What follows belongs to an exercise in optimizing a design on an open flow for small area and a short achievable clock period; a production flow would make more cautious choices. RTL that was checked went through simulation tests only; none was proved equivalent to the original. The series may have gaps, and a smaller design here may also do less where the tests do not look. No functional check of the RTL was part of runs 2 to 10. Power and IR drop assume default switching activity.

Figure 1. Wires at chosen ports, followed through buffers (run 1).
Drawn at 2 px/µm.
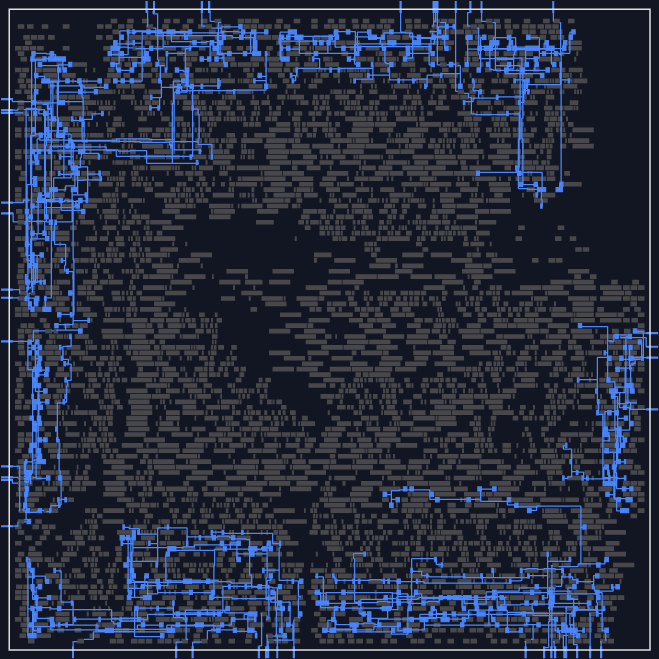
Figure 2. Routing congestion (run 1).
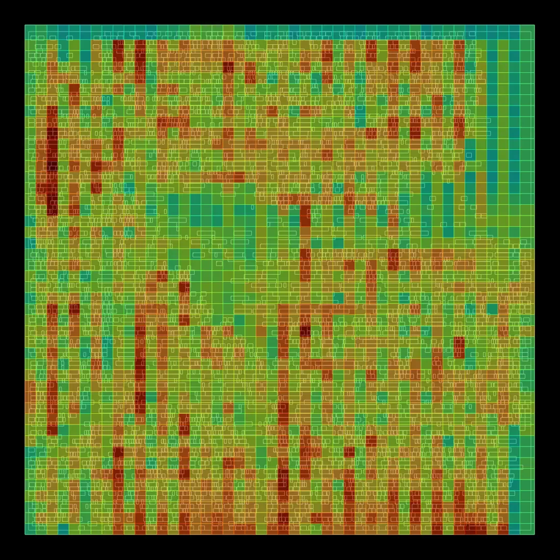
Figure 3. Local utilization (run 1).
Drawn at 1 px/µm. 32 x 32 tiles, from white (low) to dark blue (high), 0 to 100% covered.
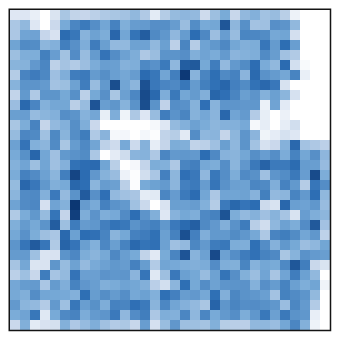
Figure 4. I/O pins on the die edge (run 1).
Drawn at 1 px/µm. Pins as bars across the die edge, other pins in gray.
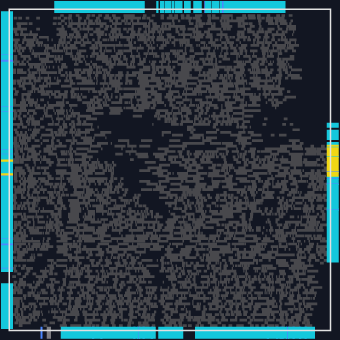
==> design/flow/design.v <==
module MultiInputAdder_wInputEnable #(
    parameter int NUM_INPUT    = 8,
    parameter int WIDTH_IN     = 16,
    parameter bit IS_SIGNED    = 1,
    parameter int OUTPUT_DELAY = 1,
    parameter int WIDTH_OUT = WIDTH_IN + $clog2(NUM_INPUT)
)
(
    input  logic i_clk, i_ena,
    input  logic [NUM_INPUT-1:0][WIDTH_IN-1:0] i_data,
    input  logic [NUM_INPUT-1:0] i_input_i_enable,
    output logic [WIDTH_OUT-1:0] o_data
);
    generate
        if (WIDTH_IN <= 0) begin : gen_error_DATA_WIDTH_IN
            initial begin
                $error("DATA_WIDTH_IN must be > 0");
            end
        end
    endgenerate
    localparam int TotalLevels      = $clog2(NUM_INPUT);
    localparam int NumLevelPerCycle = (OUTPUT_DELAY > 0) ?
                        (TotalLevels + OUTPUT_DELAY - 1) / OUTPUT_DELAY : TotalLevels;
    logic [WIDTH_OUT-1:0] tree_nodes [TotalLevels+1][NUM_INPUT];
    always_comb begin
        for (int i=0; i<NUM_INPUT; i++) begin
            if (!IS_SIGNED) begin
                if (i_input_i_enable[i] == 1'b1)
                    tree_nodes[0][i] = {{(WIDTH_OUT-WIDTH_IN){1'b0}} , i_data[i]};
                else
                    tree_nodes[0][i] = {(WIDTH_IN){1'b0}};
            end
            else begin
                if (i_input_i_enable[i] == 1'b1)
                    tree_nodes[0][i] = {{(WIDTH_OUT-WIDTH_IN){i_data[i][WIDTH_IN-1]}} , i_data[i]};
                else
                    tree_nodes[0][i] = {(WIDTH_IN){1'b0}};
            end
        end
    end
    generate
        genvar i_level, i_add;
        for (i_level=0; i_level<TotalLevels; i_level++) begin : gen_tree
            localparam int NumInput    = (NUM_INPUT + (1<<i_level) - 1) >> i_level;
            localparam int NumAdd      = NumInput >> 1;
            localparam bit PassThrough = NumInput[0] === 1;
            if ((OUTPUT_DELAY>0) && (i_level+1)%NumLevelPerCycle == 0) begin : gen_seq
                for (i_add=0; i_add<NumAdd; i_add++) begin : gen_seq_add
                    always_ff @(posedge i_clk) begin
                        if (i_ena) begin
                            tree_nodes[i_level+1][i_add] <= tree_nodes[i_level][2*i_add] +
                                                            tree_nodes[i_level][2*i_add+1];
                        end
                    end
                end
                if (PassThrough) begin : gen_seq_passthrough
                    always_ff @(posedge i_clk) begin
                        if (i_ena) begin
                            tree_nodes[i_level+1][NumAdd] <= tree_nodes[i_level][2*NumAdd];
                        end
                    end
                end
            end
            else begin : gen_comb
                for (i_add=0; i_add<NumAdd; i_add++) begin : gen_comb_add
                    always_comb begin
                        tree_nodes[i_level+1][i_add] = tree_nodes[i_level][2*i_add] +
                                                        tree_nodes[i_level][2*i_add+1];
                    end
                end
                if (PassThrough) begin : gen_comb_passthrough
                    always_comb begin
                        tree_nodes[i_level+1][NumAdd] = tree_nodes[i_level][2*NumAdd];
                    end
                end
            end
        end
    endgenerate
    assign o_data = tree_nodes[TotalLevels][0];
endmodule
module adder_tree45 (
    input  logic          i_clk,
    input  logic          i_ena,
    input  logic [719:0]  i_data,
    input  logic [44:0]   i_input_enable,
    output logic [21:0]   o_data
);
    MultiInputAdder_wInputEnable #(
        .NUM_INPUT(45),
        .WIDTH_IN(16),
        .IS_SIGNED(1),
        .OUTPUT_DELAY(5)
    ) u_adder (
        .i_clk(i_clk),
        .i_ena(i_ena),
        .i_data(i_data),
        .i_input_i_enable(i_input_enable),
        .o_data(o_data)
    );
endmodule
==> design/flow/run.sh <==
#!/bin/bash
# synth_recipe.tcl (not shown) runs the flow's synth.tcl, then flattens the netlist and writes it again
# the make line also repeats each setting of config.mk as NAME=value (left out here)
make -C /OpenROAD-flow-scripts/flow DESIGN_CONFIG=/design/flow/config.mk WORK_HOME=/design/flow/orfs CLKGATE_MAP_FILE= SYNTH_SCRIPT=/design/flow/synth_recipe.tcl finish
==> design/flow/config.mk <==
export PLATFORM = sky130hd
export DESIGN_NAME = adder_tree45
export DESIGN_NICKNAME = adder_tree45
export VERILOG_FILES = /design/flow/design.v
export SDC_FILE = /design/flow/constraint.sdc
export NUM_CORES = 4
export LEC_CHECK = 0
export CAP_MARGIN = 20
export CORE_MARGIN = 2
export CORE_UTILIZATION = 40
export SLEW_MARGIN = 20
==> design/flow/constraint.sdc <==
create_clock -name core_clock -period 5.5 [get_ports {i_clk}]
set_input_delay 1.1000 -clock core_clock [delete_from_list [all_inputs] [get_ports {i_clk}]]
set_output_delay 1.1000 -clock core_clock [all_outputs]
set_load 0.01 [all_outputs]
==> key figures, run 1 <==
Final layout
  – Clock-cell share of area: 2.51%
  – Synth-to-Final Area Change: 27.8%
  – Count of multi-input combinational gates: 2716
  – Registers with the highest flip-flop counts: u_adder.tree_nodes (346)
  – Count of clock buffers in the final design: 44
  – Sequential cell count: 346
  – Nets@finish: 6532
  – Post-Route Utilization: 51.7%
  – Most common cell after layout, fill and taps aside: sky130_fd_sc_hd__inv_1
  – Fill cell count: 9198
  – Final-layout non-clock buffer area share: 16.4%
  – Number of antenna diodes: 8
  – Combined area of the multi-input logic cells: 25400 µm²
  – Number of buffers outside the clock class in the layout: 846
  – Largest contributor to cell area by class: multi-input combinational cells
  – Number of flip-flops in the largest register: 346
  – Logic inverters: 1022
  – Largest register by flop count: u_adder.tree_nodes

Detailed routing
  – Top sig layer: met4
  – Met3 routed WL: 5760 µm
  – Wl on met1: 46000 µm
  – Routed via count: 29800
  – Starting DRC count in detailed routing: 1416
  – Wire per inst: 17.3 µm

Hold path
  – Destination of the worst hold path: u_adder.tree_nodes[182][0]
  – Worst hold path startpoint: u_adder.tree_nodes[98][0]
  – Number of stages on the worst hold path: 1
  – Path category of the worst min-delay check: flop to flop

Synthesis
  – Synthesized area: 39900 µm²
  – Top cell type's share of synthesized area: 26.1%
  – Synth Instances: 4133
  – FFs w/ async S/R, synth: 0%
  – Most common flop cell mapped by yosys: sky130_fd_sc_hd__edfxtp_1
  – Fraction of the mapped netlist area in simple logic gates: 14.4%
  – Syn Nets: 5692
  – Most area-hungry cell type in the Yosys netlist: sky130_fd_sc_hd__edfxtp_1
  – Synthesis warning total: 2
  – Main combinational cell family by area after synthesis: adder cells
  – Top-count cell post-synth: sky130_fd_sc_hd__inv_1
  – Post-synth EDFFs: 346
  – Xor and xnor area share after synthesis: 5.23%
  – Flops & latches, synth: 346
  – Syn_area_per_cell: 9.64 µm²
  – Post-synthesis sequential area ratio: 26.1%
  – Adder and majority gate portion of the synthesized area: 34.5%

Power
  – Share of total power in the clock network: 9.7%
  – Sequential Power: 5.67 mW
  – Switching part of the total power: 44.9%
  – Pleak: 24.0 nW
  – Maximum vdd ir drop: 0.489 mV
  – Total clock network power: 2.65 mW
  – Reg power frac: 20.7%
  – Combinational cell power: 19.1 mW
  – Net switching power: 12.3 mW

Clock tree
  – CTS Root Cell: sky130_fd_sc_hd__clkbuf_16
  – Number of buffers between clock root and the deepest sink: 3
  – Clock latency on the worst-skew pair: 0.56 ns
  – Number of buffers created by CTS: 41
  – H-tree depth: 2
  – CTS sink count: 346
  – Clock-pin slew on the worst setup and hold paths: 0.06 ns
  – Setup bufs post-CTS: 0
  – Number of hold buffers added after cts: 0
  – Clock tree from TritonCTS: built
  – PostCTS Resize Cnt: 0

STA
  – RSZ-0062 raised after global routing: false
  – Final Hold Vio Count: 0
  – Setup TNS Final: 0 ns
  – Shortest period the worst path allows: 4.89 ns
  – Post-route clock period utilization: 89.0%
  – Highest Clock Rate: 204 MHz
  – Worst-margin pin slew: 0.745 ns

Worst setup path
  – Worst reg2reg path startpoint: u_adder.tree_nodes[92][1]
  – Crit path top cell by count: sky130_fd_sc_hd__fa_1
  – Ordered cell list for the critical path: clkdlybuf4s50_1 -> and2_1 -> fa_1 -> fa_1 -> ha_1 -> fa_1 -> a21o_1 -> a211oi_1 -> o21ai_1 -> o21ba_1 -> o221ai_1 -> a21oi_1 -> a211oi_1 -> xnor2_1
  – Endpoint of the worst setup timing path: u_adder.tree_nodes[91][17]
  – Slowest-stage cell, CP: sky130_fd_sc_hd__fa_1
  – Type of the worst setup path: input pin to flop
  – CP startpoint: i_input_enable[5]
  – Worst Reg2Reg Path Length in Cells: 15
  – Critical path arrival: 5.19 ns
  – Capturing element type of the critical path: flop
  – CP peak stage delay: 0.56 ns
  – Stages on worst setup path: 14
  – Worst flop-to-flop path endpoint: u_adder.tree_nodes[180][21]

Global route
  – Initial antenna violation count: 11
  – Met3 routing resource usage after global routing: 3.69%
  – Wire length of the first global-routing pass: 169000 µm
  – Number of global-route vias before repair: 31500
  – Largest net degree at the start of global routing: 96

Outcome
  – Run status: complete, no violations

Floorplanning
  – Core box area: 98600 µm²
  – # rows: 115
  – Initial standard-cell utilization of the core: 40.4%

Place
  – Global placement routability congestion: 0.896
  – Placed Cells: 6217

Run
  – Total of max-cap violations: 0
About Figure 1:
[blue] i_input_enable | direction: input | edge: 17 bottom, 12 left, 12 top, 4 right | end cells: 720 | buffers: 89 | wire: 9550 µm
top-level port count: 789
I/O Buffers: 788

About Figure 2:
global routing met2 resource utilization: 37.2%
busiest grt layer: met2

About Figure 3:
fullest tile: 97%
nearly empty tiles: 6.0%
emptiest ninth of the die: top right
tiles over 75% full: 5.9%
mean over tiles: 48%

About Figure 4:
[cyan] i_data | pins: 720 | direction: input | edge: 239 bottom, 210 left, 197 top, 74 right
[yellow] o_data | pins: 22 | direction: output | edge: 20 right, 2 left
[blue] i_input_enable | pins: 45 | direction: input | edge: 17 bottom, 12 left, 12 top, 4 right
Die X-Extent: 320 µm
DIE HEIGHT: 320 µm

==> run 1: metrics by stage <==
step / cell area, µm² / hold WS, ns / worst slack (ns)
final: 50900 / 0.551 / 0.607
after global routing: 50900 / 0.577 / 0.397
after CTS: 50900 / 0.555 / 0.643
after detailed placement: 49600 / 0.557 / 0.0337
after global placement: 49600 / 0.544 / 0.0663
after floorplan: 39900 / 0.526 / 0.746
==> run 1: worst register-to-register path, stage by stage, from the launching register on <==
cell and delay, ns:
sky130_fd_sc_hd__edfxtp_1 0.37, sky130_fd_sc_hd__inv_1 0.14, sky130_fd_sc_hd__fa_1 0.46, sky130_fd_sc_hd__fa_1 0.44
sky130_fd_sc_hd__inv_1 0.06, sky130_fd_sc_hd__ha_1 0.18, sky130_fd_sc_hd__inv_1 0.07, sky130_fd_sc_hd__fa_1 0.45
sky130_fd_sc_hd__nand2b_1 0.18, sky130_fd_sc_hd__a21oi_1 0.29, sky130_fd_sc_hd__o211ai_1 0.15, sky130_fd_sc_hd__a21boi_1 0.25
sky130_fd_sc_hd__a311oi_1 0.20, sky130_fd_sc_hd__o21ai_1 0.27, sky130_fd_sc_hd__o41ai_1 0.12, sky130_fd_sc_hd__a31oi_1 0.22
Figure 5. Routed metal per tile (run 1).
Drawn at 1 px/µm. 32 x 32 tiles, from white (low) to dark blue (high), scaled to the fullest tile. Values are wire area over tile area, all layers added.
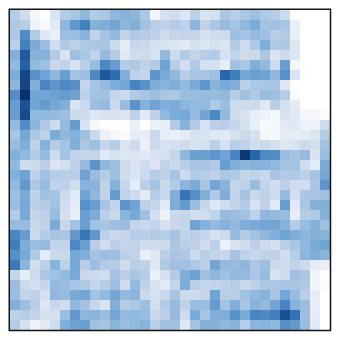

--- run 2: outline of the changes from run 1 ---
design/flow/design.v: 100 -> 3998 lines; modules unchanged: 0
  adder_tree45: edited, 20 -> 3998 lines
  removed: MultiInputAdder_wInputEnable
Figure 6. Routed metal per tile (run 2).
Drawn at 1.5 px/µm. 27 x 27 tiles, from white (low) to dark blue (high), scaled to the fullest tile. Values are wire area over tile area, all layers added.
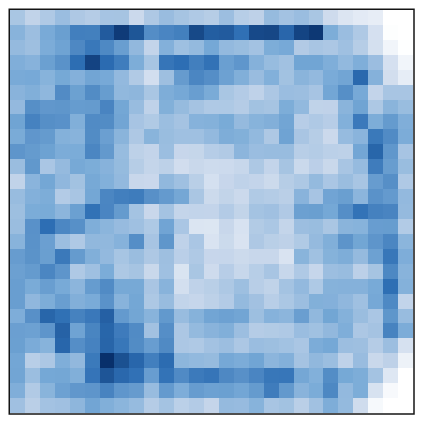
tiles over half the peak: 34%
emptiest ninth of the die: middle
mean over tiles: 0.30
densest ninth of the die: bottom left
fullest tile: 0.67

Figure 7. Wires at chosen ports, followed through buffers (run 2).
Drawn at 2 px/µm.
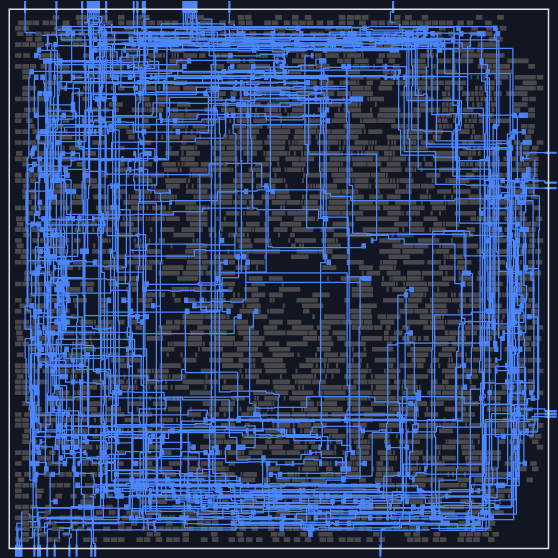
[blue] i_input_enable | direction: input | edge: 25 top, 14 bottom, 6 right | end cells: 720 | buffers: 98 | wire: 35.5 mm

Figure 8. I/O pins on the die edge (run 2).
Drawn at 1.5 px/µm. Pins as bars across the die edge, other pins in gray.
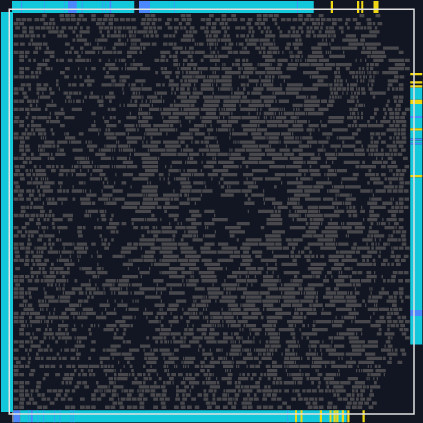
[yellow] o_data | pins: 22 | direction: output | edge: 9 bottom, 7 right, 6 top
[cyan] i_data | pins: 720 | direction: input | edge: 219 bottom, 196 left, 189 top, 116 right
[blue] i_input_enable | pins: 45 | direction: input | edge: 25 top, 14 bottom, 6 right
DIE HEIGHT: 269 µm
Die X-Extent: 269 µm

==> key figures, run 2 <==
Clock tree
  – Number of hold buffers added after cts: 0
  – Clock-pin slew on the worst setup and hold paths: 0.06 ns
  – PostCTS Resize Cnt: 0
  – Setup bufs post-CTS: 0
  – Clock tree from TritonCTS: built
  – CTS sink count: 219
  – Number of buffers between clock root and the deepest sink: 3
  – Number of buffers created by CTS: 26
  – CTS Root Cell: sky130_fd_sc_hd__clkbuf_16
  – H-tree depth: 1
  – Clock latency on the worst-skew pair: 0.55 ns

Run
  – Total of max-cap violations: 0

Final layout
  – Clock-cell share of area: 2.38%
  – Commonest cells after routing, fill and taps aside: 787 x sky130_fd_sc_hd__clkdlybuf4s50_1, 683 x sky130_fd_sc_hd__fa_1, 604 x sky130_fd_sc_hd__inv_1, 540 x sky130_fd_sc_hd__and2_1, 219 x sky130_fd_sc_hd__edfxtp_1
  – Fill cell count: 6097
  – Register area: 6580 µm²
  – Final-layout non-clock buffer area share: 21.8%
  – Largest contributor to cell area by class: multi-input combinational cells
  – Sequential cell count: 219
  – Most common cell after layout, fill and taps aside: sky130_fd_sc_hd__clkdlybuf4s50_1
  – Number of antenna diodes: 23
  – Logic inverters: 604
  – Ratio of cells with drive above 1 in the final layout: 3.20%
  – Sequential share of cell area: 17.2%
  – Count of multi-input combinational gates: 1539
  – Count of clock buffers in the final design: 29
  – Fraction of area in multi-input gates: 49.4%
  – Synth-to-Final Area Change: 36.0%
  – Number of buffers outside the clock class in the layout: 844
  – Post-Route Utilization: 54.7%
  – Nets@finish: 4720
  – Combined area of the multi-input logic cells: 18800 µm²
  – Final standard cell area without fillers: 38200 µm²

Hold path
  – Worst hold path startpoint: r2_c1_0
  – Destination of the worst hold path: r3_o1
  – Path category of the worst min-delay check: flop to flop
  – Number of stages on the worst hold path: 1

Global route
  – Wire length of the first global-routing pass: 175000 µm
  – Largest net degree at the start of global routing: 107
  – Total routing usage reported by global routing: 36.1%
  – GRT overflow: 0
  – Number of global-route vias before repair: 23500
  – Initial antenna violation count: 27

Floorplanning
  – Die Footprint: 72300 µm²
  – Initial standard-cell utilization of the core: 40.2%
  – Core box area: 69800 µm²
  – # rows: 97
  – Top-level port count: 789
  – # Taps: 940

STA
  – Shortest period the worst path allows: 4.46 ns
  – RSZ-0062 raised after global routing: false
  – Post-route clock period utilization: 81.1%
  – Worst-margin pin slew: 1.07 ns
  – Remaining max-slew budget at the tightest pin: 28.5%
  – Final number of setup-violating endpoints: 0
  – Largest clock skew in the final design: 0.0125 ns
  – Setup TNS Final: 0 ns
  – Max Slew Vio Count: 0
  – Final Hold Vio Count: 0
  – Highest Clock Rate: 224 MHz

Power
  – Net switching power: 7.53 mW
  – Pleak: 16.4 nW
  – Top pwr grp: combinational logic
  – Power Internal: 9.79 mW
  – Total clock network power: 1.86 mW
  – Maximum vdd ir drop: 0.504 mV
  – Sequential Power: 4.11 mW
  – Comb pwr share: 65.5%
  – Reg power frac: 23.7%
  – Switching part of the total power: 43.5%
  – Share of total power in the clock network: 10.7%
  – PD cells: 454 nW/µm²
  – Combinational cell power: 11.4 mW

Worst setup path
  – Data required time of the worst path: 5.79 ns
  – Type of the worst setup path: input pin to flop
  – Capturing element type of the critical path: flop
  – Slowest-stage cell, CP: sky130_fd_sc_hd__clkdlybuf4s50_1
  – Worst reg2reg path startpoint: r1_c8_4
  – CP peak stage delay: 0.99 ns
  – Crit path top cell by count: sky130_fd_sc_hd__fa_1
  – Flop2flop setup slack: 2.10 ns
  – CP startpoint: i_input_enable[0]
  – Worst Reg2Reg Path Length in Cells: 7
  – Startpoint Class: input pin
  – Critical path arrival: 4.75 ns
  – Worst flop-to-flop path endpoint: r2_c9_1
  – Endpoint of the worst setup timing path: r1_c10_6
  – Crit path max fanout: 10
  – Ordered cell list for the critical path: clkdlybuf4s50_1 -> and2_1 -> fa_1 -> fa_1 -> inv_1 -> fa_1 -> fa_1

Synthesis
  – Syn_area_per_cell: 11.5 µm²
  – Cell types with the largest area share after synthesis: sky130_fd_sc_hd__fa_1 49%, sky130_fd_sc_hd__edfxtp_1 23%, sky130_fd_sc_hd__and2_1 12%, sky130_fd_sc_hd__inv_1 8.1%, sky130_fd_sc_hd__nand2_1 2.5%
  – Synthesis warning total: 1
  – Commonest cells post-synth: 683 x sky130_fd_sc_hd__fa_1, 604 x sky130_fd_sc_hd__inv_1, 540 x sky130_fd_sc_hd__and2_1, 219 x sky130_fd_sc_hd__edfxtp_1, 190 x sky130_fd_sc_hd__nand2_1
  – Most area-hungry cell type in the Yosys netlist: sky130_fd_sc_hd__fa_1
  – Top-count cell post-synth: sky130_fd_sc_hd__fa_1
  – Syn Nets: 3921
  – Flops & latches, synth: 219
  – Post-synth EDFFs: 219
  – Post-synthesis sequential area ratio: 23.4%
  – Synth Instances: 2435
  – Top cell type's share of synthesized area: 48.7%
  – FFs w/ async S/R, synth: 0%
  – Synthesized area: 28100 µm²
  – Cell variety after synth: 49
  – Most common flop cell mapped by yosys: sky130_fd_sc_hd__edfxtp_1

Place
  – Cell area after placement: 37200 µm²
  – Global placement routability congestion: 1.03
  – Sum of net half-perimeters after detailed placement: 109000 µm
  – I/O Buffers: 788

Detailed routing
  – Starting DRC count in detailed routing: 1914
  – Routed via count: 20900
  – Routed Wire Length: 129000 µm
  – Via density per instance: 4.96
  – Wire per inst: 30.7 µm
  – Router iterations before antenna repair: 5
  – Remaining DRCs: 0
  – Final ANT Viol Nets: 0

Outcome
  – Run status: complete, no violations
-- run 2: worst max-delay path, delay by kind of cell --
| family | cells | cell delay [ns] |
|---|---|---|
| fa+ha+maj | 4 | 2.12 |
| buf+inv | 2 | 1.04 |
| simple gates | 1 | 0.47 |
-- run 2: through the flow --
stage | total power, mW | setup slack (ns) | hold slack [ns] | instances
final | 17.3 | 1.04 | 0.515 | 4217
after global routing | 19.1 | 1.06 | 0.555 | 4202
after CTS | 17.4 | 1.10 | 0.515 | 4194
after detailed placement | 15.5 | 0.516 | 0.502 | 4146
after global placement | 15.2 | 0.556 | 0.503 | 4146
after floorplan | 11.0 | 1.70 | 0.400 | 2435
-- run 2: kinds of logic (layout without fill, tap and decap cells) --
kind of cell | Yosys count | count (layout) | share of synthesized area [%]
and+or+nand+nor | 753 | 753 | 15.0
adders and majority gates | 719 | 719 | 50.3
buffers and inverters | 677 | 1496 | 9.44
DFF | 219 | 219 | 23.4
AOI/OAI and AO/OA | 54 | 54 | 1.40
xor gates and xnor gates | 13 | 13 | 0.406
other | 0 | 23 | 0
-- run 2: metal layers --
metal  global-route usage [%]  wire (µm)
met3                     7.36      11300
met4                     12.3       4790
met1                     48.4      52000
met2                     58.9      61200
met5                        0        124
Figure 9. Path with the least slack (run 2).
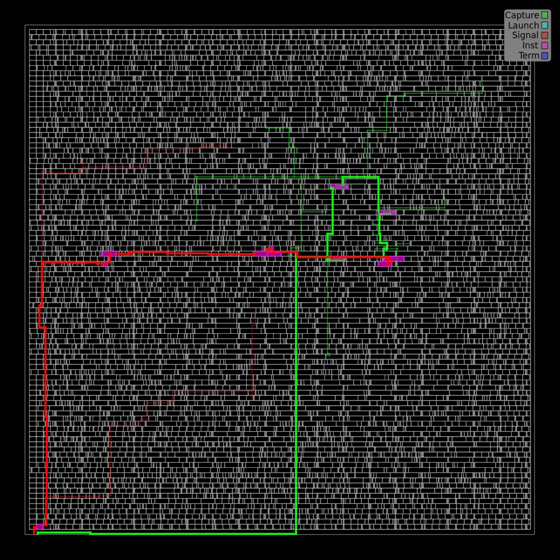

--- run 3 (diff from run 2) ---
==> design/flow/flow/run.sh (new file) <==
#!/bin/bash
# Own layout flow: the standard synthesis, then a netlist pass that removes the
# inverters Yosys's full-adder extraction leaves between full adders (full adders
# are self-dual, so each can work on true or complemented signals), then the standard flow's
# standard layout from floorplan on. Ports are buffered with buf_1 cells.
set -euo pipefail
W=$PWD
R=$W/orfs/results/${FLOW_PLATFORM:-sky130hd}/adder_tree45/base
export BUFFER_PORTS_ARGS="-buffer_cell sky130_fd_sc_hd__buf_1"
bash standard.sh "$R/1_2_yosys.v" > "$W/synth.log" 2>&1
cp "$R/1_2_yosys.v" "$W/1_2_yosys_standard.v"
python3 flow/fixinv.py "$W/1_2_yosys_standard.v" "$R/1_2_yosys.v" > "$W/fixinv.log" 2>&1
bash standard.sh > "$W/layout.log" 2>&1
==> design/flow/flow/fixinv.py (new file) <==
#!/usr/bin/env python3
"""Remove inverters around full adders in a flat sky130hd netlist from Yosys.

A full adder is self-dual: FA(~a,~b,~c) = (~sum, ~cout). Yosys's extract_fa leaves
inverters between full adders; this pass chooses, for every full adder, whether it
computes on true or complemented signals (and, for some gates, the gate or its
complement: and2<->nand2, or2<->nor2, xor2<->xnor2), so that as few inverters as
possible remain. The logic function of every register input and output port is kept.

usage: fixinv.py IN.v OUT.v
"""
import re, sys, random, collections

src = open(sys.argv[1]).read()
OUTPINS = {'X', 'Y', 'Q', 'Q_N', 'SUM', 'COUT', 'HI', 'LO'}
P = 'sky130_fd_sc_hd__'
COMPL = {'and2_1': 'nand2_1', 'nand2_1': 'and2_1', 'or2_1': 'nor2_1', 'nor2_1': 'or2_1',
         'xor2_1': 'xnor2_1', 'xnor2_1': 'xor2_1', 'and3_1': 'nand3_1', 'nand3_1': 'and3_1',
         'or3_1': 'nor3_1', 'nor3_1': 'or3_1'}
AREA = {'and2_1': 6.256, 'nand2_1': 3.7536, 'or2_1': 6.256, 'nor2_1': 3.7536, 'xor2_1': 8.7584,
        'xnor2_1': 8.7584, 'and3_1': 6.256, 'nand3_1': 5.0048, 'or3_1': 6.256, 'nor3_1': 5.0048}
INV_AREA = 3.7536

m = re.search(r'^\s*module\s+(\w+)', src, re.M)
body_start = src.index(';', m.end()) + 1
end = src.rindex('endmodule')
body = src[body_start:end]

# statements of the module body
stmts = [s.strip() for s in body.split(';') if s.strip()]
decls, cells = [], []
cell_re = re.compile(r'^(\S+)\s+(\\\S+\s|\S+)\s*\((.*)\)$', re.S)
ports_out = set()
ports_in = set()
for s in stmts:
    w = s.split(None, 1)[0]
    if w in ('wire', 'input', 'output', 'inout', 'reg'):
        decls.append(s)
        if w in ('input', 'output'):
            mm = re.match(r'(input|output)\s*(\[(\d+):(\d+)\])?\s*(\S+)', s)
            names = []
            if mm.group(2):
                hi, lo = int(mm.group(3)), int(mm.group(4))
                for k in range(min(hi, lo), max(hi, lo) + 1):
                    names.append('%s[%d]' % (mm.group(5), k))
            else:
                names.append(mm.group(5))
            (ports_out if w == 'output' else ports_in).update(names)
        continue
    if w == 'assign':
        sys.exit('assign statements are not handled: ' + s[:80])
    mc = cell_re.match(s)
    if not mc:
        sys.exit('cannot parse: ' + s[:120])
    typ, name, pins = mc.group(1), mc.group(2).strip(), mc.group(3)
    conns = [(p, n.strip()) for p, n in re.findall(r'\.(\w+)\(\s*([^()]*?)\s*\)', pins)]
    cells.append([typ, name, conns])

def short(t):
    return t[len(P):] if t.startswith(P) else t

def is_inv(c):
    return short(c[0]).startswith('inv_')

def is_fa(c):
    return short(c[0]).startswith('fa_')

def is_net(n):
    return n and not re.match(r"^\d+'[bh]", n)

driver = {}
for ci, c in enumerate(cells):
    for p, n in c[2]:
        if p in OUTPINS and is_net(n):
            driver[n] = (ci, p)

# inverters that can be absorbed: output not a port
alias = {}   # net -> input net (net == ~input)
absorbed = set()
for ci, c in enumerate(cells):
    if is_inv(c):
        d = dict(c[2])
        if d['Y'] not in ports_out and is_net(d['A']):
            alias[d['Y']] = d['A']
            absorbed.add(ci)

def root(n):
    q = 0
    while n in alias:
        n = alias[n]; q ^= 1
    return n, q

# loads: (cell index, pin index, root, parity)
loads = collections.defaultdict(list)
for ci, c in enumerate(cells):
    if ci in absorbed:
        continue
    for pi, (p, n) in enumerate(c[2]):
        if p in OUTPINS or not is_net(n):
            continue
        r, q = root(n)
        loads[r].append((ci, pi, q))
roots = set(loads.keys())
for n in ports_out:
    r, q = root(n)
    if n in alias:
        sys.exit('absorbed inverter drives port')

# variables
var_of_cell = {}
nvars = 0
locked = set()
for ci, c in enumerate(cells):
    if ci in absorbed:
        continue
    if is_fa(c) or short(c[0]) in COMPL:
        var_of_cell[ci] = nvars; nvars += 1
        for p, n in c[2]:
            if p in OUTPINS and n in ports_out:
                locked.add(nvars - 1)
val = [0] * nvars
# the value a root net carries physically: root XOR avail
def avail(r):
    d = driver.get(r)
    if d is None:
        return 0
    v = var_of_cell.get(d[0])
    return val[v] if v is not None else 0

def need(ci, q):
    v = var_of_cell.get(ci)
    if v is not None and is_fa(cells[v and ci or ci]):
        return q ^ val[v]
    return q

def root_cost(r):
    a = avail(r)
    for ci, pi, q in loads.get(r, ()):
        if need(ci, q) != a:
            return INV_AREA
    return 0.0

def cell_cost(ci):
    c = cells[ci]; t = short(c[0])
    if t in COMPL:
        return AREA[COMPL[t]] if val[var_of_cell[ci]] else AREA[t]
    return 0.0

# roots touched by each variable: its output roots and its input roots
touch = collections.defaultdict(set)
for ci, v in var_of_cell.items():
    for p, n in cells[ci][2]:
        if not is_net(n):
            continue
        if p in OUTPINS:
            touch[v].add(n)
        elif is_fa(cells[ci]):
            touch[v].add(root(n)[0])

def total():
    return sum(root_cost(r) for r in roots) + sum(cell_cost(ci) for ci in var_of_cell)

cell_of_var = {v: ci for ci, v in var_of_cell.items()}
def local(v):
    return sum(root_cost(r) for r in touch[v]) + cell_cost(cell_of_var[v])

before = total()
# Parity union-find: satisfy as many edge constraints (no inverter) as possible,
# heaviest first; node 'G' stands for every fixed-polarity pin.
parent = {}; par = {}
def find(x):
    if x not in parent:
        parent[x] = x; par[x] = 0
    if parent[x] == x:
        return x, 0
    r, p = find(parent[x])
    parent[x] = r; par[x] ^= p
    return r, par[x]
def union(a, b, q):
    (ra, pa), (rb, pb) = find(a), find(b)
    if ra == rb:
        return (pa ^ pb) == q
    if rb == 'G':
        ra, rb, pa, pb = rb, ra, pb, pa
    parent[rb] = ra; par[rb] = pa ^ pb ^ q
    return True
edges = []
def node(ci):
    v = var_of_cell.get(ci)
    return v if v is not None else 'G'
for r in roots:
    d = driver.get(r)
    src_node = node(d[0]) if d else 'G'
    for ci, pi, q in loads[r]:
        dst = var_of_cell.get(ci)
        dst_node = dst if (dst is not None and is_fa(cells[ci])) else 'G'
        if src_node == 'G' and dst_node == 'G':
            continue
        edges.append((INV_AREA / max(1, len(loads[r])), src_node, dst_node, q))
for ci, v in var_of_cell.items():
    t = short(cells[ci][0])
    if t in COMPL:
        w = AREA[t] - AREA[COMPL[t]]
        edges.append((abs(w), v, 'G', 1 if w > 0 else 0))
    if v in locked:
        edges.append((1e9, v, 'G', 0))
edges.sort(key=lambda e: -e[0])
for w, a, b, q in edges:
    union(a, b, q)
for v in range(nvars):
    val[v] = find(v)[1] ^ find('G')[1] if find(v)[0] == find('G')[0] else find(v)[1]
mid = total()
pass
rng = random.Random(1)
order = list(range(nvars))
best = before
for it in range(50):
    rng.shuffle(order)
    improved = False
    for v in order:
        if v in locked:
            continue
        c0 = local(v)
        val[v] ^= 1
        c1 = local(v)
        if c1 < c0 - 1e-9:
            improved = True
        else:
            val[v] ^= 1
    if not improved:
        break
after = total()

# rewrite
new_cells = []
new_wires = []
inv_net = {}
k = 0
def phys(r, t):
    """net carrying root r with polarity t"""
    global k
    if t == avail(r):
        return r
    if r not in inv_net:
        k += 1
        nn = '_fxinvn%d_' % k
        new_wires.append(nn)
        new_cells.append([P + 'inv_1', '_fxinv_%d_' % k, [('A', r), ('Y', nn)]])
        inv_net[r] = nn
    return inv_net[r]

out_cells = []
for ci, c in enumerate(cells):
    if ci in absorbed:
        continue
    typ = c[0]
    v = var_of_cell.get(ci)
    if v is not None and short(typ) in COMPL and val[v]:
        typ = P + COMPL[short(typ)]
    swapped = typ != c[0]
    conns = []
    for pi, (p, n) in enumerate(c[2]):
        if p in OUTPINS or not is_net(n):
            if swapped and p in ('X', 'Y'):
                p = 'Y' if p == 'X' else 'X'
            conns.append((p, n)); continue
        r, q = root(n)
        t = q ^ val[v] if (v is not None and is_fa(c)) else q
        conns.append((p, phys(r, t)))
    out_cells.append([typ, c[1], conns])
out_cells += new_cells

# physical nets of flipped drivers keep their names; they now carry the complement,
# which is accounted for above via avail(). Write the netlist.
o = [src[:body_start]]
for d in decls:
    o.append('  %s;' % d)
for w in new_wires:
    o.append('  wire %s;' % w)
for typ, name, conns in out_cells:
    nm = name if not name.startswith('\\') else name + ' '
    o.append('  %s %s (\n%s\n  );' % (typ, nm, ',\n'.join('    .%s(%s)' % (p, n) for p, n in conns)))
o.append('endmodule\n')
open(sys.argv[2], 'w').write('\n'.join(o))
ninv_before = sum(1 for c in cells if is_inv(c))
ninv_after = sum(1 for c in out_cells if short(c[0]).startswith('inv_'))
print('fixinv: inverters %d -> %d, cost %.1f -> %.1f, flipped %d of %d' %
      (ninv_before, ninv_after, before, after, sum(val), nvars), file=sys.stderr)
==> design/flow/standard.sh (new file) <==
#!/bin/bash
# synth_recipe.tcl (not shown) runs the flow's synth.tcl, then flattens the netlist and writes it again
# the make line also repeats each setting of config.mk as NAME=value (left out here)
make -C /OpenROAD-flow-scripts/flow DESIGN_CONFIG=/design/flow/config.mk WORK_HOME=/design/flow/orfs CLKGATE_MAP_FILE= SYNTH_SCRIPT=/design/flow/synth_recipe.tcl "${@:-finish}"
removed: design/flow/run.sh
Figure 10. Path with the least slack (run 3).
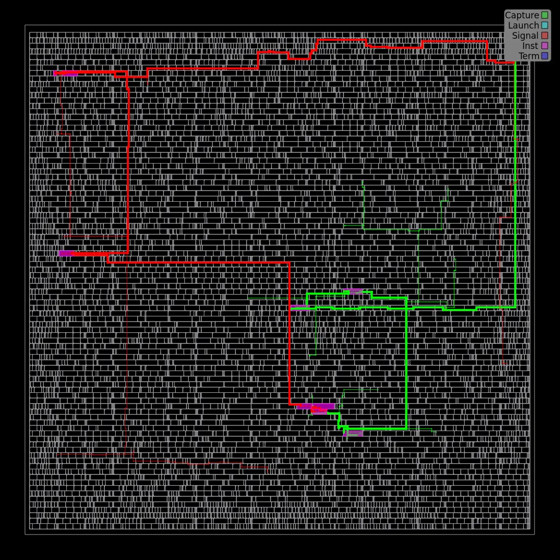
Final Worst Setup Slack: 1.33 ns
shortest period the worst path allows: 4.17 ns
Post-Route Utilization: 48.1%
number of standard cells in the layout, taps in and fillers out: 3533

Figure 11. Wires at chosen ports, followed through buffers (run 3).
Drawn at 2 px/µm.
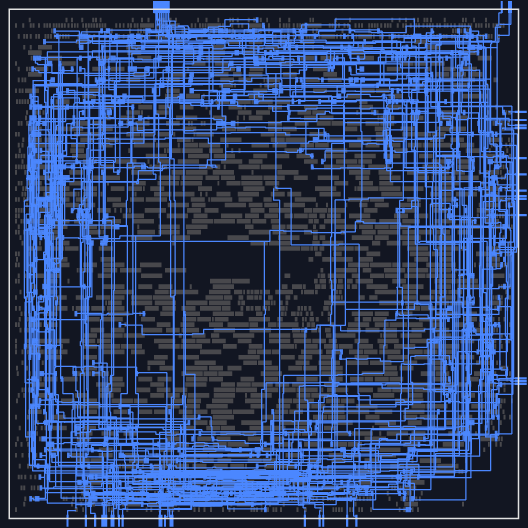
[blue] i_input_enable | direction: input | edge: 20 bottom, 13 right, 12 top | end cells: 720 | buffers: 71 | wire: 39.0 mm

Figure 12. Routing congestion (run 3).
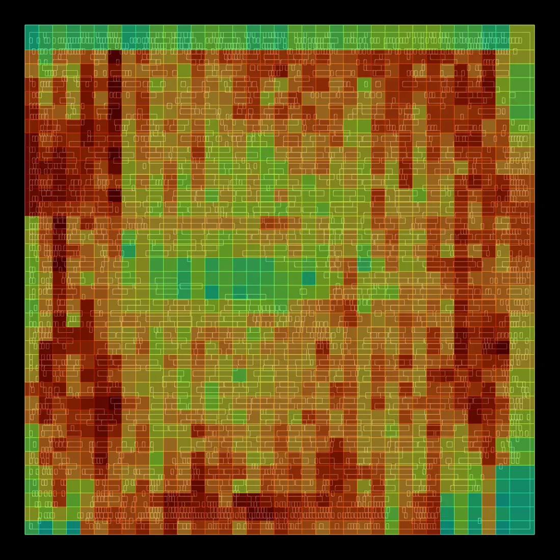
wire per inst: 35.1 µm
global routing met2 resource utilization: 60.7%
total routing usage reported by global routing: 39.0%
met3 routing resource usage after global routing: 10.1%

==> key figures, run 3 <==
Worst setup path
  – Number of buffer and inverter stages on the critical path: 1
  – Crit path top cell by count: sky130_fd_sc_hd__fa_1
  – Capturing element type of the critical path: flop
  – Type of the worst setup path: input pin to flop
  – Critical path arrival: 4.44 ns
  – Startpoint Class: input pin
  – CP startpoint: i_input_enable[17]
  – Worst Reg2Reg Path Length in Cells: 5
  – Data required time of the worst path: 5.77 ns
  – Worst flop-to-flop path endpoint: r2_c9_1
  – Top Family by Delay on Critical Path: adder cells
  – CP peak stage delay: 0.81 ns
  – Worst reg2reg path startpoint: r1_c8_3
  – Slowest-stage cell, CP: sky130_fd_sc_hd__fa_1
  – Ordered cell list for the critical path: clkbuf_2 -> nand2_1 -> fa_1 -> fa_1 -> fa_1 -> fa_1
  – Crit path max fanout: 16
  – Flop2flop setup slack: 2.27 ns

Hold path
  – Worst hold path startpoint: r1_c0_0
  – Path category of the worst min-delay check: flop to flop
  – Destination of the worst hold path: r2_c0_0
  – Number of stages on the worst hold path: 0

Clock tree
  – Number of hold buffers added after cts: 0
  – Number of buffers created by CTS: 27
  – Clock tree from TritonCTS: built
  – Clock-pin slew on the worst setup and hold paths: 0.06 ns
  – H-tree depth: 1
  – PostCTS Resize Cnt: 0
  – Number of buffers between clock root and the deepest sink: 3
  – Clock latency on the worst-skew pair: 0.54 ns
  – Setup bufs post-CTS: 0
  – CTS sink count: 219
  – CTS Root Cell: sky130_fd_sc_hd__clkbuf_16

STA
  – Highest Clock Rate: 240 MHz
  – Setup TNS Final: 0 ns
  – Remaining max-slew budget at the tightest pin: 29.6%
  – Final Hold Vio Count: 0
  – Worst-margin pin slew: 1.06 ns
  – Largest clock skew in the final design: 0.0146 ns
  – Minimum hold slack: 0.424 ns
  – RSZ-0062 raised after global routing: false
  – Post-route clock period utilization: 75.8%
  – Max Slew Vio Count: 0
  – Final number of setup-violating endpoints: 0

Final layout
  – Fill cell count: 5823
  – Most common cell after layout, fill and taps aside: sky130_fd_sc_hd__buf_1
  – Final standard cell area without fillers: 29700 µm²
  – Ratio of cells with drive above 1 in the final layout: 3.73%
  – Synth-to-Final Area Change: 18.7%
  – Nets@finish: 4151
  – Commonest cells after routing, fill and taps aside: 754 x sky130_fd_sc_hd__buf_1, 683 x sky130_fd_sc_hd__fa_1, 613 x sky130_fd_sc_hd__nand2_1, 219 x sky130_fd_sc_hd__edfxtp_1, 117 x sky130_fd_sc_hd__and2_1

Global route
  – Wire length of the first global-routing pass: 166000 µm
  – Initial antenna violation count: 20
  – Busiest grt layer: met2
  – Largest net degree at the start of global routing: 137
  – Met1 track demand over resource: 49.7%
  – GRT overflow: 0
  – Number of global-route vias before repair: 22000

Power
  – Pleak: 10.3 nW
  – Maximum vdd ir drop: 0.497 mV
  – Tot Pwr: 15.9 mW
  – PD cells: 538 nW/µm²

Synthesis
  – Synthesis warning total: 1
  – Syn Nets: 3379
  – Syn_area_per_cell: 13.2 µm²
  – Synthesized area: 25000 µm²
  – Synth Instances: 1893

Floorplanning
  – # rows: 91
  – Die Footprint: 64500 µm²
  – Top-level port count: 789
  – Initial standard-cell utilization of the core: 40.5%
  – DIE HEIGHT: 254 µm
  – Die X-Extent: 254 µm
  – Core box area: 61700 µm²

Detailed routing
  – Remaining DRCs: 0
  – Wl on met1: 45400 µm
  – Router iterations before antenna repair: 5
  – Starting DRC count in detailed routing: 2083
  – Routed Wire Length: 124000 µm
  – Via density per instance: 5.54
  – Amount of wire on met2 after detailed routing: 57300 µm
  – Met3 routed WL: 12800 µm
  – Routed via count: 19600
  – Top sig layer: met5
  – Final ANT Viol Nets: 0

Place
  – Global placement routability congestion: 1.05
  – I/O Buffers: 788
  – Cell area after placement: 28900 µm²
  – Sum of net half-perimeters after detailed placement: 101000 µm

Run
  – Total of max-cap violations: 0

Outcome
  – Run status: complete, no violations
-- run 3: how the worst max path moves through the flow --
stage	endpoint	slack, ns	cells past startpoint
after global routing	r1_c11_7	1.34	6
after floorplan	r1_c15_7	1.76	7
after global placement	r1_c11_7	0.91	6
after detailed placement	r1_c11_7	0.88	6
final	r1_c11_7	1.33	6
after CTS	r1_c11_7	1.43	6
-- run 3: final cells by class --
type	count	area (µm²)	area share, %
antenna	14	35.0	0.118
clock buffer	37	713	2.40
clock inverter	9	40.0	0.135
inverter	62	233	0.785
multi-input combinational	1539	17800	60.0
sequential	219	6580	22.2
tap	837	1050	3.53
timing repair buffer	816	3230	10.9
-- run 3: stage by stage --
stage | worst slack (ns) | util, % | instances
global route | 1.34 | 48.0 | 3528
global placement | 0.914 | 46.8 | 3473
detailed placement | 0.876 | 46.8 | 3473
floorplan | 1.76 | - | 1893
finish | 1.33 | 48.1 | 3533
CTS | 1.43 | 48.0 | 3519
-- run 3: report_power, final --
group	internal, mW	total (mW)	switching [mW]
Combinational	4.43	10.3	5.82
Clock	0.895	1.58	0.688
Sequential	3.73	4.11	0.382
Figure 13. I/O pins on the die edge (run 3).
Drawn at 1.5 px/µm. Pins as bars across the die edge, other pins in gray.
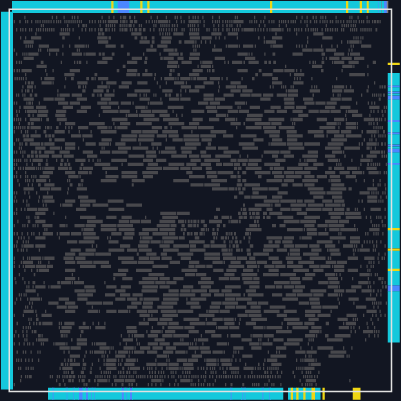

--- run 4 (diff from run 3) ---
--- a/design/flow/flow/fixinv.py
+++ b/design/flow/flow/fixinv.py
@@ -100,7 +100,7 @@
             continue
         r, q = root(n)
         loads[r].append((ci, pi, q))
-roots = set(loads.keys())
+roots = sorted(loads.keys())
 for n in ports_out:
     r, q = root(n)
     if n in alias:
@@ -188,7 +188,7 @@
 def node(ci):
     v = var_of_cell.get(ci)
     return v if v is not None else 'G'
-for r in roots:
+for r in sorted(roots):
     d = driver.get(r)
     src_node = node(d[0]) if d else 'G'
     for ci, pi, q in loads[r]:
@@ -204,11 +204,23 @@
         edges.append((abs(w), v, 'G', 1 if w > 0 else 0))
     if v in locked:
         edges.append((1e9, v, 'G', 0))
-edges.sort(key=lambda e: -e[0])
+# 1) join full adders along their connections; 2) give each joined group the
+# polarity that its fixed-polarity neighbours (registers, gates, ports) prefer.
+gedges = []
 for w, a, b, q in edges:
-    union(a, b, q)
+    if a == 'G' or b == 'G':
+        gedges.append((w, b if a == 'G' else a, q))
+    else:
+        union(a, b, q)
+comp_cost = collections.defaultdict(lambda: [0.0, 0.0])
+for w, v, q in gedges:
+    r, p = find(v)
+    comp_cost[r][p ^ q ^ 1] += w
 for v in range(nvars):
-    val[v] = find(v)[1] ^ find('G')[1] if find(v)[0] == find('G')[0] else find(v)[1]
+    r, p = find(v)
+    cc = comp_cost[r]
+    flip = 0 if cc[0] <= cc[1] else 1
+    val[v] = p ^ flip
 mid = total()
 pass
 rng = random.Random(1)
--- a/design/flow/config.mk
+++ b/design/flow/config.mk
@@ -8,4 +8,5 @@
 export CAP_MARGIN = 20
 export CORE_MARGIN = 2
 export CORE_UTILIZATION = 40
+export SETUP_SLACK_MARGIN = 1.5
 export SLEW_MARGIN = 20
Figure 14. I/O pins on the die edge (run 4).
Drawn at 1.5 px/µm. Pins as bars across the die edge, other pins in gray.
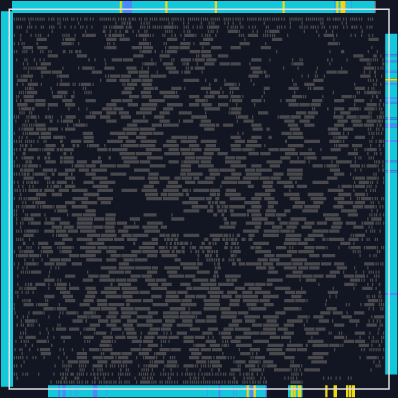
[yellow] o_data | pins: 22 | direction: output | edge: 13 bottom, 8 top, 1 right
[blue] i_input_enable | pins: 45 | direction: input | edge: 23 bottom, 13 right, 9 top
[cyan] i_data | pins: 720 | direction: input | edge: 244 top, 184 left, 153 right, 139 bottom
all pins by edge: 263 top, 184 left, 175 bottom, 167 right
Die X-Extent: 252 µm
DIE HEIGHT: 252 µm

Figure 15. Routing congestion (run 4).
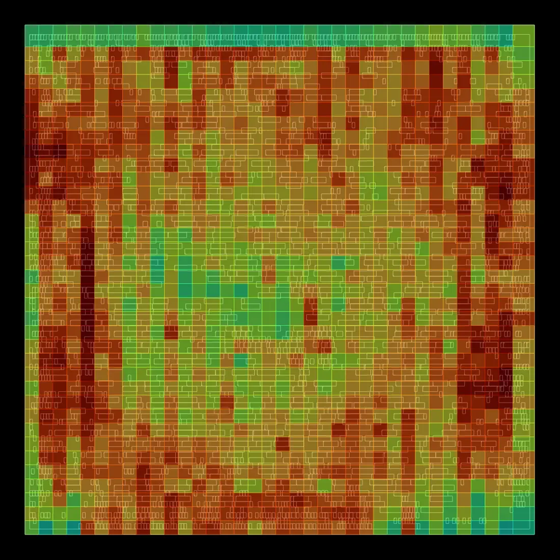
met1 track demand over resource: 47.0%
global routing met2 resource utilization: 61.2%
met3 routing resource usage after global routing: 8.83%

Figure 16. Local utilization (run 4).
Drawn at 1.5 px/µm. 25 x 25 tiles, from white (low) to dark blue (high), 0 to 100% covered.
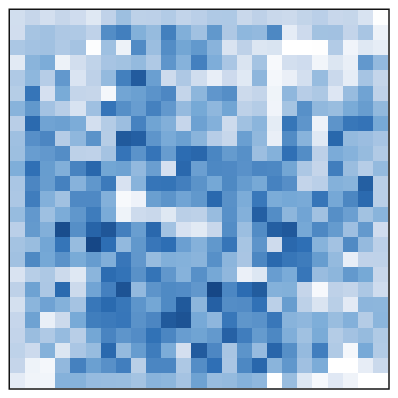
densest ninth of the die: bottom middle
fullest tile: 91%
tiles over 75% full: 6.4%

==> key figures, run 4 <==
Outcome
  – Run status: complete, no violations

Global route
  – Total routing usage reported by global routing: 37.4%
  – GRT overflow: 0
  – Initial antenna violation count: 13
  – Largest net degree at the start of global routing: 99
  – Wire length of the first global-routing pass: 160000 µm
  – Number of global-route vias before repair: 21400

STA
  – Minimum hold slack: 0.440 ns
  – Final Hold Vio Count: 0
  – Setup TNS Final: 0 ns
  – Shortest period the worst path allows: 4.04 ns
  – Remaining max-slew budget at the tightest pin: 28.9%
  – Final Worst Setup Slack: 1.46 ns
  – RSZ-0062 raised after global routing: false
  – Max Slew Vio Count: 0
  – Highest Clock Rate: 247 MHz
  – Worst-margin pin slew: 1.07 ns
  – Largest clock skew in the final design: 0.0206 ns
  – Post-route clock period utilization: 73.5%
  – Final number of setup-violating endpoints: 0

Final layout
  – Final-layout non-clock buffer area share: 10.9%
  – Count of multi-input combinational gates: 1539
  – Number of standard cells in the layout, taps in and fillers out: 3426
  – Number of antenna diodes: 15
  – Fill cell count: 5583
  – Most common cell after layout, fill and taps aside: sky130_fd_sc_hd__buf_1
  – Count of clock buffers in the final design: 29
  – Largest contributor to cell area by class: multi-input combinational cells
  – Ratio of cells with drive above 1 in the final layout: 3.88%
  – Logic inverters: 18
  – Clock-cell share of area: 2.73%
  – Register area: 6580 µm²
  – Combined area of the multi-input logic cells: 17600 µm²
  – Number of buffers outside the clock class in the layout: 809
  – Commonest cells after routing, fill and taps aside: 750 x sky130_fd_sc_hd__buf_1, 683 x sky130_fd_sc_hd__fa_1, 681 x sky130_fd_sc_hd__nand2_1, 219 x sky130_fd_sc_hd__edfxtp_1, 49 x sky130_fd_sc_hd__and2_1
  – Post-Route Utilization: 48.3%
  – Nets@finish: 4099
  – Synth-to-Final Area Change: 18.8%
  – Sequential cell count: 219
  – Fraction of area in multi-input gates: 60.2%
  – Final standard cell area without fillers: 29300 µm²
  – Sequential share of cell area: 22.5%

Clock tree
  – Setup bufs post-CTS: 0
  – CTS Root Cell: sky130_fd_sc_hd__clkbuf_16
  – Clock-pin slew on the worst setup and hold paths: 0.06 ns
  – CTS sink count: 219
  – Number of hold buffers added after cts: 0
  – Number of buffers created by CTS: 26
  – PostCTS Resize Cnt: 0
  – Clock latency on the worst-skew pair: 0.54 ns
  – Number of buffers between clock root and the deepest sink: 3
  – H-tree depth: 1
  – Clock tree from TritonCTS: built

Synthesis
  – Syn Nets: 3335
  – Synthesized area: 24600 µm²
  – Synth Instances: 1849
  – Synthesis warning total: 1
  – Syn_area_per_cell: 13.3 µm²

Hold path
  – Worst hold path startpoint: r1_c0_0
  – Destination of the worst hold path: r2_c0_0
  – Path category of the worst min-delay check: flop to flop
  – Number of stages on the worst hold path: 0

Worst setup path
  – Type of the worst setup path: input pin to flop
  – Flop2flop setup slack: 2.25 ns
  – Data required time of the worst path: 5.77 ns
  – CP startpoint: i_input_enable[37]
  – Startpoint Class: input pin
  – Worst reg2reg path startpoint: r1_c9_3
  – Worst flop-to-flop path endpoint: r2_c10_1
  – Capturing element type of the critical path: flop
  – Crit path max fanout: 16
  – Critical path arrival: 4.31 ns
  – Worst Reg2Reg Path Length in Cells: 5

Place
  – Global placement routability congestion: 1.00
  – Sum of net half-perimeters after detailed placement: 96800 µm
  – Placed Cells: 3367
  – I/O Buffers: 788
  – Cell area after placement: 28400 µm²
  – Worst setup slack before clock tree synthesis: 1.02 ns

Detailed routing
  – Remaining DRCs: 0
  – Routed Wire Length: 117000 µm
  – Wire per inst: 34.2 µm
  – Via density per instance: 5.53
  – Routed via count: 19000
  – Starting DRC count in detailed routing: 1780
  – Final ANT Viol Nets: 0
  – Router iterations before antenna repair: 7

Floorplanning
  – # Taps: 782
  – Top-level port count: 789
  – Initial standard-cell utilization of the core: 40.7%
  – Core box area: 60600 µm²
  – # rows: 90
  – Die Footprint: 63600 µm²

Power
  – Pleak: 9.85 nW
  – PD cells: 545 nW/µm²
  – Maximum vdd ir drop: 0.479 mV
  – Tot Pwr: 15.9 mW

Run
  – Total of max-cap violations: 0
run 4: layer usage:
metal / vias to the layer above / track usage (%) / wire length, µm
met5: - / 0 / 39
met4: 6 / 18.5 / 7230
met3: 304 / 8.83 / 10800
met2: 1265 / 61.2 / 56100
met1: 9998 / 47.0 / 42900
li1: 7388 / - / -
run 4: how the worst max path moves through the flow:
stage | endpoint | slack, ns | cells after the start
after global placement | r1_c5_8 | 1.00 | 6
after global routing | r1_c5_8 | 1.54 | 6
after detailed placement | r1_c5_8 | 1.02 | 6
final | r1_c5_8 | 1.46 | 6
after floorplan | r1_c15_7 | 1.79 | 6
after CTS | r1_c5_8 | 1.58 | 6
run 4: critical path: stages:
cell                       delay (ns)
sky130_fd_sc_hd__clkbuf_2        0.72
sky130_fd_sc_hd__nand2_1         0.31
sky130_fd_sc_hd__fa_1            0.62
sky130_fd_sc_hd__fa_1            0.44
sky130_fd_sc_hd__fa_1            0.59
sky130_fd_sc_hd__fa_1            0.52
run 4: report_power, final:
part / internal [mW] / total (mW) / leakage (nW) / switching (mW)
logic: 4.45 / 10.1 / 7.31 / 5.69
clock network: 0.955 / 1.65 / 0.389 / 0.691
registers: 3.73 / 4.15 / 2.15 / 0.425
Figure 17. Routed metal per tile (run 4).
Drawn at 1.5 px/µm. 25 x 25 tiles, from white (low) to dark blue (high), scaled to the fullest tile. Values are wire area over tile area, all layers added.
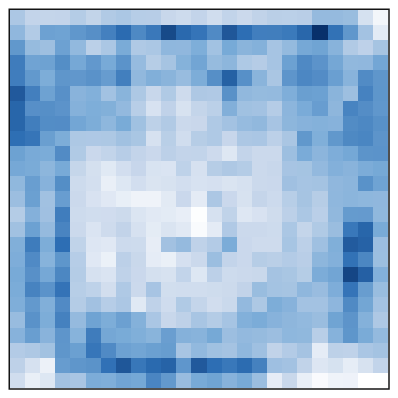

--- run 5 (diff from run 4) ---
--- a/design/flow/config.mk
+++ b/design/flow/config.mk
@@ -8,5 +8,5 @@
 export CAP_MARGIN = 20
 export CORE_MARGIN = 2
 export CORE_UTILIZATION = 40
-export SETUP_SLACK_MARGIN = 1.5
+export SETUP_SLACK_MARGIN = 2.5
 export SLEW_MARGIN = 20
Figure 18. Routed metal per tile (run 5).
Drawn at 1.5 px/µm. 25 x 25 tiles, from white (low) to dark blue (high), scaled to the fullest tile. Values are wire area over tile area, all layers added.
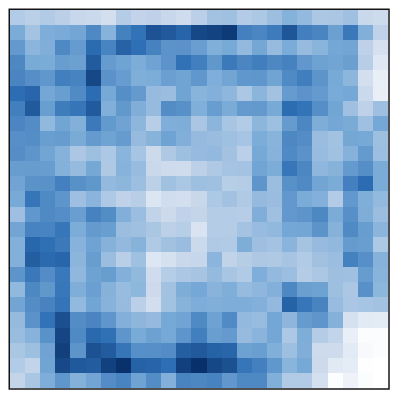
nearly empty tiles: 1.3%
tiles over half the peak: 46%
fullest tile: 0.80
mean over tiles: 0.39
total routing usage reported by global routing: 43.5%
wire per inst: 38.9 µm

Figure 19. Local utilization (run 5).
Drawn at 1.5 px/µm. 25 x 25 tiles, from white (low) to dark blue (high), 0 to 100% covered.
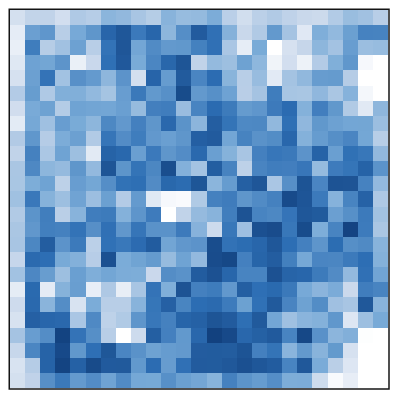
fullest tile: 93%
mean over tiles: 54%
tiles over 75% full: 18%
core box area: 60600 µm²
Post-Route Utilization: 58.5%
initial standard-cell utilization of the core: 40.7%

Figure 20. Path with the least slack (run 5).
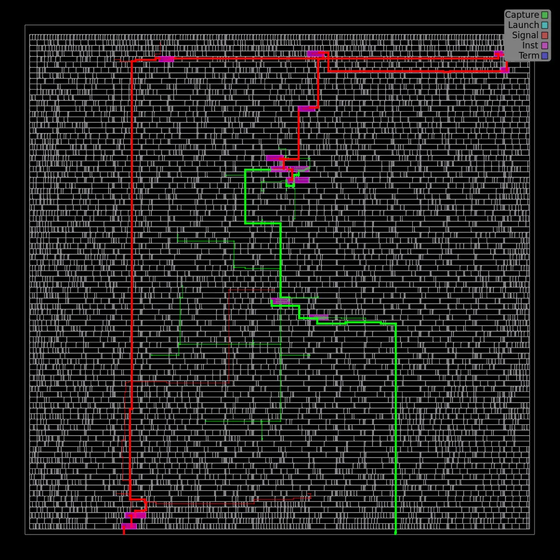
Setup TNS Final: 0 ns
number of standard cells in the layout, taps in and fillers out: 3600
shortest period the worst path allows: 3.30 ns
Final Worst Setup Slack: 2.20 ns

==> key figures, run 5 <==
Clock tree
  – CTS sink count: 219
  – Number of buffers created by CTS: 26
  – Clock-pin slew on the worst setup and hold paths: 0.06 ns
  – Clock tree from TritonCTS: built
  – CTS Root Cell: sky130_fd_sc_hd__clkbuf_16
  – Clock latency on the worst-skew pair: 0.55 ns
  – Number of buffers between clock root and the deepest sink: 3
  – H-tree depth: 1

Detailed routing
  – Via density per instance: 5.84
  – Amount of wire on met2 after detailed routing: 62800 µm
  – Final ANT Viol Nets: 0
  – Met3 routed WL: 16100 µm
  – Wl on met1: 49600 µm
  – Remaining DRCs: 0
  – Starting DRC count in detailed routing: 2422
  – Router iterations before antenna repair: 8
  – Routed Wire Length: 140000 µm
  – Top sig layer: met5
  – Routed via count: 21000

Worst setup path
  – Number of buffer and inverter stages on the critical path: 4
  – Top Family by Delay on Critical Path: adder cells
  – Ordered cell list for the critical path: buf_12 -> buf_16 -> buf_12 -> buf_6 -> nand2_4 -> fa_2 -> fa_2 -> fa_2 -> fa_2
  – Crit path top cell by count: sky130_fd_sc_hd__fa_2
  – Capturing element type of the critical path: flop
  – Type of the worst setup path: input pin to flop
  – Slowest-stage cell, CP: sky130_fd_sc_hd__fa_2
  – Critical path arrival: 3.59 ns
  – Startpoint Class: input pin
  – Data required time of the worst path: 5.79 ns
  – CP peak stage delay: 0.57 ns
  – Crit path max fanout: 7

Final layout
  – Nets@finish: 4275
  – Ratio of cells with drive above 1 in the final layout: 38.7%
  – Commonest cells after routing, fill and taps aside: 737 x sky130_fd_sc_hd__buf_1, 525 x sky130_fd_sc_hd__fa_2, 435 x sky130_fd_sc_hd__nand2_1, 219 x sky130_fd_sc_hd__edfxtp_1, 158 x sky130_fd_sc_hd__fa_1
  – Register area: 6580 µm²
  – Final standard cell area without fillers: 35400 µm²
  – Fill cell count: 4949
  – Combined area of the multi-input logic cells: 20100 µm²
  – Most common cell after layout, fill and taps aside: sky130_fd_sc_hd__buf_1
  – Synth-to-Final Area Change: 43.8%

Synthesis
  – Synthesis warning total: 1
  – Synth Instances: 1849
  – Syn_area_per_cell: 13.3 µm²
  – Synthesized area: 24600 µm²
  – Syn Nets: 3335

Run
  – Total of max-cap violations: 0

Power
  – PD cells: 492 nW/µm²
  – Tot Pwr: 17.4 mW
  – Pleak: 12.1 nW
  – Maximum vdd ir drop: 0.534 mV

STA
  – Final number of setup-violating endpoints: 0
  – RSZ-0062 raised after global routing: true
  – Largest clock skew in the final design: 0.0185 ns
  – Highest Clock Rate: 303 MHz
  – Final Hold Vio Count: 0
  – Worst-margin pin slew: 1.05 ns
  – Remaining max-slew budget at the tightest pin: 29.8%
  – Minimum hold slack: 0.461 ns
  – Max Slew Vio Count: 0
  – Post-route clock period utilization: 59.9%

Outcome
  – Run status: complete, no violations

Global route
  – Number of global-route vias before repair: 22900
  – Busiest grt layer: met2
  – Met1 track demand over resource: 55.2%
  – Met3 routing resource usage after global routing: 11.6%
  – Initial antenna violation count: 9
  – GRT overflow: 0
  – Wire length of the first global-routing pass: 182000 µm
  – Largest net degree at the start of global routing: 83
  – Global routing met2 resource utilization: 66.9%

Place
  – Sum of net half-perimeters after detailed placement: 103000 µm
  – Worst setup slack before clock tree synthesis: 0.984 ns
  – I/O Buffers: 788
  – Global placement routability congestion: 0.990
  – Cell area after placement: 30200 µm²
  – Placed Cells: 3383

Floorplanning
  – DIE HEIGHT: 252 µm
  – Top-level port count: 789
  – # rows: 90
  – Die Footprint: 63600 µm²
  – Die X-Extent: 252 µm

Hold path
  – Path category of the worst min-delay check: flop to flop
run 5: changes by cell type in the layout (fill, tap and decap cells not counted), sizes merged:
cell	change
buf	+167
bufinv	+1
clkbuf	+7
clkinv	+3
diode	-6
inv	+2
run 5: layout make-up:
cell class              instances  area share (%)
multi-input cells            1539            56.8
repair buffers                985            19.2
flip-flops and latches        219            18.6
well taps                     782            2.76
clock buffers                  27            1.85
clock inverters                21           0.600
inverters                      18           0.191
diodes                          9          0.0635
run 5: worst paths after layout:
kind | cells after the start | to | start | slack (ns)
hold reg to reg | 0 | r2_c0_0 | r1_c0_0 | 0.46
setup / recovery | 9 | r1_c4_7 | i_input_enable[36] | 2.20
setup reg to reg | 5 | r2_c14_1 | r1_c13_1 | 2.50
hold / removal | 0 | r2_c0_0 | r1_c0_0 | 0.46
run 5: timing repair:
item	4_1_cts	5_1_grt
buffers inserted	98	36
hold buffers	0	0
resized for setup	530	105
cloned	23	3
pin swaps	277	179
endpoints found under the setup margin	178	109
run 5: power breakdown:
group	internal [mW]	switching [mW]	leakage (nW)
clock network	1.02	0.741	0.427
registers	3.73	0.454	2.15
logic	5.33	6.16	9.55
total	10.1	7.36	12.1
Figure 21. I/O pins on the die edge (run 5).
Drawn at 1.5 px/µm. Pins as bars across the die edge, other pins in gray.
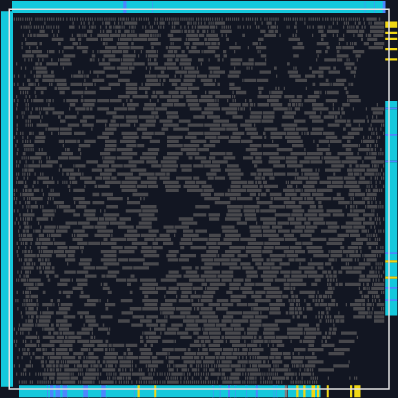

==> run 6: too many edits to list; what changed since run 5 <==
design/flow/design.v: 3998 -> 3902 lines; modules unchanged: 0
  adder_tree45: edited, 3998 -> 3902 lines
==> design/flow/run.sh (new file) <==
#!/bin/bash
# synth_recipe.tcl (not shown) runs the flow's synth.tcl, then flattens the netlist and writes it again
# the make line also repeats each setting of config.mk as NAME=value (left out here)
make -C /OpenROAD-flow-scripts/flow DESIGN_CONFIG=/design/flow/config.mk WORK_HOME=/design/flow/orfs CLKGATE_MAP_FILE= SYNTH_SCRIPT=/design/flow/synth_recipe.tcl finish
--- a/design/flow/config.mk
+++ b/design/flow/config.mk
@@ -9,4 +9,3 @@
 export CORE_MARGIN = 2
 export CORE_UTILIZATION = 40
-export SETUP_SLACK_MARGIN = 2.5
 export SLEW_MARGIN = 20
removed: design/flow/flow/run.sh
removed: design/flow/flow/fixinv.py
removed: design/flow/standard.sh
Figure 22. I/O pins on the die edge (run 6).
Drawn at 1.5 px/µm. Pins as bars across the die edge, other pins in gray.
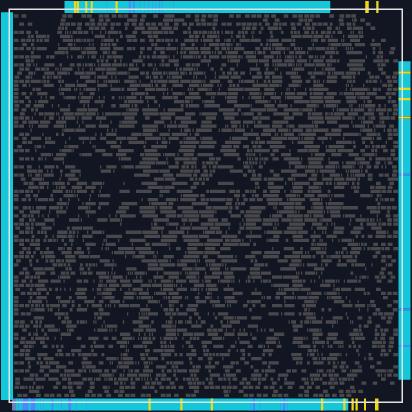
[cyan] i_data | pins: 720 | direction: input | edge: 207 bottom, 190 left, 174 top, 149 right
[yellow] o_data | pins: 22 | direction: output | edge: 10 bottom, 8 top, 4 right
[blue] i_input_enable | pins: 45 | direction: input | edge: 29 bottom, 13 top, 3 right
Die X-Extent: 261 µm
DIE HEIGHT: 261 µm

Figure 23. Routed metal per tile (run 6).
Drawn at 1.5 px/µm. 26 x 26 tiles, from white (low) to dark blue (high), scaled to the fullest tile. Values are wire area over tile area, all layers added.
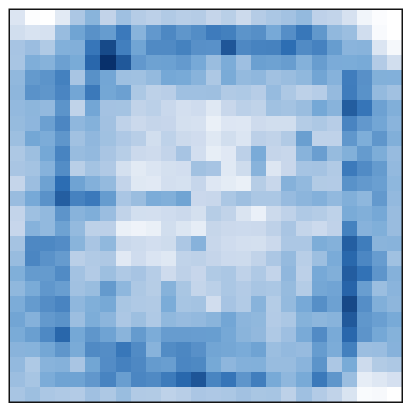
mean over tiles: 0.31
nearly empty tiles: 0.90%
emptiest ninth of the die: middle
tiles over half the peak: 30%
fullest tile: 0.73
Routed Wire Length: 123000 µm
total routing usage reported by global routing: 37.0%
routed via count: 20500
wire per inst: 30.2 µm

==> key figures, run 6 <==
Worst setup path
  – Data required time of the worst path: 5.68 ns
  – Crit path top cell by count: sky130_fd_sc_hd__fa_1
  – Worst flop-to-flop path endpoint: r2_c10_1
  – Type of the worst setup path: input pin to flop
  – Endpoint of the worst setup timing path: r1_c6_5
  – Capturing element type of the critical path: flop
  – Startpoint Class: input pin
  – Number of buffer and inverter stages on the critical path: 3
  – Crit path max fanout: 11
  – Slowest-stage cell, CP: sky130_fd_sc_hd__clkdlybuf4s50_1
  – CP peak stage delay: 0.72 ns
  – Stages on worst setup path: 9
  – CP startpoint: i_input_enable[5]
  – Ordered cell list for the critical path: clkdlybuf4s50_1 -> buf_4 -> and2_1 -> fa_1 -> fa_1 -> inv_1 -> fa_1 -> fa_1 -> fa_1
  – Top Family by Delay on Critical Path: adder cells
  – Critical path arrival: 4.92 ns

STA
  – Remaining max-slew budget at the tightest pin: 34.6%
  – Post-route clock period utilization: 86.2%
  – RSZ-0062 raised after global routing: false
  – Setup TNS Final: 0 ns
  – Final number of setup-violating endpoints: 0
  – Minimum hold slack: 0.431 ns
  – Worst-margin pin slew: 0.981 ns
  – Final Hold Vio Count: 0
  – Highest Clock Rate: 211 MHz
  – Largest clock skew in the final design: 0.00946 ns

Final layout
  – Most common cell after layout, fill and taps aside: sky130_fd_sc_hd__clkdlybuf4s50_1
  – Largest contributor to cell area by class: multi-input combinational cells
  – Number of buffers outside the clock class in the layout: 832
  – Count of multi-input combinational gates: 1517
  – Fill cell count: 5716
  – Final-layout non-clock buffer area share: 23.6%
  – Final standard cell area without fillers: 36400 µm²
  – Sequential share of cell area: 14.1%
  – Synth-to-Final Area Change: 37.7%
  – Register area: 5130 µm²
  – Nets@finish: 4657
  – Fraction of area in multi-input gates: 51.1%
  – Number of antenna diodes: 27
  – Combined area of the multi-input logic cells: 18600 µm²

Global route
  – GRT overflow: 0
  – Largest net degree at the start of global routing: 90
  – Number of global-route vias before repair: 23800
  – Wire length of the first global-routing pass: 171000 µm

Place
  – Placed Cells: 4016
  – I/O Buffers: 788
  – Global placement routability congestion: 0.965
  – Sum of net half-perimeters after detailed placement: 100000 µm
  – Cell area after placement: 35800 µm²

Clock tree
  – CTS sink count: 171
  – Setup bufs post-CTS: 0
  – Clock tree from TritonCTS: built
  – Number of buffers between clock root and the deepest sink: 2
  – CTS Root Cell: sky130_fd_sc_hd__clkbuf_16
  – Clock-pin slew on the worst setup and hold paths: 0.07 ns
  – Clock latency on the worst-skew pair: 0.44 ns
  – Number of buffers created by CTS: 17

Detailed routing
  – Remaining DRCs: 0
  – Via density per instance: 5.04
  – Final ANT Viol Nets: 0

Floorplanning
  – Core box area: 65600 µm²
  – Die Footprint: 68100 µm²
  – Top-level port count: 789
  – Initial standard-cell utilization of the core: 40.3%

Hold path
  – Number of stages on the worst hold path: 0
  – Destination of the worst hold path: r2_c0_0
  – Path category of the worst min-delay check: flop to flop
  – Worst hold path startpoint: r1_c0_0

Outcome
  – Run status: complete, no violations

Synthesis
  – Top-count cell post-synth: sky130_fd_sc_hd__fa_1
  – Most area-hungry cell type in the Yosys netlist: sky130_fd_sc_hd__fa_1
  – Synth Instances: 2388
  – Cell types with the largest area share after synthesis: sky130_fd_sc_hd__fa_1 52%, sky130_fd_sc_hd__edfxtp_1 19%, sky130_fd_sc_hd__and2_1 11%, sky130_fd_sc_hd__inv_1 9.0%, sky130_fd_sc_hd__nand2_1 3.5%
  – Top cell type's share of synthesized area: 51.7%
  – Synthesized area: 26400 µm²
  – Post-synthesis sequential area ratio: 19.4%
  – Flops & latches, synth: 171
  – Most common flop cell mapped by yosys: sky130_fd_sc_hd__edfxtp_1
  – Syn_area_per_cell: 11.1 µm²
  – Syn Nets: 3874

Power
  – PD cells: 394 nW/µm²

Run
  – Total of max-cap violations: 0
Figure 24. Path with the least slack (run 6).
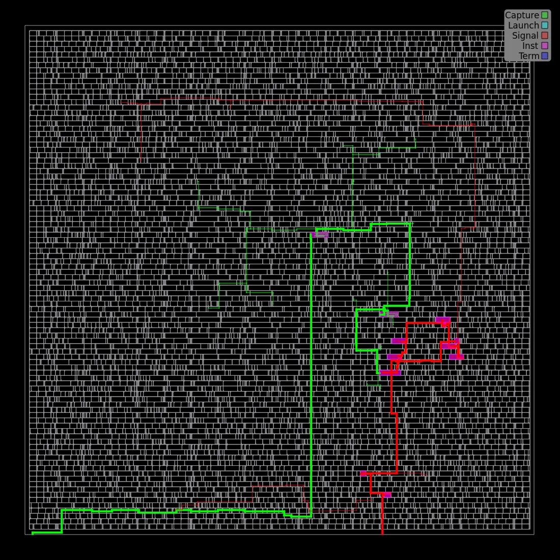
Final Worst Setup Slack: 0.758 ns
shortest period the worst path allows: 4.74 ns
number of standard cells in the layout, taps in and fillers out: 4075
Post-Route Utilization: 55.5%

[run 6: where the power goes]
group	leakage (nW)	switching (mW)	total [mW]	internal, mW
combinational	14.0	5.46	9.69	4.23
clock	0.267	0.545	1.18	0.636
sequential	1.68	0.372	3.47	3.10
total	16.0	6.37	14.3	7.96
[run 6: layer usage]
metal	up-vias	share of wire, %	GRT usage, %
met4	16	4.9	17.1
met2	1252	48	61.0
met1	10600	37	45.7
met5	-	0.094	0
li1	8386	-	-
met3	254	9.9	9.82
[run 6: worst register-to-register path, delay by kind of cell (launching register included)]
kind / cells / cell delay, ns
adder cells (fa/ha/maj): 4 / 1.99
buffers and inverters: 2 / 0.12
flip-flops: 1 / 0.41
[run 6: through the flow]
stage / power [mW] / utilization [%]
detailed placement: 13.2 / 54.5
floorplan: 9.26 / -
global placement: 13.0 / 54.5
finish: 14.3 / 55.5
global route: 15.9 / 55.4
CTS: 14.6 / 55.4
[run 6: cells by family (layout without fill, tap and decap cells)]
family,after synthesis,after routing,synth area share [%]
DFF,171,171,19.4
xor gates and xnor gates,16,16,0.530
and+or+nand+nor,736,736,15.0
other,0,27,0
buffers and inverters,700,1496,10.3
AOI/OAI and AO/OA,46,46,1.31
adders and majority gates,719,719,53.4
Figure 25. Routing congestion (run 6).
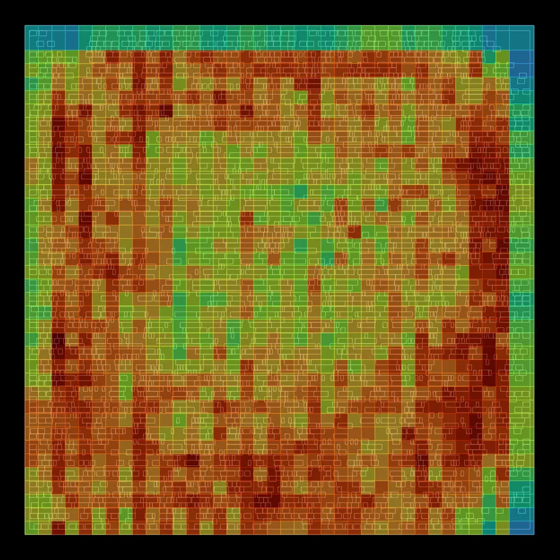

--- run 7: outline of the changes from run 6 ---
design/flow/design.v: 3902 -> 4190 lines; modules unchanged: 0
  adder_tree45: edited, 3902 -> 4190 lines
==> design/flow/flow/run.sh (new file) <==
#!/bin/bash
# Own layout flow: the standard synthesis, then a netlist pass that removes the
# inverters Yosys's full-adder extraction leaves between full adders (full adders
# are self-dual, so each can work on true or complemented signals), then the standard flow's
# standard layout from floorplan on. Ports are buffered with buf_1 cells.
set -euo pipefail
W=$PWD
R=$W/orfs/results/${FLOW_PLATFORM:-sky130hd}/adder_tree45/base
export BUFFER_PORTS_ARGS="-buffer_cell sky130_fd_sc_hd__buf_1"
bash standard.sh "$R/1_2_yosys.v" > "$W/synth.log" 2>&1
cp "$R/1_2_yosys.v" "$W/1_2_yosys_standard.v"
python3 flow/fixinv.py "$W/1_2_yosys_standard.v" "$R/1_2_yosys.v" > "$W/fixinv.log" 2>&1
bash standard.sh > "$W/layout.log" 2>&1
==> design/flow/flow/fixinv.py (new file) <==
#!/usr/bin/env python3
"""Remove inverters around full adders in a flat sky130hd netlist from Yosys.

A full adder is self-dual: FA(~a,~b,~c) = (~sum, ~cout). Yosys's extract_fa leaves
inverters between full adders; this pass chooses, for every full adder, whether it
computes on true or complemented signals (and, for some gates, the gate or its
complement: and2<->nand2, or2<->nor2, xor2<->xnor2), so that as few inverters as
possible remain. The logic function of every register input and output port is kept.

usage: fixinv.py IN.v OUT.v
"""
import re, sys, random, collections

src = open(sys.argv[1]).read()
OUTPINS = {'X', 'Y', 'Q', 'Q_N', 'SUM', 'COUT', 'HI', 'LO'}
P = 'sky130_fd_sc_hd__'
COMPL = {'and2_1': 'nand2_1', 'nand2_1': 'and2_1', 'or2_1': 'nor2_1', 'nor2_1': 'or2_1',
         'xor2_1': 'xnor2_1', 'xnor2_1': 'xor2_1', 'and3_1': 'nand3_1', 'nand3_1': 'and3_1',
         'or3_1': 'nor3_1', 'nor3_1': 'or3_1'}
AREA = {'and2_1': 6.256, 'nand2_1': 3.7536, 'or2_1': 6.256, 'nor2_1': 3.7536, 'xor2_1': 8.7584,
        'xnor2_1': 8.7584, 'and3_1': 6.256, 'nand3_1': 5.0048, 'or3_1': 6.256, 'nor3_1': 5.0048}
INV_AREA = 3.7536

m = re.search(r'^\s*module\s+(\w+)', src, re.M)
body_start = src.index(';', m.end()) + 1
end = src.rindex('endmodule')
body = src[body_start:end]

# statements of the module body
stmts = [s.strip() for s in body.split(';') if s.strip()]
decls, cells = [], []
cell_re = re.compile(r'^(\S+)\s+(\\\S+\s|\S+)\s*\((.*)\)$', re.S)
ports_out = set()
ports_in = set()
for s in stmts:
    w = s.split(None, 1)[0]
    if w in ('wire', 'input', 'output', 'inout', 'reg'):
        decls.append(s)
        if w in ('input', 'output'):
            mm = re.match(r'(input|output)\s*(\[(\d+):(\d+)\])?\s*(\S+)', s)
            names = []
            if mm.group(2):
                hi, lo = int(mm.group(3)), int(mm.group(4))
                for k in range(min(hi, lo), max(hi, lo) + 1):
                    names.append('%s[%d]' % (mm.group(5), k))
            else:
                names.append(mm.group(5))
            (ports_out if w == 'output' else ports_in).update(names)
        continue
    if w == 'assign':
        sys.exit('assign statements are not handled: ' + s[:80])
    mc = cell_re.match(s)
    if not mc:
        sys.exit('cannot parse: ' + s[:120])
    typ, name, pins = mc.group(1), mc.group(2).strip(), mc.group(3)
    conns = [(p, n.strip()) for p, n in re.findall(r'\.(\w+)\(\s*([^()]*?)\s*\)', pins)]
    cells.append([typ, name, conns])

def short(t):
    return t[len(P):] if t.startswith(P) else t

def is_inv(c):
    return short(c[0]).startswith('inv_')

def is_fa(c):
    return short(c[0]).startswith('fa_')

def is_net(n):
    return n and not re.match(r"^\d+'[bh]", n)

driver = {}
for ci, c in enumerate(cells):
    for p, n in c[2]:
        if p in OUTPINS and is_net(n):
            driver[n] = (ci, p)

# inverters that can be absorbed: output not a port
alias = {}   # net -> input net (net == ~input)
absorbed = set()
for ci, c in enumerate(cells):
    if is_inv(c):
        d = dict(c[2])
        if d['Y'] not in ports_out and is_net(d['A']):
            alias[d['Y']] = d['A']
            absorbed.add(ci)

def root(n):
    q = 0
    while n in alias:
        n = alias[n]; q ^= 1
    return n, q

# loads: (cell index, pin index, root, parity)
loads = collections.defaultdict(list)
for ci, c in enumerate(cells):
    if ci in absorbed:
        continue
    for pi, (p, n) in enumerate(c[2]):
        if p in OUTPINS or not is_net(n):
            continue
        r, q = root(n)
        loads[r].append((ci, pi, q))
roots = sorted(loads.keys())
for n in ports_out:
    r, q = root(n)
    if n in alias:
        sys.exit('absorbed inverter drives port')

# variables
var_of_cell = {}
nvars = 0
locked = set()
for ci, c in enumerate(cells):
    if ci in absorbed:
        continue
    if is_fa(c) or short(c[0]) in COMPL:
        var_of_cell[ci] = nvars; nvars += 1
        for p, n in c[2]:
            if p in OUTPINS and n in ports_out:
                locked.add(nvars - 1)
val = [0] * nvars
# the value a root net carries physically: root XOR avail
def avail(r):
    d = driver.get(r)
    if d is None:
        return 0
    v = var_of_cell.get(d[0])
    return val[v] if v is not None else 0

def need(ci, q):
    v = var_of_cell.get(ci)
    if v is not None and is_fa(cells[v and ci or ci]):
        return q ^ val[v]
    return q

def root_cost(r):
    a = avail(r)
    for ci, pi, q in loads.get(r, ()):
        if need(ci, q) != a:
            return INV_AREA
    return 0.0

def cell_cost(ci):
    c = cells[ci]; t = short(c[0])
    if t in COMPL:
        return AREA[COMPL[t]] if val[var_of_cell[ci]] else AREA[t]
    return 0.0

# roots touched by each variable: its output roots and its input roots
touch = collections.defaultdict(set)
for ci, v in var_of_cell.items():
    for p, n in cells[ci][2]:
        if not is_net(n):
            continue
        if p in OUTPINS:
            touch[v].add(n)
        elif is_fa(cells[ci]):
            touch[v].add(root(n)[0])

def total():
    return sum(root_cost(r) for r in roots) + sum(cell_cost(ci) for ci in var_of_cell)

cell_of_var = {v: ci for ci, v in var_of_cell.items()}
def local(v):
    return sum(root_cost(r) for r in touch[v]) + cell_cost(cell_of_var[v])

before = total()
# Parity union-find: satisfy as many edge constraints (no inverter) as possible,
# heaviest first; node 'G' stands for every fixed-polarity pin.
parent = {}; par = {}
def find(x):
    if x not in parent:
        parent[x] = x; par[x] = 0
    if parent[x] == x:
        return x, 0
    r, p = find(parent[x])
    parent[x] = r; par[x] ^= p
    return r, par[x]
def union(a, b, q):
    (ra, pa), (rb, pb) = find(a), find(b)
    if ra == rb:
        return (pa ^ pb) == q
    if rb == 'G':
        ra, rb, pa, pb = rb, ra, pb, pa
    parent[rb] = ra; par[rb] = pa ^ pb ^ q
    return True
edges = []
def node(ci):
    v = var_of_cell.get(ci)
    return v if v is not None else 'G'
for r in sorted(roots):
    d = driver.get(r)
    src_node = node(d[0]) if d else 'G'
    for ci, pi, q in loads[r]:
        dst = var_of_cell.get(ci)
        dst_node = dst if (dst is not None and is_fa(cells[ci])) else 'G'
        if src_node == 'G' and dst_node == 'G':
            continue
        edges.append((INV_AREA / max(1, len(loads[r])), src_node, dst_node, q))
for ci, v in var_of_cell.items():
    t = short(cells[ci][0])
    if t in COMPL:
        w = AREA[t] - AREA[COMPL[t]]
        edges.append((abs(w), v, 'G', 1 if w > 0 else 0))
    if v in locked:
        edges.append((1e9, v, 'G', 0))
# 1) join full adders along their connections; 2) give each joined group the
# polarity that its fixed-polarity neighbours (registers, gates, ports) prefer.
gedges = []
for w, a, b, q in edges:
    if a == 'G' or b == 'G':
        gedges.append((w, b if a == 'G' else a, q))
    else:
        union(a, b, q)
comp_cost = collections.defaultdict(lambda: [0.0, 0.0])
for w, v, q in gedges:
    r, p = find(v)
    comp_cost[r][p ^ q ^ 1] += w
for v in range(nvars):
    r, p = find(v)
    cc = comp_cost[r]
    flip = 0 if cc[0] <= cc[1] else 1
    val[v] = p ^ flip
mid = total()
pass
rng = random.Random(1)
order = list(range(nvars))
best = before
for it in range(50):
    rng.shuffle(order)
    improved = False
    for v in order:
        if v in locked:
            continue
        c0 = local(v)
        val[v] ^= 1
        c1 = local(v)
        if c1 < c0 - 1e-9:
            improved = True
        else:
            val[v] ^= 1
    if not improved:
        break
after = total()

# rewrite
new_cells = []
new_wires = []
inv_net = {}
k = 0
def phys(r, t):
    """net carrying root r with polarity t"""
    global k
    if t == avail(r):
        return r
    if r not in inv_net:
        k += 1
        nn = '_fxinvn%d_' % k
        new_wires.append(nn)
        new_cells.append([P + 'inv_1', '_fxinv_%d_' % k, [('A', r), ('Y', nn)]])
        inv_net[r] = nn
    return inv_net[r]

out_cells = []
for ci, c in enumerate(cells):
    if ci in absorbed:
        continue
    typ = c[0]
    v = var_of_cell.get(ci)
    if v is not None and short(typ) in COMPL and val[v]:
        typ = P + COMPL[short(typ)]
    swapped = typ != c[0]
    conns = []
    for pi, (p, n) in enumerate(c[2]):
        if p in OUTPINS or not is_net(n):
            if swapped and p in ('X', 'Y'):
                p = 'Y' if p == 'X' else 'X'
            conns.append((p, n)); continue
        r, q = root(n)
        t = q ^ val[v] if (v is not None and is_fa(c)) else q
        conns.append((p, phys(r, t)))
    out_cells.append([typ, c[1], conns])
out_cells += new_cells

# physical nets of flipped drivers keep their names; they now carry the complement,
# which is accounted for above via avail(). Write the netlist.
o = [src[:body_start]]
for d in decls:
    o.append('  %s;' % d)
for w in new_wires:
    o.append('  wire %s;' % w)
for typ, name, conns in out_cells:
    nm = name if not name.startswith('\\') else name + ' '
    o.append('  %s %s (\n%s\n  );' % (typ, nm, ',\n'.join('    .%s(%s)' % (p, n) for p, n in conns)))
o.append('endmodule\n')
open(sys.argv[2], 'w').write('\n'.join(o))
ninv_before = sum(1 for c in cells if is_inv(c))
ninv_after = sum(1 for c in out_cells if short(c[0]).startswith('inv_'))
print('fixinv: inverters %d -> %d, cost %.1f -> %.1f, flipped %d of %d' %
      (ninv_before, ninv_after, before, after, sum(val), nvars), file=sys.stderr)
==> design/flow/standard.sh (new file) <==
#!/bin/bash
# synth_recipe.tcl (not shown) runs the flow's synth.tcl, then flattens the netlist and writes it again
# the make line also repeats each setting of config.mk as NAME=value (left out here)
make -C /OpenROAD-flow-scripts/flow DESIGN_CONFIG=/design/flow/config.mk WORK_HOME=/design/flow/orfs CLKGATE_MAP_FILE= SYNTH_SCRIPT=/design/flow/synth_recipe.tcl "${@:-finish}"
--- a/design/flow/config.mk
+++ b/design/flow/config.mk
@@ -9,3 +9,4 @@
 export CORE_MARGIN = 2
 export CORE_UTILIZATION = 40
+export SETUP_SLACK_MARGIN = 1.5
 export SLEW_MARGIN = 20
removed: design/flow/run.sh
Figure 26. Routing congestion (run 7).
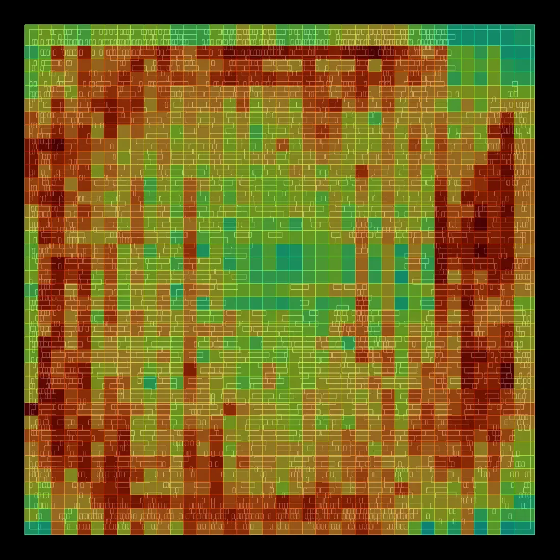
global routing met2 resource utilization: 55.0%
wire per inst: 33.7 µm
met3 routing resource usage after global routing: 9.47%
total routing usage reported by global routing: 35.0%
Post-Route Utilization: 47.6%

Figure 27. Wires at chosen ports, followed through buffers (run 7).
Drawn at 2 px/µm.
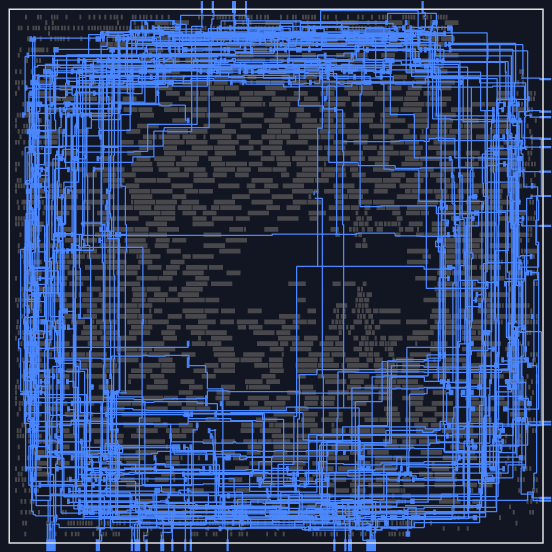
[blue] i_input_enable | direction: input | edge: 27 bottom, 12 right, 6 top | end cells: 720 | buffers: 47 | wire: 40.5 mm

==> key figures, run 7 <==
Clock tree
  – Clock-pin slew on the worst setup and hold paths: 0.06 ns
  – Number of buffers between clock root and the deepest sink: 3
  – Setup bufs post-CTS: 0
  – Number of buffers created by CTS: 38
  – CTS Root Cell: sky130_fd_sc_hd__clkbuf_16
  – CTS sink count: 315
  – Clock tree from TritonCTS: built
  – Clock latency on the worst-skew pair: 0.55 ns
  – H-tree depth: 2
  – PostCTS Resize Cnt: 0
  – Number of hold buffers added after cts: 0

Floorplanning
  – DIE HEIGHT: 266 µm
  – Die Footprint: 70800 µm²
  – # rows: 96
  – Core box area: 68300 µm²
  – Top-level port count: 789
  – Initial standard-cell utilization of the core: 40.2%
  – Die X-Extent: 266 µm

Detailed routing
  – Starting DRC count in detailed routing: 1982
  – Routed via count: 20000
  – Via density per instance: 5.52
  – Router iterations before antenna repair: 5
  – Remaining DRCs: 0
  – Routed Wire Length: 122000 µm
  – Final ANT Viol Nets: 0

STA
  – Final Hold Vio Count: 0
  – Worst-margin pin slew: 1.21 ns
  – RSZ-0062 raised after global routing: false
  – Final number of setup-violating endpoints: 0
  – Setup TNS Final: 0 ns
  – Highest Clock Rate: 270 MHz
  – Largest clock skew in the final design: 0.0201 ns
  – Remaining max-slew budget at the tightest pin: 19.4%
  – Minimum hold slack: 0.510 ns
  – Post-route clock period utilization: 67.2%
  – Max Slew Vio Count: 0

Place
  – Global placement routability congestion: 1.02
  – Sum of net half-perimeters after detailed placement: 95100 µm
  – Placed Cells: 3541
  – I/O Buffers: 788
  – Cell area after placement: 31300 µm²
  – Worst setup slack before clock tree synthesis: 1.41 ns

Synthesis
  – Syn_area_per_cell: 14.2 µm²
  – Synthesized area: 27500 µm²
  – Synthesis warning total: 1
  – Synth Instances: 1937
  – Syn Nets: 3423

Run
  – Total of max-cap violations: 0

Outcome
  – Run status: complete, no violations

Final layout
  – Commonest cells after routing, fill and taps aside: 742 x sky130_fd_sc_hd__buf_1, 683 x sky130_fd_sc_hd__fa_1, 681 x sky130_fd_sc_hd__nand2_1, 315 x sky130_fd_sc_hd__edfxtp_1, 51 x sky130_fd_sc_hd__and2_1
  – Nets@finish: 4185
  – Most common cell after layout, fill and taps aside: sky130_fd_sc_hd__buf_1
  – Synth-to-Final Area Change: 18.5%
  – Ratio of cells with drive above 1 in the final layout: 4.18%
  – Final standard cell area without fillers: 32500 µm²

Power
  – Tot Pwr: 18.5 mW
  – PD cells: 569 nW/µm²
  – Maximum vdd ir drop: 0.550 mV
  – Pleak: 11.0 nW

Worst setup path
  – Critical path arrival: 3.98 ns
  – Top Family by Delay on Critical Path: adder cells
  – Startpoint Class: input pin
  – Type of the worst setup path: input pin to flop
  – Capturing element type of the critical path: flop
  – Slowest-stage cell, CP: sky130_fd_sc_hd__clkbuf_2
  – Data required time of the worst path: 5.79 ns
  – Crit path max fanout: 16
  – Number of buffer and inverter stages on the critical path: 1
  – CP peak stage delay: 0.82 ns
  – Crit path top cell by count: sky130_fd_sc_hd__fa_1
  – Ordered cell list for the critical path: clkbuf_2 -> nand2_1 -> fa_1 -> fa_1 -> fa_1

Global route
  – Largest net degree at the start of global routing: 130
  – Number of global-route vias before repair: 22700
  – Initial antenna violation count: 11
  – GRT overflow: 0
  – Wire length of the first global-routing pass: 166000 µm

Hold path
  – Path category of the worst min-delay check: flop to flop
Figure 28. Path with the least slack (run 7).
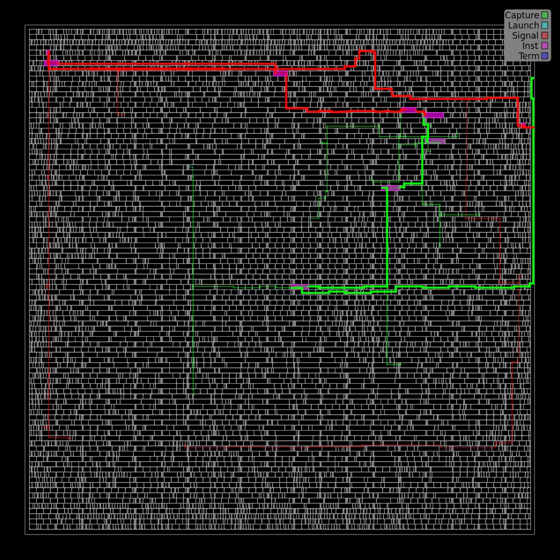
Final Worst Setup Slack: 1.80 ns
shortest period the worst path allows: 3.70 ns
number of standard cells in the layout, taps in and fillers out: 3618

==> run 7: worst paths after layout <==
check | from | end | slack (ns) | cells after the start
worst max-delay path | i_input_enable[30] | r1_c3_13 | 1.80 | 5
worst min-delay path | r2_c1_0 | r3_o1 | 0.51 | 1
worst max register to register | r2_c13_0 | r3_o20 | 2.03 | 8
worst min register to register | r2_c1_0 | r3_o1 | 0.51 | 1
==> run 7: power breakdown <==
group          total [mW]  leakage [nW]  switching (mW)  internal, mW
logic                11.0          7.32            6.37          4.60
clock network        2.50         0.610            1.01          1.49
registers            5.05          3.11           0.499          4.55
==> run 7: layout make-up <==
type | instances | area [µm²]
fill | 6352 | 35800
multi-input combinational | 1531 | 17600
sequential | 315 | 9460
timing repair buffer | 793 | 3090
tap | 882 | 1100
clock buffer | 47 | 1050
clock inverter | 21 | 180
inverter | 20 | 75.1
antenna | 9 | 22.5
==> run 7: metal layers <==
metal  share of wire [%]  GRT usage, %  up-vias
met5                0.16          1.11        -
met3                  10          9.47      350
met2                  46          55.0     1526
met4                 6.4          19.3        8
met1                  37          44.1    10400
li1                    -             -     7738
Figure 29. Routed metal per tile (run 7).
Drawn at 1.5 px/µm. 27 x 27 tiles, from white (low) to dark blue (high), scaled to the fullest tile. Values are wire area over tile area, all layers added.
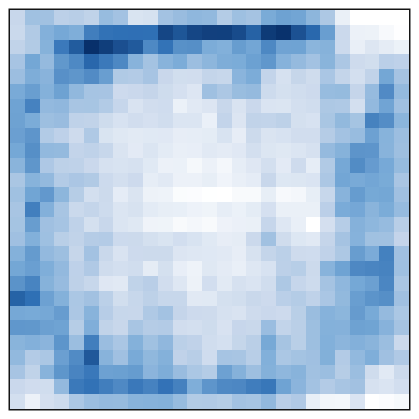

--- run 8 (diff from run 7) ---
--- a/design/flow/config.mk
+++ b/design/flow/config.mk
@@ -8,5 +8,5 @@
 export CAP_MARGIN = 20
 export CORE_MARGIN = 2
 export CORE_UTILIZATION = 40
-export SETUP_SLACK_MARGIN = 1.5
+export SETUP_SLACK_MARGIN = 2.5
 export SLEW_MARGIN = 20
Figure 30. Routed metal per tile (run 8).
Drawn at 1.5 px/µm. 27 x 27 tiles, from white (low) to dark blue (high), scaled to the fullest tile. Values are wire area over tile area, all layers added.
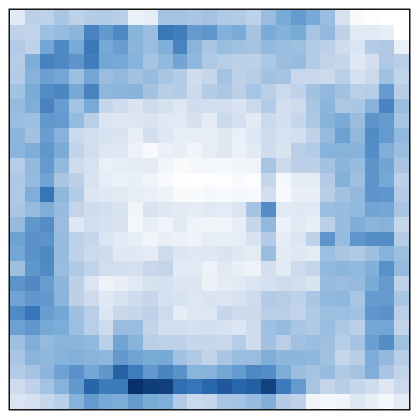
tiles over half the peak: 18%
nearly empty tiles: 1.2%
fullest tile: 0.92

Figure 31. Wires at chosen ports, followed through buffers (run 8).
Drawn at 2 px/µm.
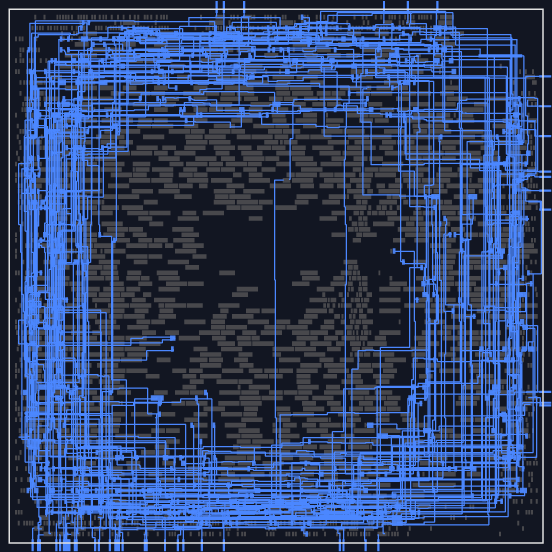
[blue] i_input_enable | direction: input | edge: 29 bottom, 10 right, 6 top | end cells: 720 | buffers: 51 | wire: 40.9 mm

Figure 32. I/O pins on the die edge (run 8).
Drawn at 1.5 px/µm. Pins as bars across the die edge, other pins in gray.
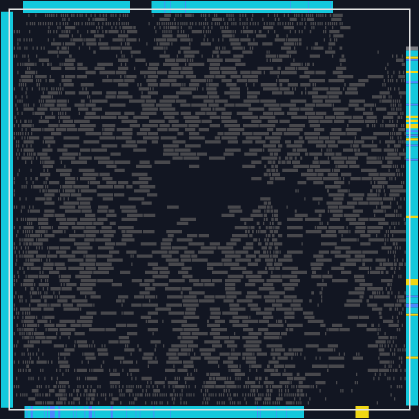
[blue] i_input_enable | pins: 45 | direction: input | edge: 29 bottom, 10 right, 6 top
[yellow] o_data | pins: 22 | direction: output | edge: 13 right, 9 bottom
[cyan] i_data | pins: 720 | direction: input | edge: 202 top, 194 left, 173 bottom, 151 right

==> key figures, run 8 <==
Synthesis
  – Synthesized area: 27500 µm²
  – Synth Instances: 1937
  – Syn_area_per_cell: 14.2 µm²
  – Syn Nets: 3423
  – Synthesis warning total: 1

Final layout
  – Ratio of cells with drive above 1 in the final layout: 8.58%
  – Final standard cell area without fillers: 33600 µm²
  – Commonest cells after routing, fill and taps aside: 742 x sky130_fd_sc_hd__buf_1, 674 x sky130_fd_sc_hd__fa_1, 624 x sky130_fd_sc_hd__nand2_1, 315 x sky130_fd_sc_hd__edfxtp_1, 47 x sky130_fd_sc_hd__nand2_2
  – Fill cell count: 6176
  – Synth-to-Final Area Change: 22.2%
  – Nets@finish: 4198
  – Most common cell after layout, fill and taps aside: sky130_fd_sc_hd__buf_1

Floorplanning
  – Core box area: 68300 µm²
  – Top-level port count: 789
  – # rows: 96
  – DIE HEIGHT: 266 µm
  – Die X-Extent: 266 µm
  – Die Footprint: 70800 µm²
  – Initial standard-cell utilization of the core: 40.2%

Power
  – Top pwr grp: combinational logic
  – Pleak: 11.3 nW
  – Maximum vdd ir drop: 0.754 mV
  – Reg power frac: 24.1%
  – PD cells: 628 nW/µm²
  – Power Internal: 12.3 mW
  – Share of total power in the clock network: 12.4%
  – Comb pwr share: 63.4%
  – Total clock network power: 2.62 mW
  – Sequential Power: 5.08 mW
  – Switching part of the total power: 41.7%
  – Net switching power: 8.79 mW
  – Combinational cell power: 13.4 mW

Worst setup path
  – Type of the worst setup path: flop to flop
  – Flop2flop setup slack: 2.30 ns
  – Worst flop-to-flop path endpoint: r3_o20
  – Worst Reg2Reg Path Length in Cells: 8
  – Startpoint Class: flop
  – Capturing element type of the critical path: flop
  – CP startpoint: r2_c11_1
  – Endpoint of the worst setup timing path: r3_o20
  – Crit path max fanout: 3
  – Data required time of the worst path: 5.78 ns
  – Worst reg2reg path startpoint: r2_c11_1
  – Critical path arrival: 3.48 ns

STA
  – Highest Clock Rate: 313 MHz
  – Final number of setup-violating endpoints: 0
  – Shortest period the worst path allows: 3.20 ns
  – Worst-margin pin slew: 0.778 ns
  – Largest clock skew in the final design: 0.0128 ns
  – Remaining max-slew budget at the tightest pin: 48.1%
  – Post-route clock period utilization: 58.2%
  – Max Slew Vio Count: 0
  – Final Hold Vio Count: 0
  – RSZ-0062 raised after global routing: true
  – Setup TNS Final: 0 ns

Global route
  – Initial antenna violation count: 12
  – Busiest grt layer: met2
  – Number of global-route vias before repair: 22900
  – Met3 routing resource usage after global routing: 9.91%
  – Largest net degree at the start of global routing: 128
  – Total routing usage reported by global routing: 35.2%
  – Wire length of the first global-routing pass: 167000 µm
  – GRT overflow: 0
  – Global routing met2 resource utilization: 55.1%
  – Met1 track demand over resource: 43.8%

Detailed routing
  – Routed Wire Length: 122000 µm
  – Met3 routed WL: 13300 µm
  – Wl on met1: 44000 µm
  – Amount of wire on met2 after detailed routing: 56100 µm
  – Wire per inst: 33.7 µm
  – Via density per instance: 5.52
  – Final ANT Viol Nets: 0
  – Starting DRC count in detailed routing: 1851
  – Routed via count: 20000
  – Remaining DRCs: 0
  – Top sig layer: met5
  – Router iterations before antenna repair: 6

Clock tree
  – Number of buffers created by CTS: 38
  – CTS sink count: 315
  – Number of hold buffers added after cts: 0
  – Clock latency on the worst-skew pair: 0.54 ns
  – Clock-pin slew on the worst setup and hold paths: 0.06 ns
  – CTS Root Cell: sky130_fd_sc_hd__clkbuf_16
  – H-tree depth: 2
  – Clock tree from TritonCTS: built
  – Setup bufs post-CTS: 3
  – Number of buffers between clock root and the deepest sink: 3
  – PostCTS Resize Cnt: 120

Place
  – Global placement routability congestion: 0.976
  – Cell area after placement: 31500 µm²
  – Sum of net half-perimeters after detailed placement: 94500 µm
  – I/O Buffers: 788

Outcome
  – Run status: complete, no violations

Run
  – Total of max-cap violations: 0

Hold path
  – Worst hold path startpoint: r2_c1_0
  – Path category of the worst min-delay check: flop to flop
  – Destination of the worst hold path: r3_o1
  – Number of stages on the worst hold path: 1
## run 8: metrics by stage
step	hold WS [ns]	std cells	utilization (%)	setup slack, ns	power, mW
2_1_floorplan	0.487	1937	-	2.40	12.4
3_3_place_gp	0.492	3545	46.1	1.45	16.0
3_5_place_dp	0.494	3545	46.1	1.40	16.2
4_1_cts	0.507	3615	48.8	2.27	20.3
5_1_grt	0.526	3625	49.1	2.23	22.8
6_report	0.509	3628	49.1	2.30	21.1
## run 8: worst max-delay path: stages (launching register included)
cell and delay [ns]:
sky130_fd_sc_hd__edfxtp_1 0.39, sky130_fd_sc_hd__fa_1 0.53, sky130_fd_sc_hd__fa_2 0.63, sky130_fd_sc_hd__ha_4 0.23, sky130_fd_sc_hd__a21oi_4 0.17, sky130_fd_sc_hd__o22ai_4 0.10, sky130_fd_sc_hd__or4_4 0.52, sky130_fd_sc_hd__o21ba_4 0.23
sky130_fd_sc_hd__xnor2_4 0.13
## run 8: layout make-up
cell class	instances	area (µm²)	area share, %
sequential	315	9460	28.2
multi-input combinational	1531	18100	54.0
timing repair buffer	806	3520	10.5
clock buffer	45	998	2.97
clock inverter	22	274	0.816
antenna	7	17.5	0.0522
tap	882	1100	3.29
inverter	20	75.1	0.224
--- run 9 (diff from run 8) ---
--- a/design/flow/config.mk
+++ b/design/flow/config.mk
@@ -7,6 +7,6 @@
 export LEC_CHECK = 0
 export CAP_MARGIN = 20
 export CORE_MARGIN = 2
-export CORE_UTILIZATION = 40
+export CORE_UTILIZATION = 60
 export SETUP_SLACK_MARGIN = 2.5
 export SLEW_MARGIN = 20
==> key figures, run 9 <==
Outcome
  – Run status: did not finish
  – Stage reached: 3_2_place_iop
  – First error: [ERROR PPL-0024] Number of IO pins (789) exceeds maximum number of available positions (782). Increase the die perimeter from 871.90um to 1073.04um.

Floorplanning
  – DIE HEIGHT: 218 µm
  – Initial standard-cell utilization of the core: 60.7%
  – # rows: 78
  – Die X-Extent: 218 µm

Synthesis
  – Syn_area_per_cell: 14.2 µm²
  – Synthesized area: 27500 µm²
  – Syn Nets: 3423
  – Synth Instances: 1937
  – Synthesis warning total: 1
==> run 10: too many edits to list; what changed since run 9 <==
design/flow/design.v: 4190 -> 4065 lines; modules unchanged: 0
  adder_tree45: edited, 4190 -> 4065 lines
--- a/design/flow/config.mk
+++ b/design/flow/config.mk
@@ -8,5 +8,5 @@
 export CAP_MARGIN = 20
 export CORE_MARGIN = 2
-export CORE_UTILIZATION = 60
+export CORE_UTILIZATION = 40
 export SETUP_SLACK_MARGIN = 2.5
 export SLEW_MARGIN = 20
Figure 33. Routing congestion (run 10).
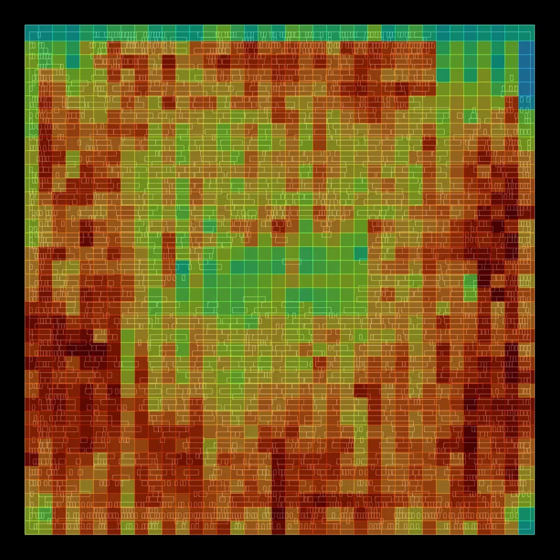
total routing usage reported by global routing: 38.9%
Post-Route Utilization: 55.9%

Figure 34. Local utilization (run 10).
Drawn at 1.5 px/µm. 26 x 26 tiles, from white (low) to dark blue (high), 0 to 100% covered.
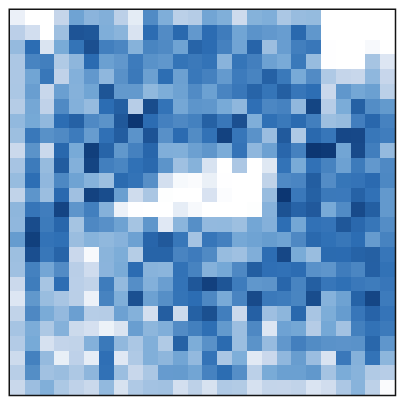
mean over tiles: 52%
tiles over 75% full: 17%
nearly empty tiles: 5.6%
initial standard-cell utilization of the core: 40.4%
core box area: 63100 µm²

==> key figures, run 10 <==
Outcome
  – Run status: complete, no violations

Clock tree
  – CTS Root Cell: sky130_fd_sc_hd__clkbuf_16
  – PostCTS Resize Cnt: 250
  – CTS sink count: 251
  – Number of buffers created by CTS: 29
  – Number of buffers between clock root and the deepest sink: 3
  – Clock latency on the worst-skew pair: 0.57 ns
  – Clock tree from TritonCTS: built
  – Number of hold buffers added after cts: 0
  – Clock-pin slew on the worst setup and hold paths: 0.06 ns
  – Setup bufs post-CTS: 69
  – H-tree depth: 1

Final layout
  – Register area: 7540 µm²
  – Final-layout non-clock buffer area share: 17.2%
  – Sequential share of cell area: 21.4%
  – Sequential cell count: 251
  – Commonest cells after routing, fill and taps aside: 741 x sky130_fd_sc_hd__buf_1, 484 x sky130_fd_sc_hd__nand2_1, 444 x sky130_fd_sc_hd__fa_2, 251 x sky130_fd_sc_hd__edfxtp_1, 241 x sky130_fd_sc_hd__fa_1
  – Synth-to-Final Area Change: 38.4%
  – Logic inverters: 39
  – Largest contributor to cell area by class: multi-input combinational cells
  – Count of multi-input combinational gates: 1516
  – Ratio of cells with drive above 1 in the final layout: 32.8%
  – Number of buffers outside the clock class in the layout: 951
  – Fraction of area in multi-input gates: 55.1%
  – Final standard cell area without fillers: 35300 µm²
  – Count of clock buffers in the final design: 32
  – Number of antenna diodes: 19
  – Most common cell after layout, fill and taps aside: sky130_fd_sc_hd__buf_1
  – Combined area of the multi-input logic cells: 19400 µm²
  – Nets@finish: 4272
  – Clock-cell share of area: 2.77%
  – Fill cell count: 5270

Place
  – Cell area after placement: 31100 µm²
  – Sum of net half-perimeters after detailed placement: 93900 µm
  – I/O Buffers: 788
  – Global placement routability congestion: 0.984

Run
  – Total of max-cap violations: 0

Detailed routing
  – Router iterations before antenna repair: 6
  – Routed via count: 20500
  – Starting DRC count in detailed routing: 2358
  – Via density per instance: 5.58
  – Routed Wire Length: 131000 µm
  – Remaining DRCs: 0
  – Wire per inst: 35.6 µm
  – Final ANT Viol Nets: 0

Worst setup path
  – Type of the worst setup path: input pin to flop
  – Worst Reg2Reg Path Length in Cells: 10
  – Data required time of the worst path: 5.81 ns
  – Endpoint of the worst setup timing path: r1_c4_10
  – Worst reg2reg path startpoint: r2_c7_2
  – Startpoint Class: input pin
  – Worst flop-to-flop path endpoint: r3_o20
  – CP startpoint: i_input_enable[0]
  – Capturing element type of the critical path: flop
  – Critical path arrival: 3.47 ns
  – Flop2flop setup slack: 2.55 ns
  – Crit path max fanout: 8

STA
  – Final number of setup-violating endpoints: 0
  – Minimum hold slack: 0.502 ns
  – Final Hold Vio Count: 0
  – Worst-margin pin slew: 1.04 ns
  – Post-route clock period utilization: 57.5%
  – Largest clock skew in the final design: 0.0293 ns
  – Max Slew Vio Count: 0
  – Setup TNS Final: 0 ns
  – Highest Clock Rate: 316 MHz
  – Remaining max-slew budget at the tightest pin: 30.9%
  – RSZ-0062 raised after global routing: true

Power
  – Tot Pwr: 17.0 mW
  – Maximum vdd ir drop: 0.436 mV
  – PD cells: 483 nW/µm²
  – Pleak: 12.0 nW

Floorplanning
  – # Taps: 846
  – # rows: 92
  – Die X-Extent: 256 µm
  – Die Footprint: 65800 µm²
  – Top-level port count: 789
  – DIE HEIGHT: 256 µm

Synthesis
  – Synth Instances: 1875
  – Syn Nets: 3359
  – Synthesized area: 25500 µm²
  – Syn_area_per_cell: 13.6 µm²
  – Synthesis warning total: 1

Global route
  – GRT overflow: 0
  – Number of global-route vias before repair: 23200
  – Wire length of the first global-routing pass: 173000 µm
  – Initial antenna violation count: 14
  – Largest net degree at the start of global routing: 96

Hold path
  – Path category of the worst min-delay check: flop to flop
  – Number of stages on the worst hold path: 1
  – Destination of the worst hold path: r3_o0
  – Worst hold path startpoint: r2_c0_0
Figure 35. Path with the least slack (run 10).
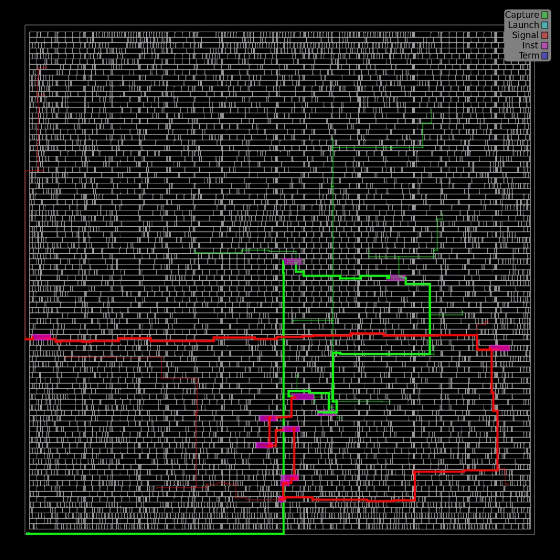
number of standard cells in the layout, taps in and fillers out: 3676
Final Worst Setup Slack: 2.34 ns
shortest period the worst path allows: 3.16 ns

run 10: worst max-delay path: stages:
cell                        delay, ns
sky130_fd_sc_hd__clkbuf_16       0.17
sky130_fd_sc_hd__buf_16          0.18
sky130_fd_sc_hd__buf_4           0.15
sky130_fd_sc_hd__nand2_4         0.05
sky130_fd_sc_hd__fa_2            0.45
sky130_fd_sc_hd__fa_2            0.36
sky130_fd_sc_hd__fa_2            0.54
sky130_fd_sc_hd__fa_2            0.44
run 10: routing by layer:
metal  part of all wire (%)  up-vias  global-route usage, %  wire length, µm
met1                     36    10700                   47.8            46500
met2                     45     1587                   61.5            59400
met3                     11      439                   11.2            14400
li1                       -     7792                      -                -
met5                  0.024        -                      0               31
met4                    8.1        4                   23.2            10600
run 10: power by group:
group | internal, mW | switching (mW)
Combinational | 4.85 | 5.80
Clock | 1.20 | 0.801
Sequential | 3.92 | 0.469
run 10: per-stage QoR:
step	setup slack [ns]	utilization, %	instances
finish	2.34	55.9	3676
global placement	1.02	49.3	3469
CTS	2.35	54.4	3604
global route	2.33	55.9	3663
floorplan	2.04	-	1875
detailed placement	1.01	49.3	3469

==> notes/layouts.md <==
Pictures saved along the way, in no particular order.

Path with the least slack.
shot_01.png
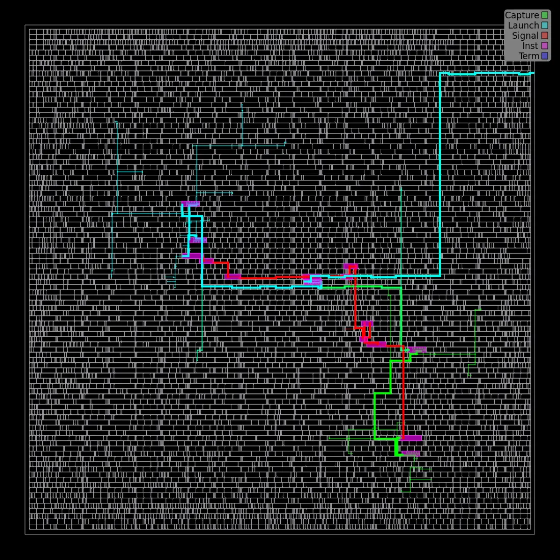
shot_02.png
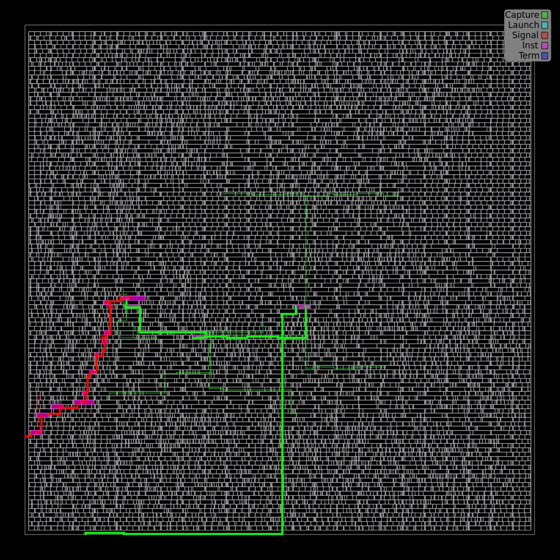
- run 1 = shot_02.png
- run 8 = shot_01.png
- most cells: shot_02.png


==> layout pictures side by side <==
Routing congestion.
image #1
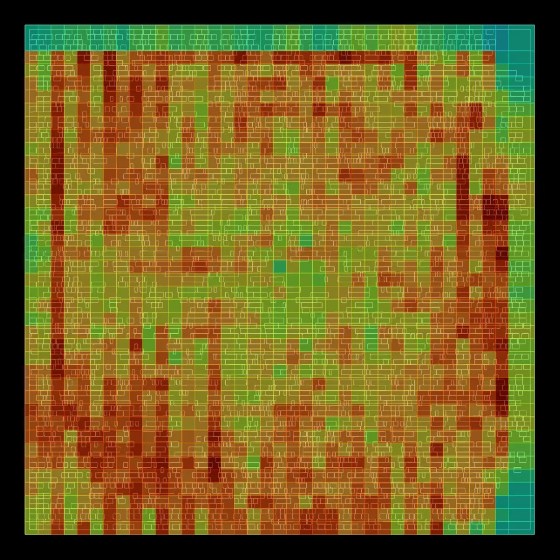
image #2
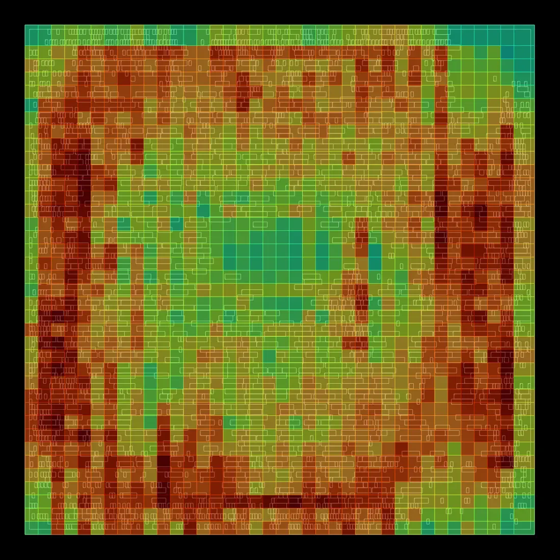
image #3
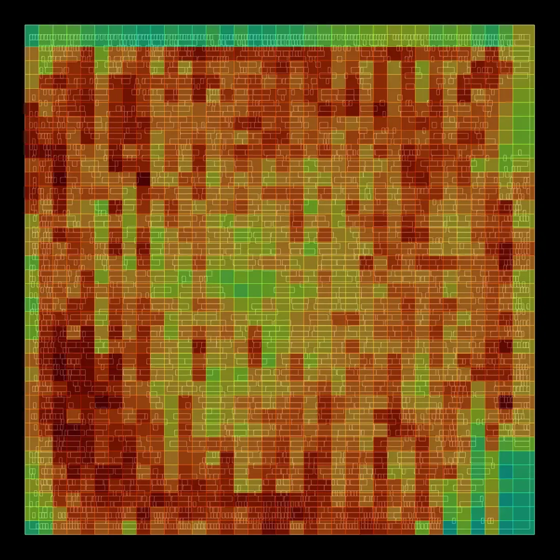
- highest track usage: image #3
- most wire per cell: image #3
Run 8 is image #2.
Run 5 is image #3.
Run 2 is image #1.

==> what the ideal ports hide <==
How much do the figures lean on ideal ports? The routed layouts below were timed once more, with nothing changed but the port constraints.
Step 1 sets driving cells, clkbuf_16 on the clock port and buf_2 on the other inputs (assumed; they add their load-dependent delay and slew).
Step 2 adds t to the input delays and takes it off the output delays; t is the mean of the earliest and latest rising clock arrival at the registers after step 1. Input paths then give back, and output paths get back, about the clock's delay inside the block.
Slacks: ideal / step 1 / step 2; pairs: ideal / step 1.
run	t, ns	setup WS [ns]	worst hold slack (ns)	clock arrival spread, ns	worst data-port slew with drivers (ns)
run 1	0.618	0.607 / 0.651 / 0.033	0.551 / 0.551 / 0.551	0.019 / 0.018	0.12
run 2	0.610	1.037 / 1.083 / 0.473	0.515 / 0.515 / 0.515	0.015 / 0.014	0.19
run 3	0.599	1.333 / 1.377 / 0.778	0.424 / 0.424 / 0.424	0.018 / 0.018	0.21
run 4	0.602	1.459 / 1.502 / 0.900	0.440 / 0.440 / 0.440	0.023 / 0.022	0.23
run 5	0.591	2.203 / 2.095 / 1.504	0.461 / 0.461 / 0.461	0.020 / 0.020	0.24
run 6	0.505	0.758 / 0.796 / 0.291	0.431 / 0.431 / 0.431	0.011 / 0.012	0.19
run 7	0.607	1.802 / 1.843 / 1.237	0.510 / 0.510 / 0.510	0.021 / 0.021	0.14
run 8	0.598	2.301 / 2.301 / 1.908	0.509 / 0.509 / 0.509	0.022 / 0.022	0.15
run 10	0.619	2.336 / 2.178 / 1.559	0.502 / 0.502 / 0.502	0.029 / 0.030	0.26
After both steps setup and hold are still met in every run listed. For run 10, which loses most, drivers alone change the setup slack by -0.158 ns; drivers and shift together by -0.777 ns.
